Background: an optimization exercise with open tools, aiming at small area. Do not read the settings as production practice. In this exercise RTL edits were held to simulation tests only and were not proved equivalent to the original. The series may have gaps, and a smaller design here may also do less where the tests do not look.

--- flow/design.v: outline only ---
// module matched_filter_despreader_sync: 1154 lines
// module mfd_fa: 6 lines
// module mfd_xnor: 5 lines
// module mfd_or: 5 lines
// module mfd_ha: 6 lines
module matched_filter_despreader_sync (sample_i, sample_q, input_sample_valid,clk,reset,
										despread_sample_i, despread_sample_q, despread_sample_valid);
  // ...
==> flow/flow/run.sh <==
#!/bin/bash
# Own flow: the standard layout, with a leaner clock tree (no dummy loads,
# clusters of about 16 sinks per clkbuf_8) and the smallest buffer on each port.
# The ORFS output goes to standard.log in this folder.
export CTS_ARGS="-sink_clustering_enable -repair_clock_nets -dont_use_dummy_load -buf_list sky130_fd_sc_hd__clkbuf_8 -sink_clustering_size 16 -sink_clustering_max_diameter 50"
export BUFFER_PORTS_ARGS="-buffer_cell sky130_fd_sc_hd__buf_1"
bash standard.sh > standard.log 2>&1
==> flow/standard.sh <==
#!/bin/bash
# synth_recipe.tcl (not shown) runs the flow's synth.tcl, then flattens the netlist and writes it again
# the make line also repeats each setting of config.mk as NAME=value (left out here)
make -C /OpenROAD-flow-scripts/flow DESIGN_CONFIG=/design/flow/config.mk WORK_HOME=/design/flow/orfs CLKGATE_MAP_FILE= SYNTH_SCRIPT=/design/flow/synth_recipe.tcl "${@:-finish}"
==> flow/config.mk <==
export PLATFORM = sky130hd
export DESIGN_NAME = matched_filter_despreader_sync
export DESIGN_NICKNAME = matched_filter_despreader_sync
export VERILOG_FILES = /design/flow/design.v
export SDC_FILE = /design/flow/constraint.sdc
export NUM_CORES = 4
export LEC_CHECK = 0
export CAP_MARGIN = 20
export CORE_MARGIN = 2
export CORE_UTILIZATION = 90
export SLEW_MARGIN = 20
export SYNTH_HIERARCHICAL = 1
==> flow/constraint.sdc <==
create_clock -name core_clock -period 10.0 [get_ports {clk}]
set_input_delay 2.0000 -clock core_clock [delete_from_list [all_inputs] [get_ports {clk}]]
set_output_delay 2.0000 -clock core_clock [all_outputs]
set_load 0.01 [all_outputs]
**Run 1: floorplan with the power grid**

Scale bar: 50 µm. Pins as bars on the die edge.
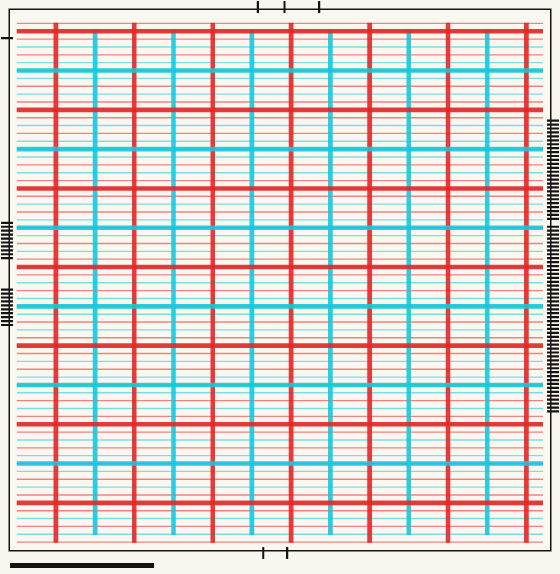
- red: VSS
- cyan: VDD
- met1 rails: 67
- signal pins: 100
- rows: 66
- met5 straps: 13
- met4 straps: 13

**Run 1: cell classes on the final placement**

Fill, decap, tap and diode cells in grey.
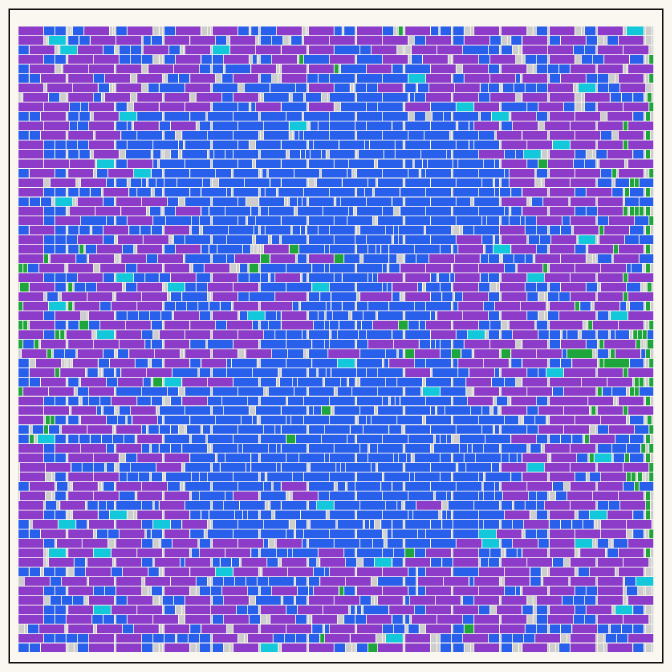
- green: other buffers and delay cells (cells 118; share of their area 1.8%)
- purple: flops (cells 684; share of their area 45%)
- cyan: clock drivers (cells 50; share of their area 2.3%)
- blue: combinational and other logic (cells 1388; share of their area 51%)
Util after Layout: 0.9501
Final Cell Area: 31070 µm²
core area: 32700 µm²
Core Rows: 66

**Run 1: clock wires, drivers and flops**

Scale bar: 50 µm.
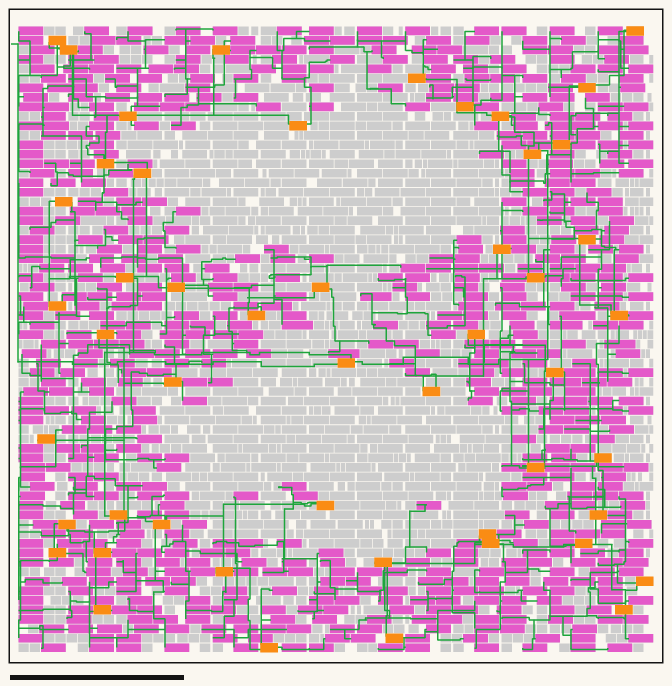
- magenta: flip-flops (count 684)
- green: clock wires (length 6470 µm)
- orange: clock drivers (count 50)
- routed clock nets: 51

==> summary.txt, run 1 <==
Synth Register Bits=684; RSZ-0062 raised after global routing=no; DIE AREA=34920 µm²; final worst slack=-4.532 ps; commonest non-fill, non-tap cell in the layout=dfxtp_1; number of I/O pins=100; Max Fclk=99.95 MHz; clock slew at reported path FFs=110 ps; via total after detailed routing=21417; worst-margin pin slew=1198 ps; top fanout value on the critical path=11; Worst Setup Start Kind=flop; CTS tree=built; first-pass detailed-route iteration total=17; antenna violations before repair=12; FF-to-FF setup slack=-5 ps; Clock Path Buffers=3; outcome=failed layout checks; post-route ant nets=0; fin crit share=1.000; critical path type=flop to flop; pre-CTS WS=533.8 ps; Mapped Cells=2261; Via density=7.953; synthesized net count=2689; layout check faults=negative setup slack; endpoints failing hold=0; Die X-Extent=186.9 µm; Starting Density=0.9204; clock latency at the later pin of the worst-skew pair=690 ps; Port Buffers=99; gr ovfl total=0; Slew Limit Fails=0; asr flop ratio synth=0.01754; Area growth, synth to finish=3.230%; Worst setup EP type=flop; Cell variety after synth=43; minimum clock period=10000 ps; syn avg cell area=13.31 µm²; total CTS buffers=50; critical path arrival=10550 ps; Clock Sinks=684; # DRC=0; Hold Path Class=flop to flop; Routed WL=93.51 mm; depth of the worst hold-timing path=0; top_reg_cell synth=dfxtp_1; mapped cell area=30100 µm²; commonest cells after routing, fill and taps aside=672 x dfxtp_1, 608 x a22o_1, 364 x fa_1; sequential share of the synthesized area=0.4570; largest net degree at the start of global routing=254; Post-DP HPWL=56.86 mm; DR iter-0 viols=3739; vias in the first global route=22684; Max Cap Viol=0; global-route wire length before repair=139.8 mm; clock skew=68.76 ps; GRT Util Overall=0.5508; NumNets Final=2670; Final GP Congestion=1.176; CTS HTree Levels=2; fraction of layout cells with a size suffix above 1=0.06920; die height=186.9 µm; Slew headroom=0.2010; YS warnings=7; post-DR wirelength/cell=34.72 µm; Final setup viols=1; R2R depth=22; Clk Tree Root Cell=clkbuf_8; Post-synth EDFFs=0; Data required, critical path=10550 ps
run 1: final cells by class:
class	instances	area, µm²
antenna	11	27.53
tap	442	553.0
clock buffer	50	688.2
timing repair buffer	118	540.5
sequential	684	13760
fill	667	1632
multi-input combinational	1340	15320
inverter	48	180.2
run 1: layer usage:
layer | wire length [µm] | up-vias | GRT usage
li1 | - | 7963 | -
met1 | 28190 | 10216 | 0.6135
met2 | 40370 | 2284 | 0.7902
met3 | 15400 | 946 | 0.2942
met4 | 9453 | 8 | 0.4319
met5 | 92 | - | 0.03159
run 1: metrics by stage:
stage	cell area, µm²	TNS, ps	cells	hold slack [ps]
4_1_cts	31000	0	2678	391.7
3_3_place_gp	30320	0	2628	351.8
6_report	31070	-4.532	2693	394.0
2_1_floorplan	30100	0	2261	345.6
5_1_grt	31040	0	2682	398.3
3_5_place_dp	30320	0	2628	357.2
run 1: cells in the mapped netlist, types with 18 or more instances:
master | n | area [µm²]
mux2_2 | 48 | 540.5
fa_1 | 364 | 7287
mux2i_1 | 22 | 220.2
or2_1 | 22 | 137.6
inv_1 | 47 | 176.4
and2_1 | 55 | 344.1
or2_2 | 18 | 112.6
xnor2_1 | 23 | 201.4
buf_4 | 32 | 240.2
a22o_1 | 608 | 5325
dfxtp_1 | 672 | 13450
nand2_1 | 85 | 319.1
clkbuf_1 | 125 | 469.2
ha_1 | 29 | 362.9
buf_2 | 19 | 95.09
run 1: worst max-delay path, stage by stage, from the launching register on:
cell and delay, ps:
dfrtp_1 660, inv_1 240, ha_1 290, o21bai_1 320
o21ai_2 650, nand2_1 280, or2_1 290, fa_1 390
fa_1 410, fa_1 550, fa_1 610, fa_1 470
fa_1 500, fa_1 730, fa_1 550, fa_1 430
fa_1 390, fa_1 440, ha_1 210, fa_1 380
ha_1 220, fa_1 390, fa_1 440
run 1: timing repair:
item | CTS | global route
hold endpoints to repair | 0 | 0
setup buffers | 0 | 4
hold buffers | 0 | 0
gates resized for setup | 0 | 1
endpoints found under the setup margin | 0 | 4
run 1: cell families (layout without fill, tap and decap cells):
| logic type | Yosys count | after routing | synth area share |
|---|---|---|---|
| adders and majority gates | 393 | 393 | 0.2542 |
| other | 0 | 11 | 0 |
| muxes | 70 | 70 | 0.02528 |
| buffers and inverters | 237 | 216 | 0.03434 |
| and+or+nand+nor | 214 | 214 | 0.03721 |
| xor gates and xnor gates | 23 | 23 | 0.006693 |
| AOI/OAI and AO/OA | 640 | 640 | 0.1853 |
| DFF | 684 | 684 | 0.4570 |
**Run 1: congestion heat map**

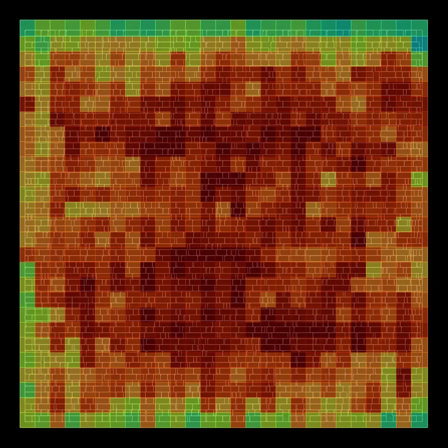

## Run 2: what changed since run 1
--- a/flow/config.mk
+++ b/flow/config.mk
@@ -8,5 +8,5 @@
 export CAP_MARGIN = 20
 export CORE_MARGIN = 2
-export CORE_UTILIZATION = 90
+export CORE_UTILIZATION = 85
 export SLEW_MARGIN = 20
 export SYNTH_HIERARCHICAL = 1
**Run 2: congestion heat map**

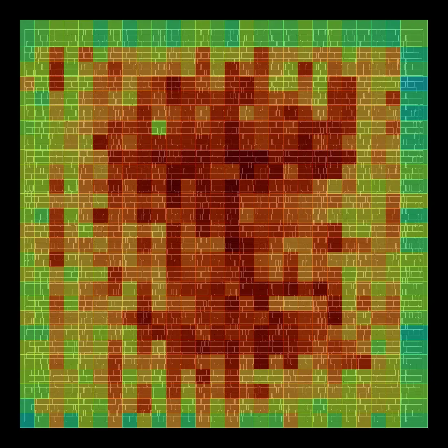
GRT Util Overall: 0.4160
GR peak layer: met2

**Run 2: cell classes on the final placement**

Fill, decap, tap and diode cells in grey.
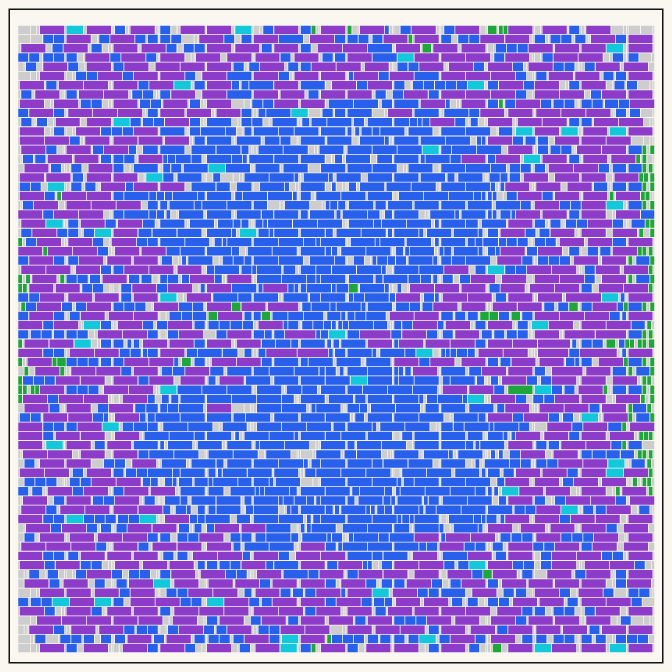
- purple: flops (cells 684; share of their area 45%)
- blue: combinational and other logic (cells 1388; share of their area 51%)
- green: other buffers and delay cells (cells 115; share of their area 1.7%)
- cyan: clock drivers (cells 52; share of their area 2.3%)
Final Cell Area: 31050 µm²
Util after Layout: 0.8944
core area: 34710 µm²
sequential cell area share: 0.4433
Core Rows: 68

**Run 2: floorplan with the power grid**

Scale bar: 50 µm. Pins as bars on the die edge.
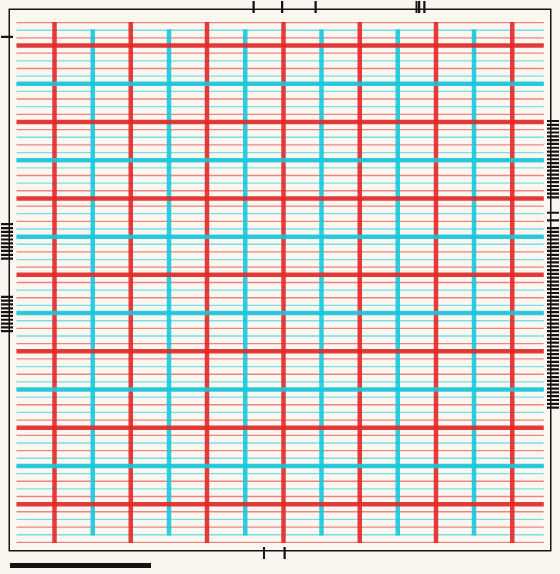
- red: VSS
- cyan: VDD
- signal pins: 100
- met1 rails: 69
- met4 straps: 13

**Run 2: signal wires by layer**

Only two layers are drawn.
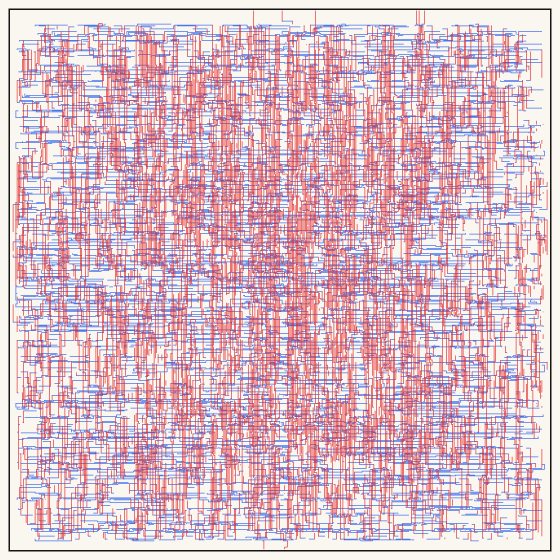
- blue: metal 1 (wire length 26.6 mm)
- red: metal 2 (wire length 32.3 mm)

==> run 2 against run 1 <==
  * The run now finishes clean
  * Critical path type unchanged
  * Global-route usage fell by 13 points
  * Wire length fell by 22%
  * Synthesized area did not move
  * Worst hold slack got worse by 11 ps
==> summary.txt, run 2 <==
dpl cells=2642 (+0.53%); first-pass detailed-route iteration total=8 (-9); Worst Setup Start Kind=flop; largest family of logic cells by synthesized area=adder cells; Max Cap Viol=0 (unchanged); most repeated library cell on the critical path=fa_1; Clock Path Buffers=3 (unchanged); Post-synth EDFFs=0 (unchanged); Clk Tree Root Cell=clkbuf_8; critical path's slowest cell=dfrtp_1; top fanout value on the critical path=11 (unchanged); outcome=complete, no violations; via total after detailed routing=18982 (-11%); minimum clock period=9560 ps (-444.1 ps); antenna violations before repair=3 (-9); proportion of netlist area held by the largest area contributor=0.4470 (unchanged); die height=192.2 µm (+2.8%); Hold Path Class=flop to flop; worst-margin pin slew=1104 ps (-94.82 ps); clock skew=67.79 ps (-0.9686 ps); Synth Area in Compound Gates=0.1853 (unchanged); Slew Limit Fails=0 (unchanged); RSZ-0062 raised after global routing=no; Area growth, synth to finish=3.151% (about the same); Data required, critical path=10490 ps (-60 ps); Final GP Congestion=1.236 (+5.1%); commonest cells after routing, fill and taps aside=672 x dfxtp_1, 608 x a22o_1, 364 x fa_1; # DRC=0 (unchanged); Post-CTS Hold Fix Bufs=0 (unchanged); top_reg_cell synth=dfxtp_1; endpoints failing hold=0 (unchanged); Die X-Extent=192.2 µm (+2.8%); mapped cell area=30100 µm² (unchanged); Post-Synth Simple-Gate Area=0.03721 (unchanged); largest net degree at the start of global routing=195 (-23%); Starting Density=0.8670 (-0.05334); global-route wire length before repair=112.8 mm (-19%); post-synthesis mux area share=0.02528 (unchanged); DR iter-0 viols=2465 (-34%); number of I/O pins=100 (unchanged); syn avg cell area=13.31 µm² (unchanged); Worst setup EP type=flop; FF-to-FF setup slack=440 ps (+440 ps); most common cell in the netlist=dfxtp_1; Slew headroom=0.2642 (+0.06321); critical path type=flop to flop; Gates resized, CTS repair=0 (unchanged); Buf/Inv on CP=1 (unchanged); post-route ant nets=0 (unchanged); pre-CTS WS=708.5 ps (+174.7 ps); top post-synthesis cells by count=672 x dfxtp_1, 608 x a22o_1, 364 x fa_1; post-synthesis adder-cell area fraction=0.2542 (unchanged); Cell variety after synth=43 (unchanged); Mapped Cells=2261 (unchanged); synthesized net count=2689 (unchanged); clock latency at the later pin of the worst-skew pair=680 ps (about the same); depth of the worst hold-timing path=0 (unchanged); Clock Sinks=684 (unchanged); fraction of layout cells with a size suffix above 1=0.06878 (-0.0004157); sequential share of the synthesized area=0.4570 (unchanged); CTS HTree Levels=2 (unchanged); Crit path depth=22 (unchanged); asr flop ratio synth=0.01754 (unchanged); Routed WL=72.98 mm (-22%); post-synth top area cell=dfxtp_1; setup TNS=0 ps (+4.532 ps); Max Fclk=104.6 MHz (+4.6%); YS warnings=7 (unchanged); post-DR wirelength/cell=27.08 µm (-22%); Synth area leaders=dfxtp_1 45%, fa_1 24%, a22o_1 18%, mux2_2 1.8%, clkbuf_1 1.6%; Post-Synth XOR/XNOR Area=0.006693 (unchanged); CTS tree=built; fin crit share=0.9560 (-0.04441); worst path cell trace=inv_1 > ha_1 > o21bai_1 > o21ai_2 > mux2i_1 > fa_1 > fa_1 > fa_1 > fa_1 > fa_1 > fa_1 > fa_1 > fa_1 > fa_1 > fa_1 > fa_1 > fa_1 > ha_1 > fa_1 > ha_1 > fa_1 > fa_1; postcts setup bufs=0 (unchanged); gr ovfl total=0 (unchanged); NumNets Final=2669 (-0.037%); Port Buffers=99 (unchanged); Critical Path Max Stage Delay=600 ps (-130 ps); Final setup viols=0 (-1); Synth Register Bits=684 (unchanged); R2R depth=22 (unchanged); Non-Filler Instances=2695 (+0.074%); Post-DP HPWL=51.86 mm (-8.8%); vias in the first global route=19653 (-13%); clock slew at reported path FFs=110 ps (about the same); delay-heaviest family, CP=adder cells; total CTS buffers=52 (+4.0%); DIE AREA=36930 µm² (+5.8%); final worst slack=439.6 ps (+444.1 ps); Via density=7.043 (-11%); critical path arrival=10050 ps (-500 ps); commonest non-fill, non-tap cell in the layout=dfxtp_1
==> run 2: logic make-up after synthesis <==
kind of cell,count (synthesis)
flip-flops,684
AO/OA/AOI/OAI,640
adder cells (fa/ha/maj),393
buffers and inverters,237
AND/OR/NAND/NOR,214
multiplexers,70
XOR/XNOR,23
==> run 2: per-stage QoR <==
| step | hold slack (ps) | instance area [µm²] | utilization |
|---|---|---|---|
| finish | 382.6 | 31050 | 0.8944 |
| global route | 393.2 | 31040 | 0.8943 |
| floorplan | 345.6 | 30100 | - |
| CTS | 381.0 | 31040 | 0.8942 |
| detailed placement | 357.7 | 30330 | 0.8736 |
| global placement | 352.5 | 30330 | 0.8736 |
==> run 2: cell type report <==
class,count,area [µm²]
fill,1437,3667
inverter,48,180.2
multi-input combinational,1340,15310
tap,455,569.3
clock buffer,52,715.7
antenna,1,2.502
sequential,684,13760
timing repair buffer,115,505.5
==> run 2: routing by layer <==
layer	vias to the layer above	share of wire	GRT usage
met1	9404	0.36	0.5441
met4	6	0.066	0.2384
met2	1257	0.44	0.6107
met5	-	0.0013	0
met3	378	0.13	0.1436
li1	7937	-	-
## Run 3: what changed since run 2
==> flow/flow/run.sh (replaced) <==
#!/bin/bash
# Own flow: the standard layout, with a leaner clock tree (no dummy loads,
# clusters of about 14 sinks per clkbuf_8) and the smallest buffer on each port.
# The ORFS output goes to standard.log in this folder.
export CTS_ARGS="-sink_clustering_enable -repair_clock_nets -dont_use_dummy_load -buf_list sky130_fd_sc_hd__clkbuf_8 -sink_clustering_size 14 -sink_clustering_max_diameter 45"
export BUFFER_PORTS_ARGS="-buffer_cell sky130_fd_sc_hd__buf_1"
bash standard.sh > standard.log 2>&1
==> run 3 against run 2 <==
  * Critical path depth did not move
  * Wire length fell by 2.8%
  * Global-route usage fell by 1.3 points
  * Sequential share of layout area fell by 0.15 points
  * Still clean on timing, DRC and antenna
  * Clock skew rose by 6.7 ps
  * Core utilization rose by 0.31 points
  * Largest cell class unchanged
  * Critical endpoint unchanged
==> summary.txt, run 3 <==
Max Cap Viol=0 (unchanged); Max Fclk=106.0 MHz (+1.3%); first-pass detailed-route iteration total=9 (+1); global-route wire length before repair=109.9 mm (-2.5%); top_reg_cell synth=dfxtp_1; Die X-Extent=192.2 µm (unchanged); top fanout value on the critical path=11 (unchanged); clock slew at reported path FFs=90 ps (-20 ps); R2R depth=22 (unchanged); CTS HTree Levels=2 (unchanged); minimum clock period=9435 ps (-125.4 ps); clock skew=74.52 ps (+6.730 ps); dpl cells=2642 (unchanged); Mapped Cells=2261 (unchanged); final hold slack=390.1 ps (+7.562 ps); syn avg cell area=13.31 µm² (unchanged); Core Rows=68 (unchanged); critical path arrival=9940 ps (-110 ps); Post-DP HPWL=51.86 mm (unchanged); Post-Synth XOR/XNOR Area=0.006693 (unchanged); antenna violations before repair=2 (-1); Final GP Congestion=1.236 (unchanged); postcts setup bufs=0 (unchanged); asr flop ratio synth=0.01754 (unchanged); ANT cells=0 (-1); Starting Density=0.8670 (unchanged); Synth Register Bits=684 (unchanged); proportion of netlist area held by the largest area contributor=0.4470 (unchanged); largest net degree at the start of global routing=195 (unchanged); DIE AREA=36930 µm² (unchanged); Port Buffers=99 (unchanged); total CTS buffers=60 (+15%); Clk Tree Root Cell=clkbuf_8; die height=192.2 µm (unchanged); Area growth, synth to finish=3.509%; Hold Path Class=flop to flop; post-synth top area cell=dfxtp_1; fin crit share=0.9435 (-0.01254); RSZ-0062 raised after global routing=no; Cell variety after synth=43 (unchanged); DR iter-0 viols=2110 (-14%); commonest cells after routing, fill and taps aside=672 x dfxtp_1, 608 x a22o_1, 364 x fa_1; most common cell in the netlist=dfxtp_1; Post-Synth Simple-Gate Area=0.03721 (unchanged); setup TNS=0 ps (unchanged); pre-CTS WS=708.5 ps (unchanged); commonest non-fill, non-tap cell in the layout=dfxtp_1; CTS tree=built; Non-Filler Instances=2702 (+0.26%); Post-synth EDFFs=0 (unchanged); post-synthesis mux area share=0.02528 (unchanged); sequential share of the synthesized area=0.4570 (unchanged); Slew Limit Fails=0 (unchanged); NumNets Final=2677 (+0.30%); core area=34710 µm² (unchanged); FF-to-FF setup slack=560 ps (+130 ps); Routed WL=70.91 mm (-2.8%); mapped cell area=30100 µm² (unchanged); largest family of logic cells by synthesized area=adder cells; Via density=6.948 (-1.4%); post-route ant nets=0 (unchanged); Slew headroom=0.2595 (-0.004756); outcome=complete, no violations; worst-margin pin slew=1111 ps (+7.134 ps); Clock Path Buffers=3 (unchanged); Data required, critical path=10510 ps (+20 ps); synthesized net count=2689 (unchanged); number of I/O pins=100 (unchanged); depth of the worst hold-timing path=0 (unchanged); Final setup viols=0 (unchanged); fraction of layout cells with a size suffix above 1=0.07210 (+0.003315); Synth Area in Compound Gates=0.1853 (unchanged); via total after detailed routing=18774 (-1.1%); top post-synthesis cells by count=672 x dfxtp_1, 608 x a22o_1, 364 x fa_1; vias in the first global route=19662 (+0.046%); Synth area leaders=dfxtp_1 45%, fa_1 24%, a22o_1 18%, mux2_2 1.8%, clkbuf_1 1.6%; YS warnings=7 (unchanged); final worst slack=565.0 ps (+125.4 ps); endpoints failing hold=0 (unchanged); Gates resized, CTS repair=0 (unchanged); Post-CTS Hold Fix Bufs=0 (unchanged); clock latency at the later pin of the worst-skew pair=700 ps (+20 ps); # DRC=0 (unchanged); post-synthesis adder-cell area fraction=0.2542 (unchanged); gr ovfl total=0 (unchanged); Clock Sinks=684 (unchanged); Worst setup EP type=flop; Worst Setup Start Kind=flop; critical path type=flop to flop
==> run 3: cell counts after synthesis <==
Identical to the previous run, type by type.
==> run 3: critical path, cell delays in order, from the launching register on <==
cell and delay [ps]:
dfrtp_1 540, ha_1 360, and3_1 230, ha_1 190, nor2_1 510, and2_1 310, fa_1 500, fa_1 400
fa_1 460, fa_1 510, fa_1 430, fa_1 530, fa_1 450, fa_1 520, fa_1 400, fa_1 420
fa_1 390, fa_1 470, ha_1 220, fa_1 380, ha_1 210, fa_1 380, fa_1 450
==> run 3: cell type report <==
type / count / area (µm²)
Clock buffer: 60 / 825.8
Inverter: 48 / 180.2
Sequential cell: 684 / 13760
Multi-Input combinational cell: 1340 / 15310
Timing Repair Buffer: 115 / 505.5
Fill cell: 1448 / 3560
Tap cell: 455 / 569.3
==> run 3: per-stage QoR <==
stage / util / cell area [µm²]
4_1_cts: 0.8974 / 31150
3_3_place_gp: 0.8736 / 30330
6_report: 0.8975 / 31150
3_5_place_dp: 0.8736 / 30330
2_1_floorplan: - / 30100
5_1_grt: 0.8975 / 31150
==> run 3: kinds of logic (layout without fill, tap and decap cells) <==
logic type                 Yosys count  in the layout
AOI/OAI and AO/OA                  640            640
xor gates and xnor gates            23             23
adders and majority gates          393            393
buffers and inverters              237            223
DFF                                684            684
muxes                               70             70
and+or+nand+nor                    214            214
==> run 3: layer usage <==
layer / wire length [µm] / part of all wire / GRT usage
met1: 26760 / 0.38 / 0.5340
met2: 31660 / 0.45 / 0.5932
met3: 8717 / 0.12 / 0.1392
met4: 3770 / 0.053 / 0.2090
met5: 0 / 0 / 0
**Run 3: signal wires by layer**

Only two layers are drawn.
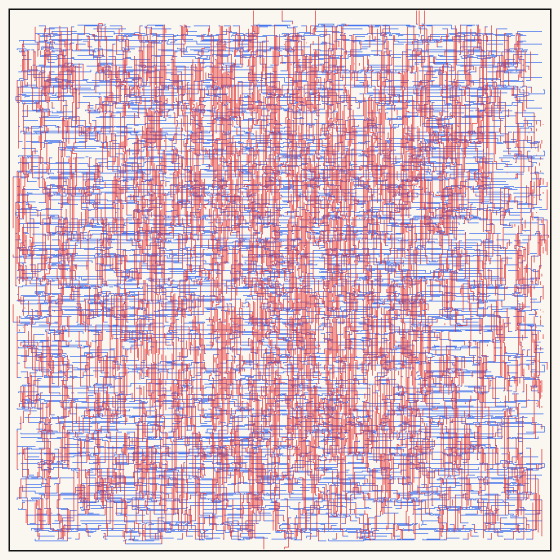
- blue: metal 1 (wire length 26.8 mm)
- red: metal 2 (wire length 31.7 mm)

**Run 3: cell classes on the final placement**

Fill, decap, tap and diode cells in grey.
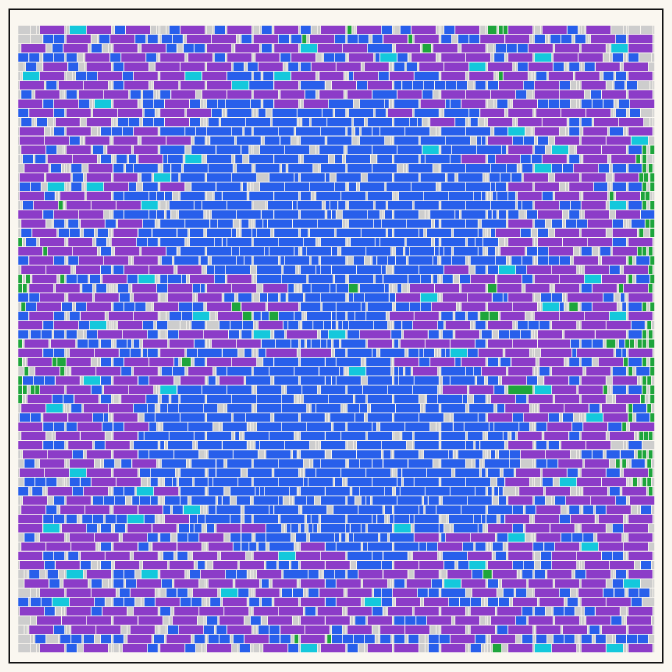
- cyan: clock drivers (cells 60; share of their area 2.7%)
- blue: combinational and other logic (cells 1388; share of their area 51%)
- green: other buffers and delay cells (cells 115; share of their area 1.7%)
- purple: flops (cells 684; share of their area 45%)
sequential cell area share: 0.4418
Util after Layout: 0.8975
Final Cell Area: 31150 µm²

**Run 3: congestion heat map**

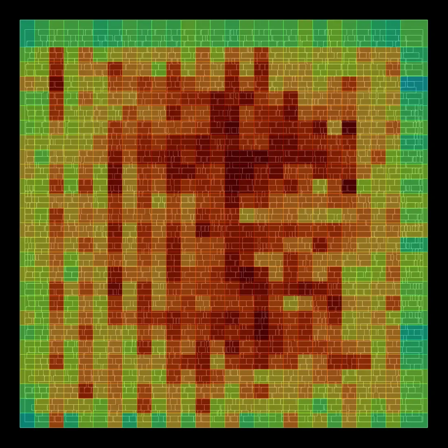
GRT met3 Usage: 0.1392
post-DR wirelength/cell: 26.24 µm
GR Util met2: 0.5932
GRT Util Overall: 0.4026

**Run 3: clock wires, drivers and flops**

Scale bar: 50 µm.
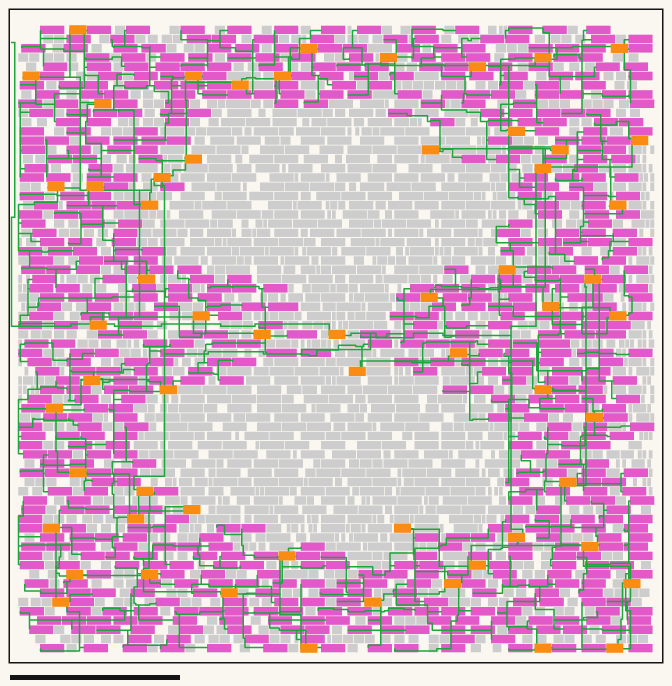
- magenta: flip-flops (count 684)
- green: clock wires (length 6440 µm)
- orange: clock drivers (count 60)
- flops lie: spread over the die
- routed clock nets: 61

## Run 4: large edit since run 3, in outline
flow/design.v: 1176 -> 1144 lines; modules unchanged: 4
  matched_filter_despreader_sync: edited, 1154 -> 1122 lines
==> flow/flow/run.sh (replaced) <==
#!/bin/bash
# Own flow: the standard layout, with a leaner clock tree (no dummy loads,
# clusters of about 10 sinks per clkbuf_4) and the smallest buffer on each port.
# The ORFS output goes to standard.log in this folder.
export CTS_ARGS="-sink_clustering_enable -repair_clock_nets -dont_use_dummy_load -buf_list sky130_fd_sc_hd__clkbuf_4 -sink_clustering_size 10 -sink_clustering_max_diameter 30"
export BUFFER_PORTS_ARGS="-buffer_cell sky130_fd_sc_hd__buf_1"
bash standard.sh > standard.log 2>&1
==> run 4 against run 3 <==
  * Still clean
  * Critical path depth stayed put
  * First-iteration DRC count is 7.6% higher
  * Synthesized cell count is 1.4% lower
  * Largest cell class unchanged
==> summary.txt, run 4 <==
fin crit share=0.9615 (+0.01800); Max Fclk=104.0 MHz (-1.9%); critical path type=flop to flop; # DRC=0 (unchanged); asr flop ratio synth=0.01754 (unchanged); Max Cap Viol=0 (unchanged); top fanout value on the critical path=10 (-1); first-pass detailed-route iteration total=7 (-2); Mapped Cells=2230 (-1.4%); Die X-Extent=191.5 µm (-0.34%); Non-Filler Instances=2706 (+0.15%); Core Rows=68 (unchanged); Starting Density=0.8631 (-0.003904); FF-to-FF setup slack=380 ps (-180 ps); NumNets Final=2676 (-0.037%); Slew Limit Fails=0 (unchanged); Port Buffers=99 (unchanged); number of I/O pins=100 (unchanged); postcts setup bufs=0 (unchanged); CTS HTree Levels=3 (+1); setup TNS=0 ps (unchanged); Synth Register Bits=684 (unchanged); commonest cells after routing, fill and taps aside=672 x dfxtp_1, 608 x a22o_1, 360 x fa_1; Via density=7.056 (+1.6%); Metal-1 WL=26.44 mm (-1.2%); Clock Path Buffers=3 (unchanged); clock slew at reported path FFs=90 ps (about the same); YS warnings=7 (unchanged); RSZ-0062 raised after global routing=no; Clk Tree Root Cell=clkbuf_4; mapped cell area=29890 µm² (-0.69%); Gates resized, CTS repair=0 (unchanged); fraction of layout cells with a size suffix above 1=0.08356 (+0.01146); dpl cells=2603 (-1.5%); # fillers=1503 (+3.8%); Data required, critical path=10620 ps (+110 ps); Cell variety after synth=43 (unchanged); synthesized net count=2654 (-1.3%); DR iter-0 viols=2271 (+7.6%); most common cell in the netlist=dfxtp_1; Worst Setup Start Kind=flop; DIE AREA=36680 µm² (-0.68%); antenna violations before repair=1 (-1); outcome=complete, no violations; largest net degree at the start of global routing=256 (+31%); met2 routed WL=32.11 mm (+1.4%); vias in the first global route=19778 (+0.59%); Slew headroom=0.1787 (-0.08078); R2R depth=22 (unchanged); Routed WL=71.24 mm (+0.47%); DR top layer=met4; Final setup viols=0 (unchanged); worst-margin pin slew=1232 ps (+121.2 ps); Clock Sinks=684 (unchanged); Hold Path Class=flop to flop; total CTS buffers=101 (+68%); CTS tree=built; endpoints failing hold=0 (unchanged); critical path arrival=10240 ps (+300 ps); proportion of netlist area held by the largest area contributor=0.4501 (+0.003125); syn avg cell area=13.40 µm² (+0.69%); global-route wire length before repair=110.5 mm (+0.55%); gr ovfl total=0 (unchanged); minimum clock period=9615 ps (+180.0 ps); Post-synth EDFFs=0 (unchanged); clock skew=150.2 ps (+75.70 ps); top post-synthesis cells by count=672 x dfxtp_1, 608 x a22o_1, 360 x fa_1; post-synth top area cell=dfxtp_1; Post-DP HPWL=51.82 mm (about the same); met3 WL post-DR=8.348 mm (-4.2%); sequential share of the synthesized area=0.4602 (+0.003195); Synth area leaders=dfxtp_1 45%, fa_1 24%, a22o_1 18%, mux2_2 1.7%, clkbuf_1 1.3%; Area growth, synth to finish=3.186%; Final GP Congestion=1.079 (-13%); die height=191.5 µm (-0.34%); Worst setup EP type=flop; clock latency at the later pin of the worst-skew pair=850 ps (+150 ps); depth of the worst hold-timing path=0 (unchanged); post-route ant nets=0 (unchanged); core area=34630 µm² (-0.25%); via total after detailed routing=19094 (+1.7%); commonest non-fill, non-tap cell in the layout=dfxtp_1; top_reg_cell synth=dfxtp_1; Post-CTS Hold Fix Bufs=0 (unchanged)
## run 4: cell count changes after synthesis, moves of 4 or more
cell      delta
or2_2        -4
buf_2       +16
inv_1       -13
fa_1         -4
nand2_1      +6
clkbuf_1    -19
and2_1       -6
mux2_2       -4
## run 4: routing by layer
layer / vias to the layer above / global-route usage
li1: 7960 / -
met1: 9482 / 0.5400
met2: 1285 / 0.6046
met3: 367 / 0.1237
met4: 0 / 0.2213
met5: - / 0
## run 4: worst max-delay path: stages (launching register included)
cell     delay (ps)
dfrtp_1         520
ha_1            380
and3_1          250
ha_1            200
nor2_1          730
and2_1          340
ha_1            290
xnor2_1         570
fa_1            570
fa_1            500
fa_1            530
fa_1            480
fa_1            450
fa_1            420
fa_1            390
fa_1            390
fa_1            380
fa_1            410
fa_1            410
fa_1            380
ha_1            210
ha_1            200
fa_1            420
## run 4: layout make-up
| class | count | area, µm² | share of cell area |
|---|---|---|---|
| Clock buffer | 101 | 758.2 | 0.02459 |
| Inverter | 35 | 131.4 | 0.004260 |
| Sequential cell | 684 | 13760 | 0.4462 |
| Tap cell | 455 | 569.3 | 0.01846 |
| Multi-Input combinational cell | 1324 | 15130 | 0.4906 |
| Timing Repair Buffer | 106 | 488.0 | 0.01582 |
| Antenna cell | 1 | 2.502 | 0.00008114 |
## run 4: kinds of logic (layout without fill, tap and decap cells)
group | Yosys count | count (layout) | synth area share
fa+ha+maj | 389 | 389 | 0.2533
other cells | 0 | 1 | 0
mux | 66 | 66 | 0.02395
buf+inv | 222 | 242 | 0.03361
flops | 684 | 684 | 0.4602
simple gates | 207 | 207 | 0.03583
xor+xnor | 21 | 21 | 0.006154
compound gates | 641 | 641 | 0.1870
## run 4: metrics by stage
step                cell area, µm²  hold WS, ps  utilization  worst slack [ps]
floorplan                    29890        345.6            -              1446
global placement             30060        353.9       0.8681             975.2
detailed placement           30060        359.5       0.8681             594.8
CTS                          30820        347.5       0.8900             482.7
global route                 30840        362.7       0.8906             185.1
finish                       30840        351.1       0.8906             385.0
**Run 4: clock wires, drivers and flops**

Scale bar: 50 µm.
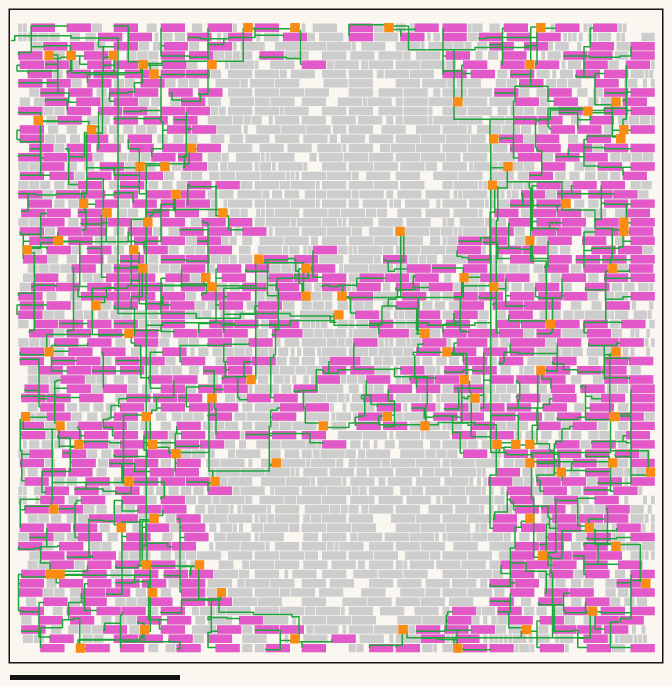
- green: clock wires (length 6690 µm)
- magenta: flip-flops (count 684)
- orange: clock drivers (count 101)
- routed clock nets: 102
- flops lie: spread over the die

**Run 4: signal wires by layer**

Only two layers are drawn.
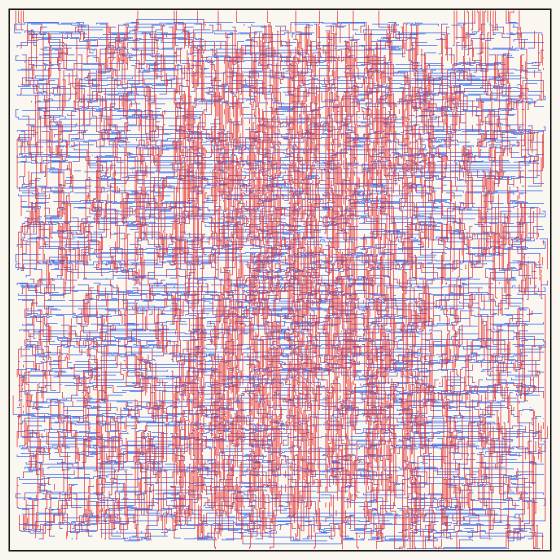
- red: metal 2 (wire length 32.1 mm)
- blue: metal 1 (wire length 26.4 mm)

**Run 4: congestion heat map**

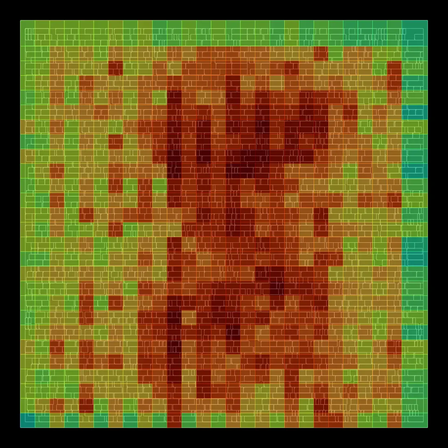
GR Util met2: 0.6046
Util after Layout: 0.8906
GRT met3 Usage: 0.1237
GRT Util Overall: 0.4061
post-DR wirelength/cell: 26.33 µm

**Run 4: floorplan with the power grid**

Scale bar: 50 µm. Pins as bars on the die edge.
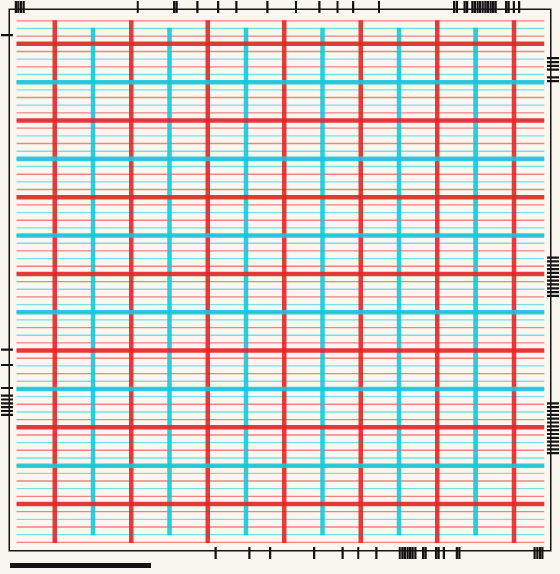
- cyan: VDD
- red: VSS
- met5 straps: 13
- rows: 68

**Run 4: cell classes on the final placement**

Fill, decap, tap and diode cells in grey.
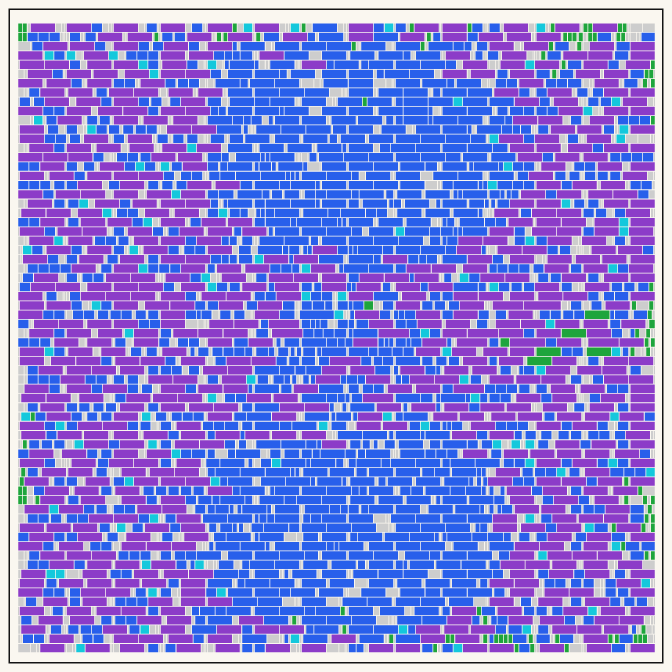

## Run 5: what changed since run 4
==> flow/flow/run.sh (replaced) <==
#!/bin/bash
# Own flow: the standard layout, with a leaner clock tree (no dummy loads,
# clusters of about 26 sinks per clkbuf_16) and the smallest buffer on each port.
# The ORFS output goes to standard.log in this folder.
export CTS_ARGS="-sink_clustering_enable -repair_clock_nets -dont_use_dummy_load -buf_list sky130_fd_sc_hd__clkbuf_16 -sink_clustering_size 26 -sink_clustering_max_diameter 60"
export BUFFER_PORTS_ARGS="-buffer_cell sky130_fd_sc_hd__buf_1"
bash standard.sh > standard.log 2>&1
**Run 5: cell classes on the final placement**

Fill, decap, tap and diode cells in grey.
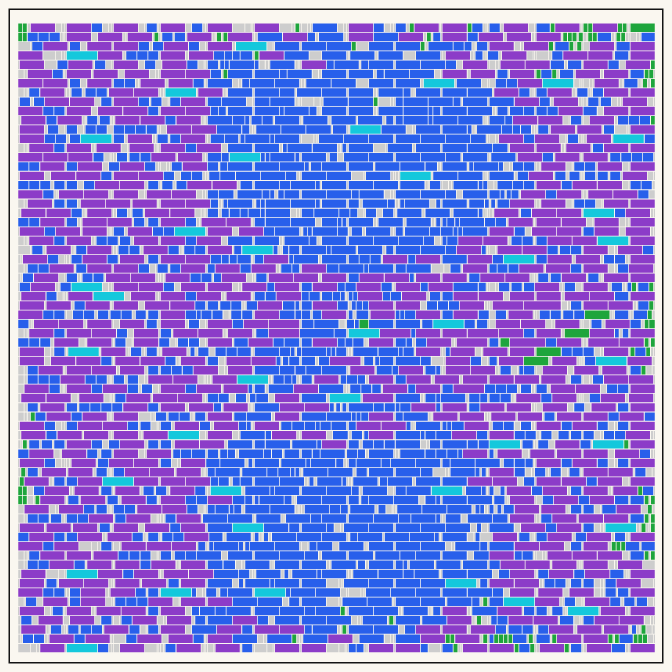
- green: other buffers and delay cells (cells 106; share of their area 1.6%)
- blue: combinational and other logic (cells 1359; share of their area 50%)
- purple: flops (cells 684; share of their area 45%)
- cyan: clock drivers (cells 38; share of their area 3.1%)

**Run 5: clock wires, drivers and flops**

Scale bar: 50 µm.
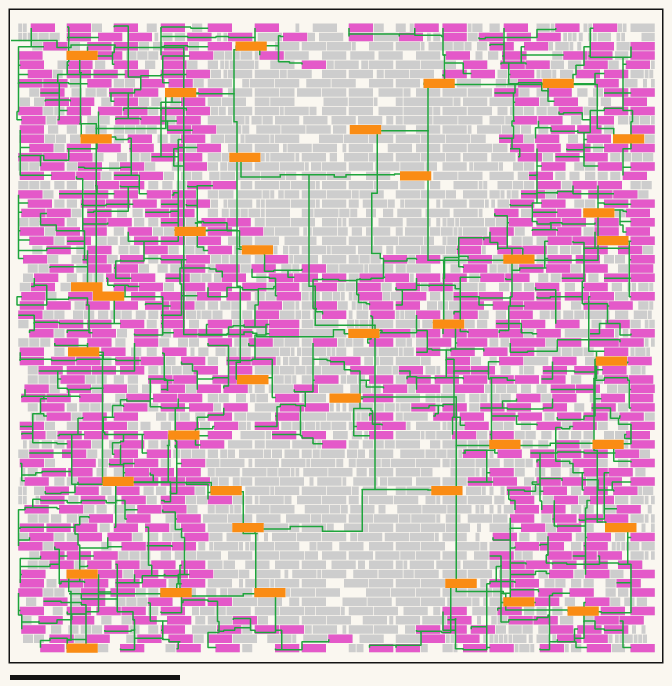
- green: clock wires (length 6030 µm)
- orange: clock drivers (count 38)
- magenta: flip-flops (count 684)
- flops lie: spread over the die
- routed clock nets: 39

**Run 5: signal wires by layer**

Only two layers are drawn.
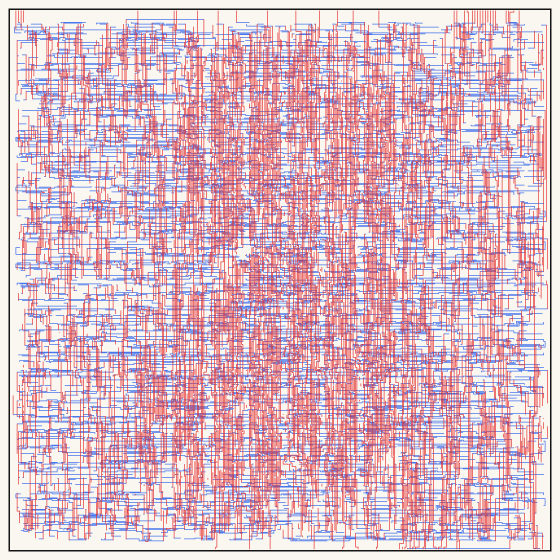
- red: metal 2 (wire length 33.8 mm)
- blue: metal 1 (wire length 27.3 mm)
via total after detailed routing: 19223
Routed WL: 75.78 mm

**Run 5: congestion heat map**

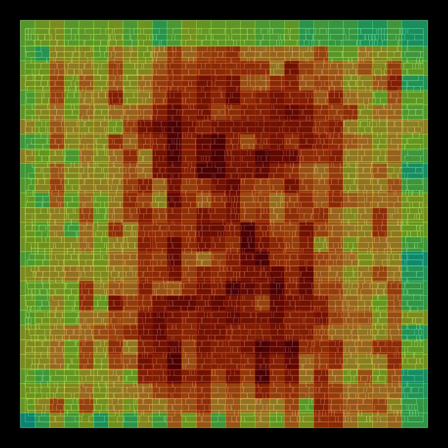
M1 GR Usage: 0.5549
Util after Layout: 0.8962

==> run 5 against run 4 <==
  * Synthesized cell count unchanged
  * Clock skew decreased by 88 ps
  * Die area unchanged
  * Critical path depth decreased by 1
  * Design area increased by 0.62%
  * Cell count decreased by 2.3%
  * Non-clock buffer count unchanged
  * Fmax about the same
  * Sequential share of layout area decreased by 0.28 points
==> summary.txt, run 5 <==
commonest cells after routing, fill and taps aside=672 x dfxtp_1, 608 x a22o_1, 360 x fa_1; post-route ant nets=0 (unchanged); fin crit share=0.9622 (about the same); met3 WL post-DR=9.162 mm (+9.8%); worst path cell trace=inv_1 > o21ai_2 > nand2_1 > or2_1 > fa_1 > fa_1 > fa_1 > fa_1 > fa_1 > fa_1 > fa_1 > fa_1 > fa_1 > fa_1 > fa_1 > fa_1 > fa_1 > fa_1 > ha_1 > ha_1 > fa_1; met2 routed WL=33.77 mm (+5.2%); most common cell in the netlist=dfxtp_1; first-pass detailed-route iteration total=9 (+2); YS warnings=7 (unchanged); Metal-1 WL=27.31 mm (+3.3%); setup TNS=0 ps (unchanged); gr ovfl total=0 (unchanged); fraction of layout cells with a size suffix above 1=0.05716 (-0.02640); critical path's slowest cell=fa_1; DR iter-0 viols=2741 (+21%); dpl cells=2603 (unchanged); Final setup viols=0 (unchanged); clock skew=61.81 ps (-88.41 ps); post-synth top area cell=dfxtp_1; Worst setup EP type=flop; Clk Tree Root Cell=clkbuf_16; vias in the first global route=19833 (+0.28%); top fanout value on the critical path=13 (+3); Final GP Congestion=1.079 (unchanged); core area=34630 µm² (unchanged); Core Rows=68 (unchanged); clock latency at the later pin of the worst-skew pair=570 ps (-280 ps); minimum clock period=9622 ps (+7.230 ps); Synth Area in Compound Gates=0.1870 (unchanged); final worst slack=377.7 ps (-7.230 ps); clock slew at reported path FFs=100 ps (about the same); proportion of netlist area held by the largest area contributor=0.4501 (unchanged); sequential share of the synthesized area=0.4602 (unchanged); Via density=7.273 (+3.1%); outcome=complete, no violations; CTS tree=built; Post-Synth XOR/XNOR Area=0.006154 (unchanged); endpoints failing hold=0 (unchanged); Die X-Extent=191.5 µm (unchanged); mapped cell area=29890 µm² (unchanged); syn avg cell area=13.40 µm² (unchanged); Post-CTS Hold Fix Bufs=0 (unchanged); NumNets Final=2613 (-2.4%); Synth area leaders=dfxtp_1 45%, fa_1 24%, a22o_1 18%, mux2_2 1.7%, clkbuf_1 1.3%; Worst Setup Start Kind=flop; global-route wire length before repair=115.6 mm (+4.6%); die height=191.5 µm (unchanged); depth of the worst hold-timing path=0 (unchanged); asr flop ratio synth=0.01754 (unchanged); DIE AREA=36680 µm² (unchanged); Starting Density=0.8631 (unchanged); post-DR wirelength/cell=28.67 µm (+8.9%); Slew headroom=0.2172 (+0.03853); top_reg_cell synth=dfxtp_1; FF-to-FF setup slack=380 ps (about the same); number of I/O pins=100 (unchanged); total CTS buffers=38 (-62%); Hold Path Class=flop to flop; Port Buffers=99 (unchanged); pre-CTS WS=594.8 ps (unchanged); Final Cell Area=31030 µm² (+0.62%); commonest non-fill, non-tap cell in the layout=dfxtp_1; RSZ-0062 raised after global routing=no; Area growth, synth to finish=3.830%; critical path arrival=10040 ps (-200 ps); CTS HTree Levels=2 (-1); GRT Util Overall=0.4293 (+0.02323); largest net degree at the start of global routing=256 (unchanged); Post-Synth Simple-Gate Area=0.03583 (unchanged); Post-synth EDFFs=0 (unchanged); Clock Sinks=684 (unchanged); Max Cap Viol=0 (unchanged); Post-DP HPWL=51.82 mm (unchanged); post-synthesis adder-cell area fraction=0.2533 (unchanged); Max Fclk=103.9 MHz (about the same); Gates resized, CTS repair=0 (unchanged); R2R depth=21 (-4.5%); Non-Filler Instances=2643 (-2.3%); synthesized net count=2654 (unchanged); Mapped Cells=2230 (unchanged); Buf/Inv on CP=1 (+1); Clock Path Buffers=3 (unchanged); post-synthesis mux area share=0.02395 (unchanged); postcts setup bufs=0 (unchanged); top post-synthesis cells by count=672 x dfxtp_1, 608 x a22o_1, 360 x fa_1; most repeated library cell on the critical path=fa_1; Data required, critical path=10420 ps (-200 ps); worst-margin pin slew=1174 ps (-57.79 ps); largest family of logic cells by synthesized area=adder cells
run 5: cell counts after synthesis:
No cell type changed its count.
run 5: layout make-up:
| cell class | count | area, µm² |
|---|---|---|
| inverters | 35 | 131.4 |
| well taps | 455 | 569.3 |
| fillers | 1371 | 3595 |
| repair buffers | 106 | 488.0 |
| flip-flops and latches | 684 | 13760 |
| multi-input cells | 1324 | 15130 |
| clock buffers | 38 | 950.9 |
| diodes | 1 | 2.502 |
run 5: cells by family (layout without fill, tap and decap cells):
| family | after synthesis | count (layout) |
|---|---|---|
| buffers and inverters | 222 | 179 |
| xor gates and xnor gates | 21 | 21 |
| other | 0 | 1 |
| and+or+nand+nor | 207 | 207 |
| muxes | 66 | 66 |
| DFF | 684 | 684 |
| adders and majority gates | 389 | 389 |
| AOI/OAI and AO/OA | 641 | 641 |
run 5: metal layers:
metal | up-vias | global-route usage
met1 | 9536 | 0.5549
met5 | - | 0.005495
met3 | 496 | 0.1441
li1 | 7816 | -
met2 | 1375 | 0.6411
met4 | 0 | 0.2432
run 5: through the flow:
step / hold slack, ps
final: 381.6
after CTS: 380.6
after detailed placement: 359.5
after global routing: 390.9
after floorplan: 345.6
after global placement: 353.9
## Run 6: what changed since run 5
==> flow/flow/run.sh (replaced) <==
#!/bin/bash
# Own flow: the standard layout, with a leaner clock tree (no dummy loads,
# clusters of about 16 sinks per clkbuf_8) and the smallest buffer on each port.
# The ORFS output goes to standard.log in this folder.
export CTS_ARGS="-sink_clustering_enable -repair_clock_nets -dont_use_dummy_load -buf_list sky130_fd_sc_hd__clkbuf_8 -sink_clustering_size 16 -sink_clustering_max_diameter 50"
export BUFFER_PORTS_ARGS="-buffer_cell sky130_fd_sc_hd__buf_1"
bash standard.sh > standard.log 2>&1
==> run 6 against run 5 <==
  * Still clean
  * Via count down 2.6%
  * Clock skew down 8.1 ps
  * Synthesized cell count unchanged
  * Setup slack better by 140 ps
  * Count of clock-buffer cells in the layout up 13
  * Largest cell class unchanged
==> summary.txt, run 6 <==
Worst setup EP type=flop; clock slew at reported path FFs=100 ps (about the same); commonest cells after routing, fill and taps aside=672 x dfxtp_1, 608 x a22o_1, 360 x fa_1; post-synth top area cell=dfxtp_1; RSZ-0062 raised after global routing=no; critical path arrival=10010 ps (-30 ps); Final GP Congestion=1.079 (unchanged); Final setup viols=0 (unchanged); fin crit share=0.9481 (-0.01409); FF+latch area=13760 µm² (unchanged); Hold Path Class=flop to flop; mapped cell area=29890 µm² (unchanged); Clk Tree Root Cell=clkbuf_8; die height=191.5 µm (unchanged); syn avg cell area=13.40 µm² (unchanged); Worst Setup Start Kind=flop; postcts setup bufs=0 (unchanged); Cell variety after synth=43; CTS HTree Levels=2 (unchanged); NumNets Final=2626 (+0.50%); CTS tree=built; Non-Filler Instances=2656 (+0.49%); YS warnings=7 (unchanged); Synth Register Bits=684; top post-synthesis cells by count=672 x dfxtp_1, 608 x a22o_1, 360 x fa_1; FF-to-FF setup slack=520 ps (+140 ps); placed cell areas=30060 µm²; outcome=complete, no violations; worst-margin pin slew=1167 ps (-7.423 ps); area of the multi-input gates=15130 µm² (unchanged); global-route wire length before repair=108.1 mm (-6.5%); top fanout value on the critical path=10 (-3); Post-CTS Hold Fix Bufs=0 (unchanged); DR iter-0 viols=2445 (-11%); # DRC=0; Clock Path Buffers=3 (unchanged); gr ovfl total=0 (unchanged); top_reg_cell synth=dfxtp_1; setup TNS=0 ps (unchanged); depth of the worst hold-timing path=0 (unchanged); minimum clock period=9481 ps (-140.9 ps); antenna violations before repair=2; DIE AREA=36680 µm² (unchanged); Slew Limit Fails=0; sequential share of the synthesized area=0.4602 (unchanged); core area=34630 µm² (unchanged); commonest non-fill, non-tap cell in the layout=dfxtp_1; Max Fclk=105.5 MHz (+1.5%); Mapped Cells=2230 (unchanged); Max Cap Viol=0 (unchanged); total CTS buffers=51 (+34%); most common cell in the netlist=dfxtp_1; Gates resized, CTS repair=0 (unchanged); Post-DP HPWL=51.82 mm (unchanged); dpl cells=2603 (unchanged); first-pass detailed-route iteration total=6 (-3); Data required, critical path=10530 ps (+110 ps); Die X-Extent=191.5 µm (unchanged); Area growth, synth to finish=2.997%; Final Cell Area=30780 µm² (-0.80%); R2R depth=24 (+14%); fraction of layout cells with a size suffix above 1=0.06273 (+0.005571); vias in the first global route=19218 (-3.1%); number of I/O pins=100 (unchanged); synthesized net count=2654 (unchanged); Synth area leaders=dfxtp_1 45%, fa_1 24%, a22o_1 18%, mux2_2 1.7%, clkbuf_1 1.3%; Via density=7.048 (-3.1%); proportion of netlist area held by the largest area contributor=0.4501 (unchanged); largest net degree at the start of global routing=256 (unchanged); Slew headroom=0.2222 (+0.004949); critical path type=flop to flop; Clock Sinks=684 (unchanged); post-DR wirelength/cell=26.34 µm (-8.2%); Core Rows=68 (unchanged); Starting Density=0.8631 (unchanged); post-route ant nets=0 (unchanged); asr flop ratio synth=0.01754 (unchanged); Post-synth EDFFs=0 (unchanged); Port Buffers=99 (unchanged); final hold slack=388.3 ps (+6.621 ps); endpoints failing hold=0 (unchanged); # fillers=1518 (+11%)
==> run 6: cell types whose count changed in the layout (fill, tap and decap cells not counted) <==
cell,previous run,this run
clkbuf_16,38,0
clkbuf_8,0,51
==> run 6: kinds of logic (layout without fill, tap and decap cells) <==
kind of cell,count (synthesis),after routing,share of synthesized area
simple gates,207,207,0.03583
other cells,0,1,0
buf+inv,222,192,0.03361
flops,684,684,0.4602
fa+ha+maj,389,389,0.2533
compound gates,641,641,0.1870
mux,66,66,0.02395
xor+xnor,21,21,0.006154
==> run 6: layout make-up <==
| type | count | area share |
|---|---|---|
| Inverter | 35 | 0.004268 |
| Antenna cell | 1 | 0.00008129 |
| Clock buffer | 51 | 0.02280 |
| Sequential cell | 684 | 0.4470 |
| Multi-Input combinational cell | 1324 | 0.4915 |
| Tap cell | 455 | 0.01849 |
| Timing Repair Buffer | 106 | 0.01585 |
==> run 6: per-layer routing <==
layer	vias up	track usage	wire (µm)
li1	7841	-	-
met1	9328	0.5348	26230
met2	1180	0.5921	31450
met3	371	0.1081	7857
met4	0	0.2089	4413
met5	-	0	0
==> run 6: metrics by stage <==
step                      utilization  setup slack [ps]
after floorplan                     -              1446
after global placement         0.8681             975.2
after detailed placement       0.8681             594.8
after CTS                      0.8884             599.0
after global routing           0.8889             265.8
final                          0.8890             518.7
==> run 6: critical path: stages, from the launching register on <==
cell	delay [ps]
dfrtp_1	570
inv_1	170
ha_1	240
o21bai_1	290
o21ai_2	490
nand2_1	230
or2_1	270
fa_1	520
fa_1	580
fa_1	450
ha_1	220
fa_1	370
fa_1	470
fa_1	430
fa_1	450
fa_1	420
fa_1	390
fa_1	390
fa_1	380
fa_1	420
fa_1	410
fa_1	380
ha_1	200
ha_1	200
fa_1	420
**Run 6: signal wires by layer**

Only two layers are drawn.
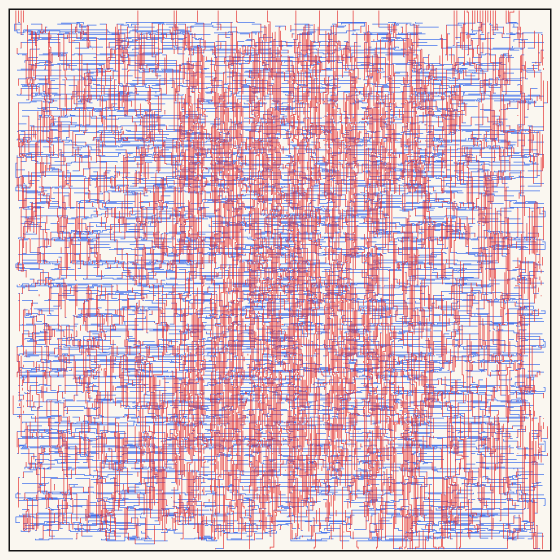
- blue: metal 1 (wire length 26.2 mm)
- red: metal 2 (wire length 31.5 mm)
via total after detailed routing: 18720
Routed WL: 69.95 mm

**Run 6: cell classes on the final placement**

Fill, decap, tap and diode cells in grey.
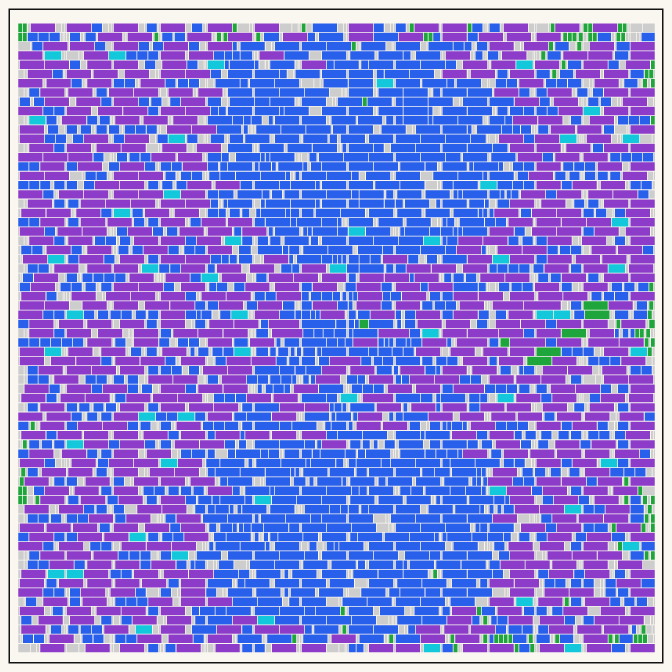
- purple: flops (cells 684; share of their area 46%)
- cyan: clock drivers (cells 51; share of their area 2.3%)
- green: other buffers and delay cells (cells 106; share of their area 1.6%)
- blue: combinational and other logic (cells 1359; share of their area 51%)

**Run 6: congestion heat map**

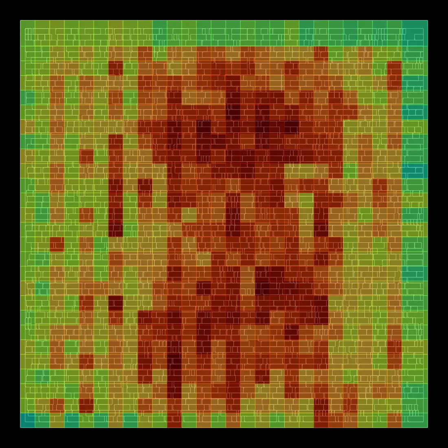
GRT Util Overall: 0.3956
M1 GR Usage: 0.5348
Util after Layout: 0.8890
GRT met3 Usage: 0.1081

**Run 6: clock wires, drivers and flops**

Scale bar: 50 µm.
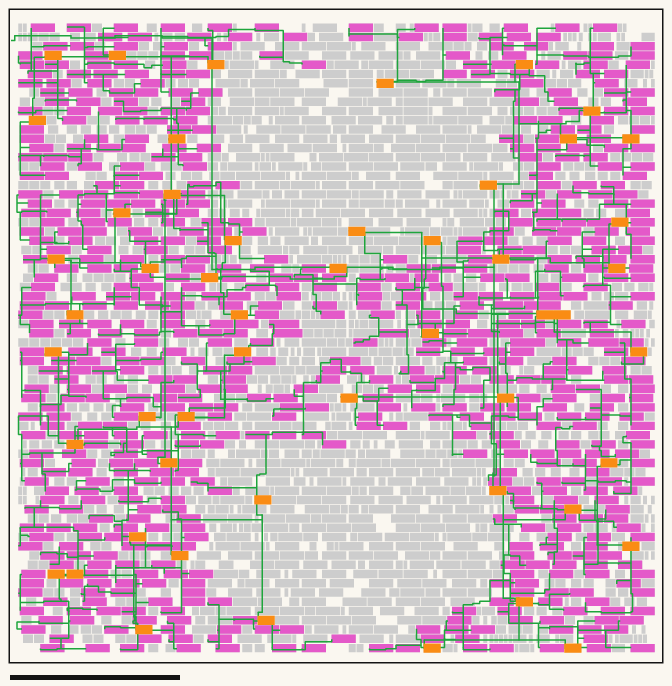
- orange: clock drivers (count 51)
- green: clock wires (length 6180 µm)
- magenta: flip-flops (count 684)
- flops lie: spread over the die
- routed clock nets: 52
clock skew: 53.74 ps
clock latency at the later pin of the worst-skew pair: 670 ps

==> run 7: too many edits to list; what changed since run 6 <==
flow/design.v: 1144 -> 1361 lines; modules unchanged: 0
  matched_filter_despreader_sync: edited, 1122 -> 1361 lines
  removed: mfd_fa, mfd_xnor, mfd_or, mfd_ha
==> flow/run.sh (new file) <==
#!/bin/bash
# synth_recipe.tcl (not shown) runs the flow's synth.tcl, then flattens the netlist and writes it again
# the make line also repeats each setting of config.mk as NAME=value (left out here)
make -C /OpenROAD-flow-scripts/flow DESIGN_CONFIG=/design/flow/config.mk WORK_HOME=/design/flow/orfs CLKGATE_MAP_FILE= SYNTH_SCRIPT=/design/flow/synth_recipe.tcl finish
--- a/flow/config.mk
+++ b/flow/config.mk
@@ -8,5 +8,4 @@
 export CAP_MARGIN = 20
 export CORE_MARGIN = 2
-export CORE_UTILIZATION = 85
+export CORE_UTILIZATION = 40
 export SLEW_MARGIN = 20
-export SYNTH_HIERARCHICAL = 1
removed: flow/flow/run.sh
removed: flow/standard.sh
==> run 7 against run 6 <==
  * Worst hold slack worse by 41 ps
  * Sequential share of layout area up 5.6 points
  * Register-to-register slack worse by 160 ps
  * Via count down 9.4%
  * Design area up 31%
  * Sequential cell count up 22
  * Global-route usage down 19 points
  * Non-clock buffer count up 65
==> summary.txt, run 7 <==
outcome=complete, no violations; Buf/Inv on CP=7 (+6); critical path type=flop to flop; asr flop ratio synth=0.01416 (-0.003380); DR iter-0 viols=1469 (-40%); Routed WL=86.57 mm (+24%); Crit path depth=27 (+13%); Critical Path Max Stage Delay=600 ps (+20 ps); CTS HTree Levels=3 (+1); gr ovfl total=0 (unchanged); fraction of layout cells with a size suffix above 1=0.1050 (+0.04228); Post-DP HPWL=69.53 mm (+34%); most repeated library cell on the critical path=fa_1; vias in the first global route=18344 (-4.5%); Hold Path Class=flop to flop; worst-margin pin slew=1092 ps (-74.25 ps); GRT Util Overall=0.2013 (-0.1943); top fanout value on the critical path=14 (+4); Slew Limit Fails=0 (unchanged); Post-CTS Hold Fix Bufs=0 (unchanged); proportion of netlist area held by the largest area contributor=0.5242 (+0.07413); number of I/O pins=100 (unchanged); core area=86480 µm² (+150%); DIE AREA=89440 µm² (+140%); Max Cap Viol=0 (unchanged); Area growth, synth to finish=15.61%; Worst setup EP type=flop; Cell variety after synth=58 (+35%); FF+latch area=20270 µm² (+47%); syn avg cell area=15.80 µm² (+18%); Clock Sinks=706 (+3.2%); setup TNS=0 ps (unchanged); largest net degree at the start of global routing=175 (-32%); Worst Setup Start Kind=flop; critical path arrival=10160 ps (+150 ps); synthesized net count=2736 (+3.1%); Synth area leaders=edfxtp_1 52%, fa_1 26%, inv_1 5.8%, dfxtp_1 5.1%, ha_1 1.8%; FF-to-FF setup slack=360 ps (-160 ps); Max Fclk=103.8 MHz (-1.6%); post-route ant nets=0 (unchanged); total CTS buffers=77 (+51%); Post-synth EDFFs=608 (+608); Core Rows=108 (+59%); depth of the worst hold-timing path=0 (unchanged); fin crit share=0.9638 (+0.01570); via total after detailed routing=16958 (-9.4%); clock skew=38.99 ps (-14.75 ps); commonest non-fill, non-tap cell in the layout=edfxtp_1; commonest cells after routing, fill and taps aside=608 x edfxtp_1, 533 x inv_1, 446 x fa_1; antenna violations before repair=3 (+1); top_reg_cell synth=edfxtp_1; YS warnings=1 (-6); Die X-Extent=299.1 µm (+56%); die height=299.1 µm (+56%); Synth Register Bits=706 (+3.2%); R2R depth=27 (+13%); Mapped Cells=2204 (-1.2%); Final GP Congestion=0.9273 (-14%)
## run 7: layout make-up
class                           instances  share of cell area
Multi-Input combinational cell        919              0.3060
Clock buffer                           96             0.05224
Clock inverter                         46             0.01380
Tap cell                             1155             0.03589
Sequential cell                       706              0.5034
Timing Repair Buffer                  171             0.03853
Inverter                              538             0.05016
## run 7: per-layer routing
metal / wire (µm) / global-route usage
met1: 42830 / 0.3159
met2: 38340 / 0.2975
met3: 4186 / 0.03051
met4: 1216 / 0.04333
met5: 0 / 0
## run 7: through the flow
stage / instances / cell area [µm²] / setup slack [ps] / hold slack, ps
final: 3631 / 40260 / 361.6 / 346.9
after CTS: 3626 / 40200 / 97.50 / 349.0
after global routing: 3631 / 40260 / 18.56 / 353.3
after floorplan: 2204 / 34830 / 540.3 / 345.5
after detailed placement: 3484 / 37540 / 127.6 / 333.8
after global placement: 3484 / 37540 / 116.4 / 333.3
## run 7: repair_timing
item / CTS / global route
gates resized for setup: 0 / 6
endpoints found under the setup margin: 0 / 2
setup buffers: 0 / 5
## run 7: logic make-up (layout without fill, tap and decap cells)
logic type | after synthesis | in the layout | synth area share
compound gates | 99 | 99 | 0.01947
xor+xnor | 33 | 33 | 0.009161
fa+ha+maj | 503 | 503 | 0.2769
buf+inv | 579 | 851 | 0.06481
flops | 706 | 706 | 0.5820
mux | 46 | 46 | 0.01444
simple gates | 238 | 238 | 0.03320
**Run 7: clock wires, drivers and flops**

Scale bar: 100 µm.
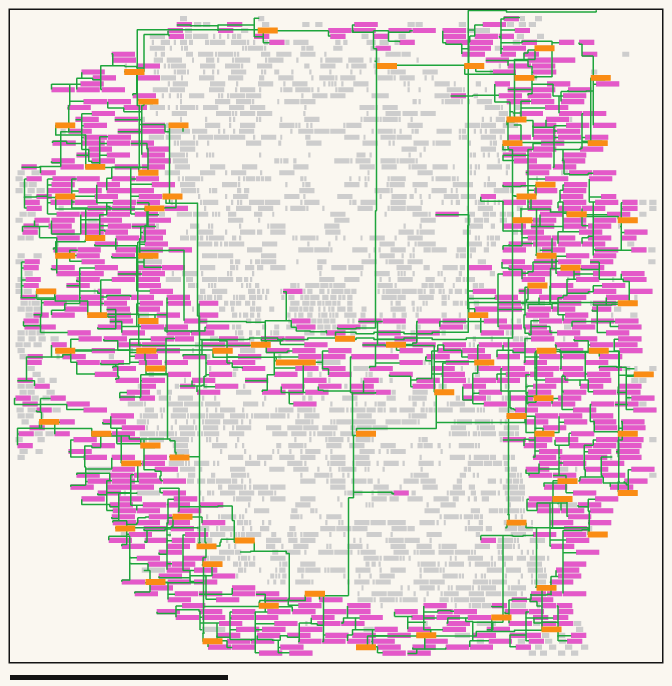
- green: clock wires (length 8870 µm)
- orange: clock drivers (count 77)
- magenta: flip-flops (count 706)
- flops lie: spread over the die

**Run 7: congestion heat map**

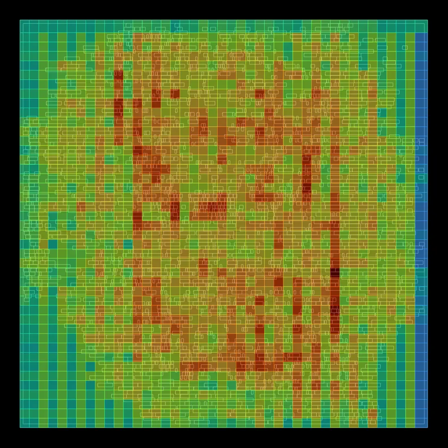
post-DR wirelength/cell: 23.84 µm
GR Util met2: 0.2975
Util after Layout: 0.4656
GRT met3 Usage: 0.03051
GR peak layer: met1

**Run 7: floorplan with the power grid**

Scale bar: 100 µm. Pins as bars on the die edge.
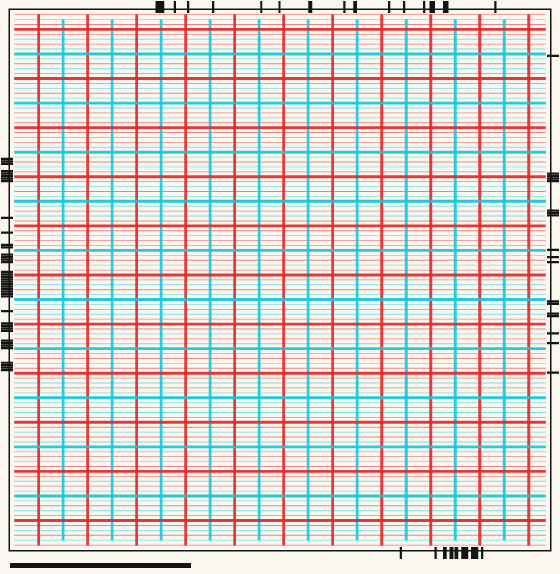
- red: VSS
- cyan: VDD
- rows: 108
- signal pins: 100

**Run 7: cell classes on the final placement**

Fill, decap, tap and diode cells in grey.
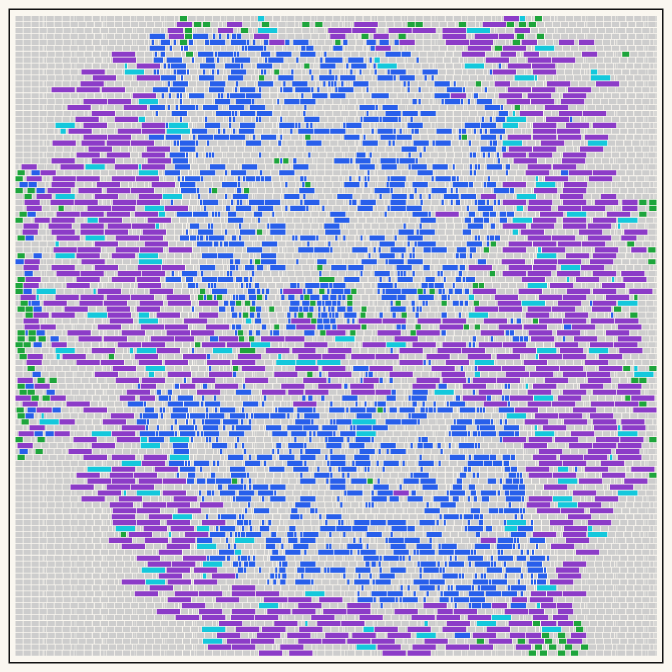
- green: other buffers and delay cells (cells 171; share of their area 4.0%)
- blue: combinational and other logic (cells 1457; share of their area 37%)
- purple: flops (cells 706; share of their area 52%)
- cyan: clock drivers and dummy loads (cells 142; share of their area 6.8%)

==> port drivers added, routing unchanged <==
The results above use ideal ports. As a check the final layouts listed here were re-extracted and re-timed, cells and wires unchanged. Step 1, drivers: a clkbuf_16 drives clk and a buf_2 each remaining input, both assumed. Step 2 times the ports against the registers' clock, not the clock port: input delays grow and output delays shrink by t, the midpoint of the rising clock arrivals with the driver on. Slacks: no drivers / after step 1 / after step 2; pairs: no drivers / after step 1.
| run | t (ns) | setup WS [ns] | worst setup path at the end |
|---|---|---|---|
| run 1 | 0.716 | -0.005 / -0.005 / -0.005 | register to register |
| run 2 | 0.705 | 0.440 / 0.440 / 0.440 | register to register |
| run 3 | 0.710 | 0.565 / 0.565 / 0.565 | register to register |
| run 4 | 0.834 | 0.385 / 0.385 / 0.385 | register to register |
| run 5 | 0.601 | 0.378 / 0.378 / 0.378 | register to register |
| run 6 | 0.689 | 0.519 / 0.519 / 0.519 | register to register |
| run 7 | 0.703 | 0.362 / 0.362 / 0.362 | register to register |
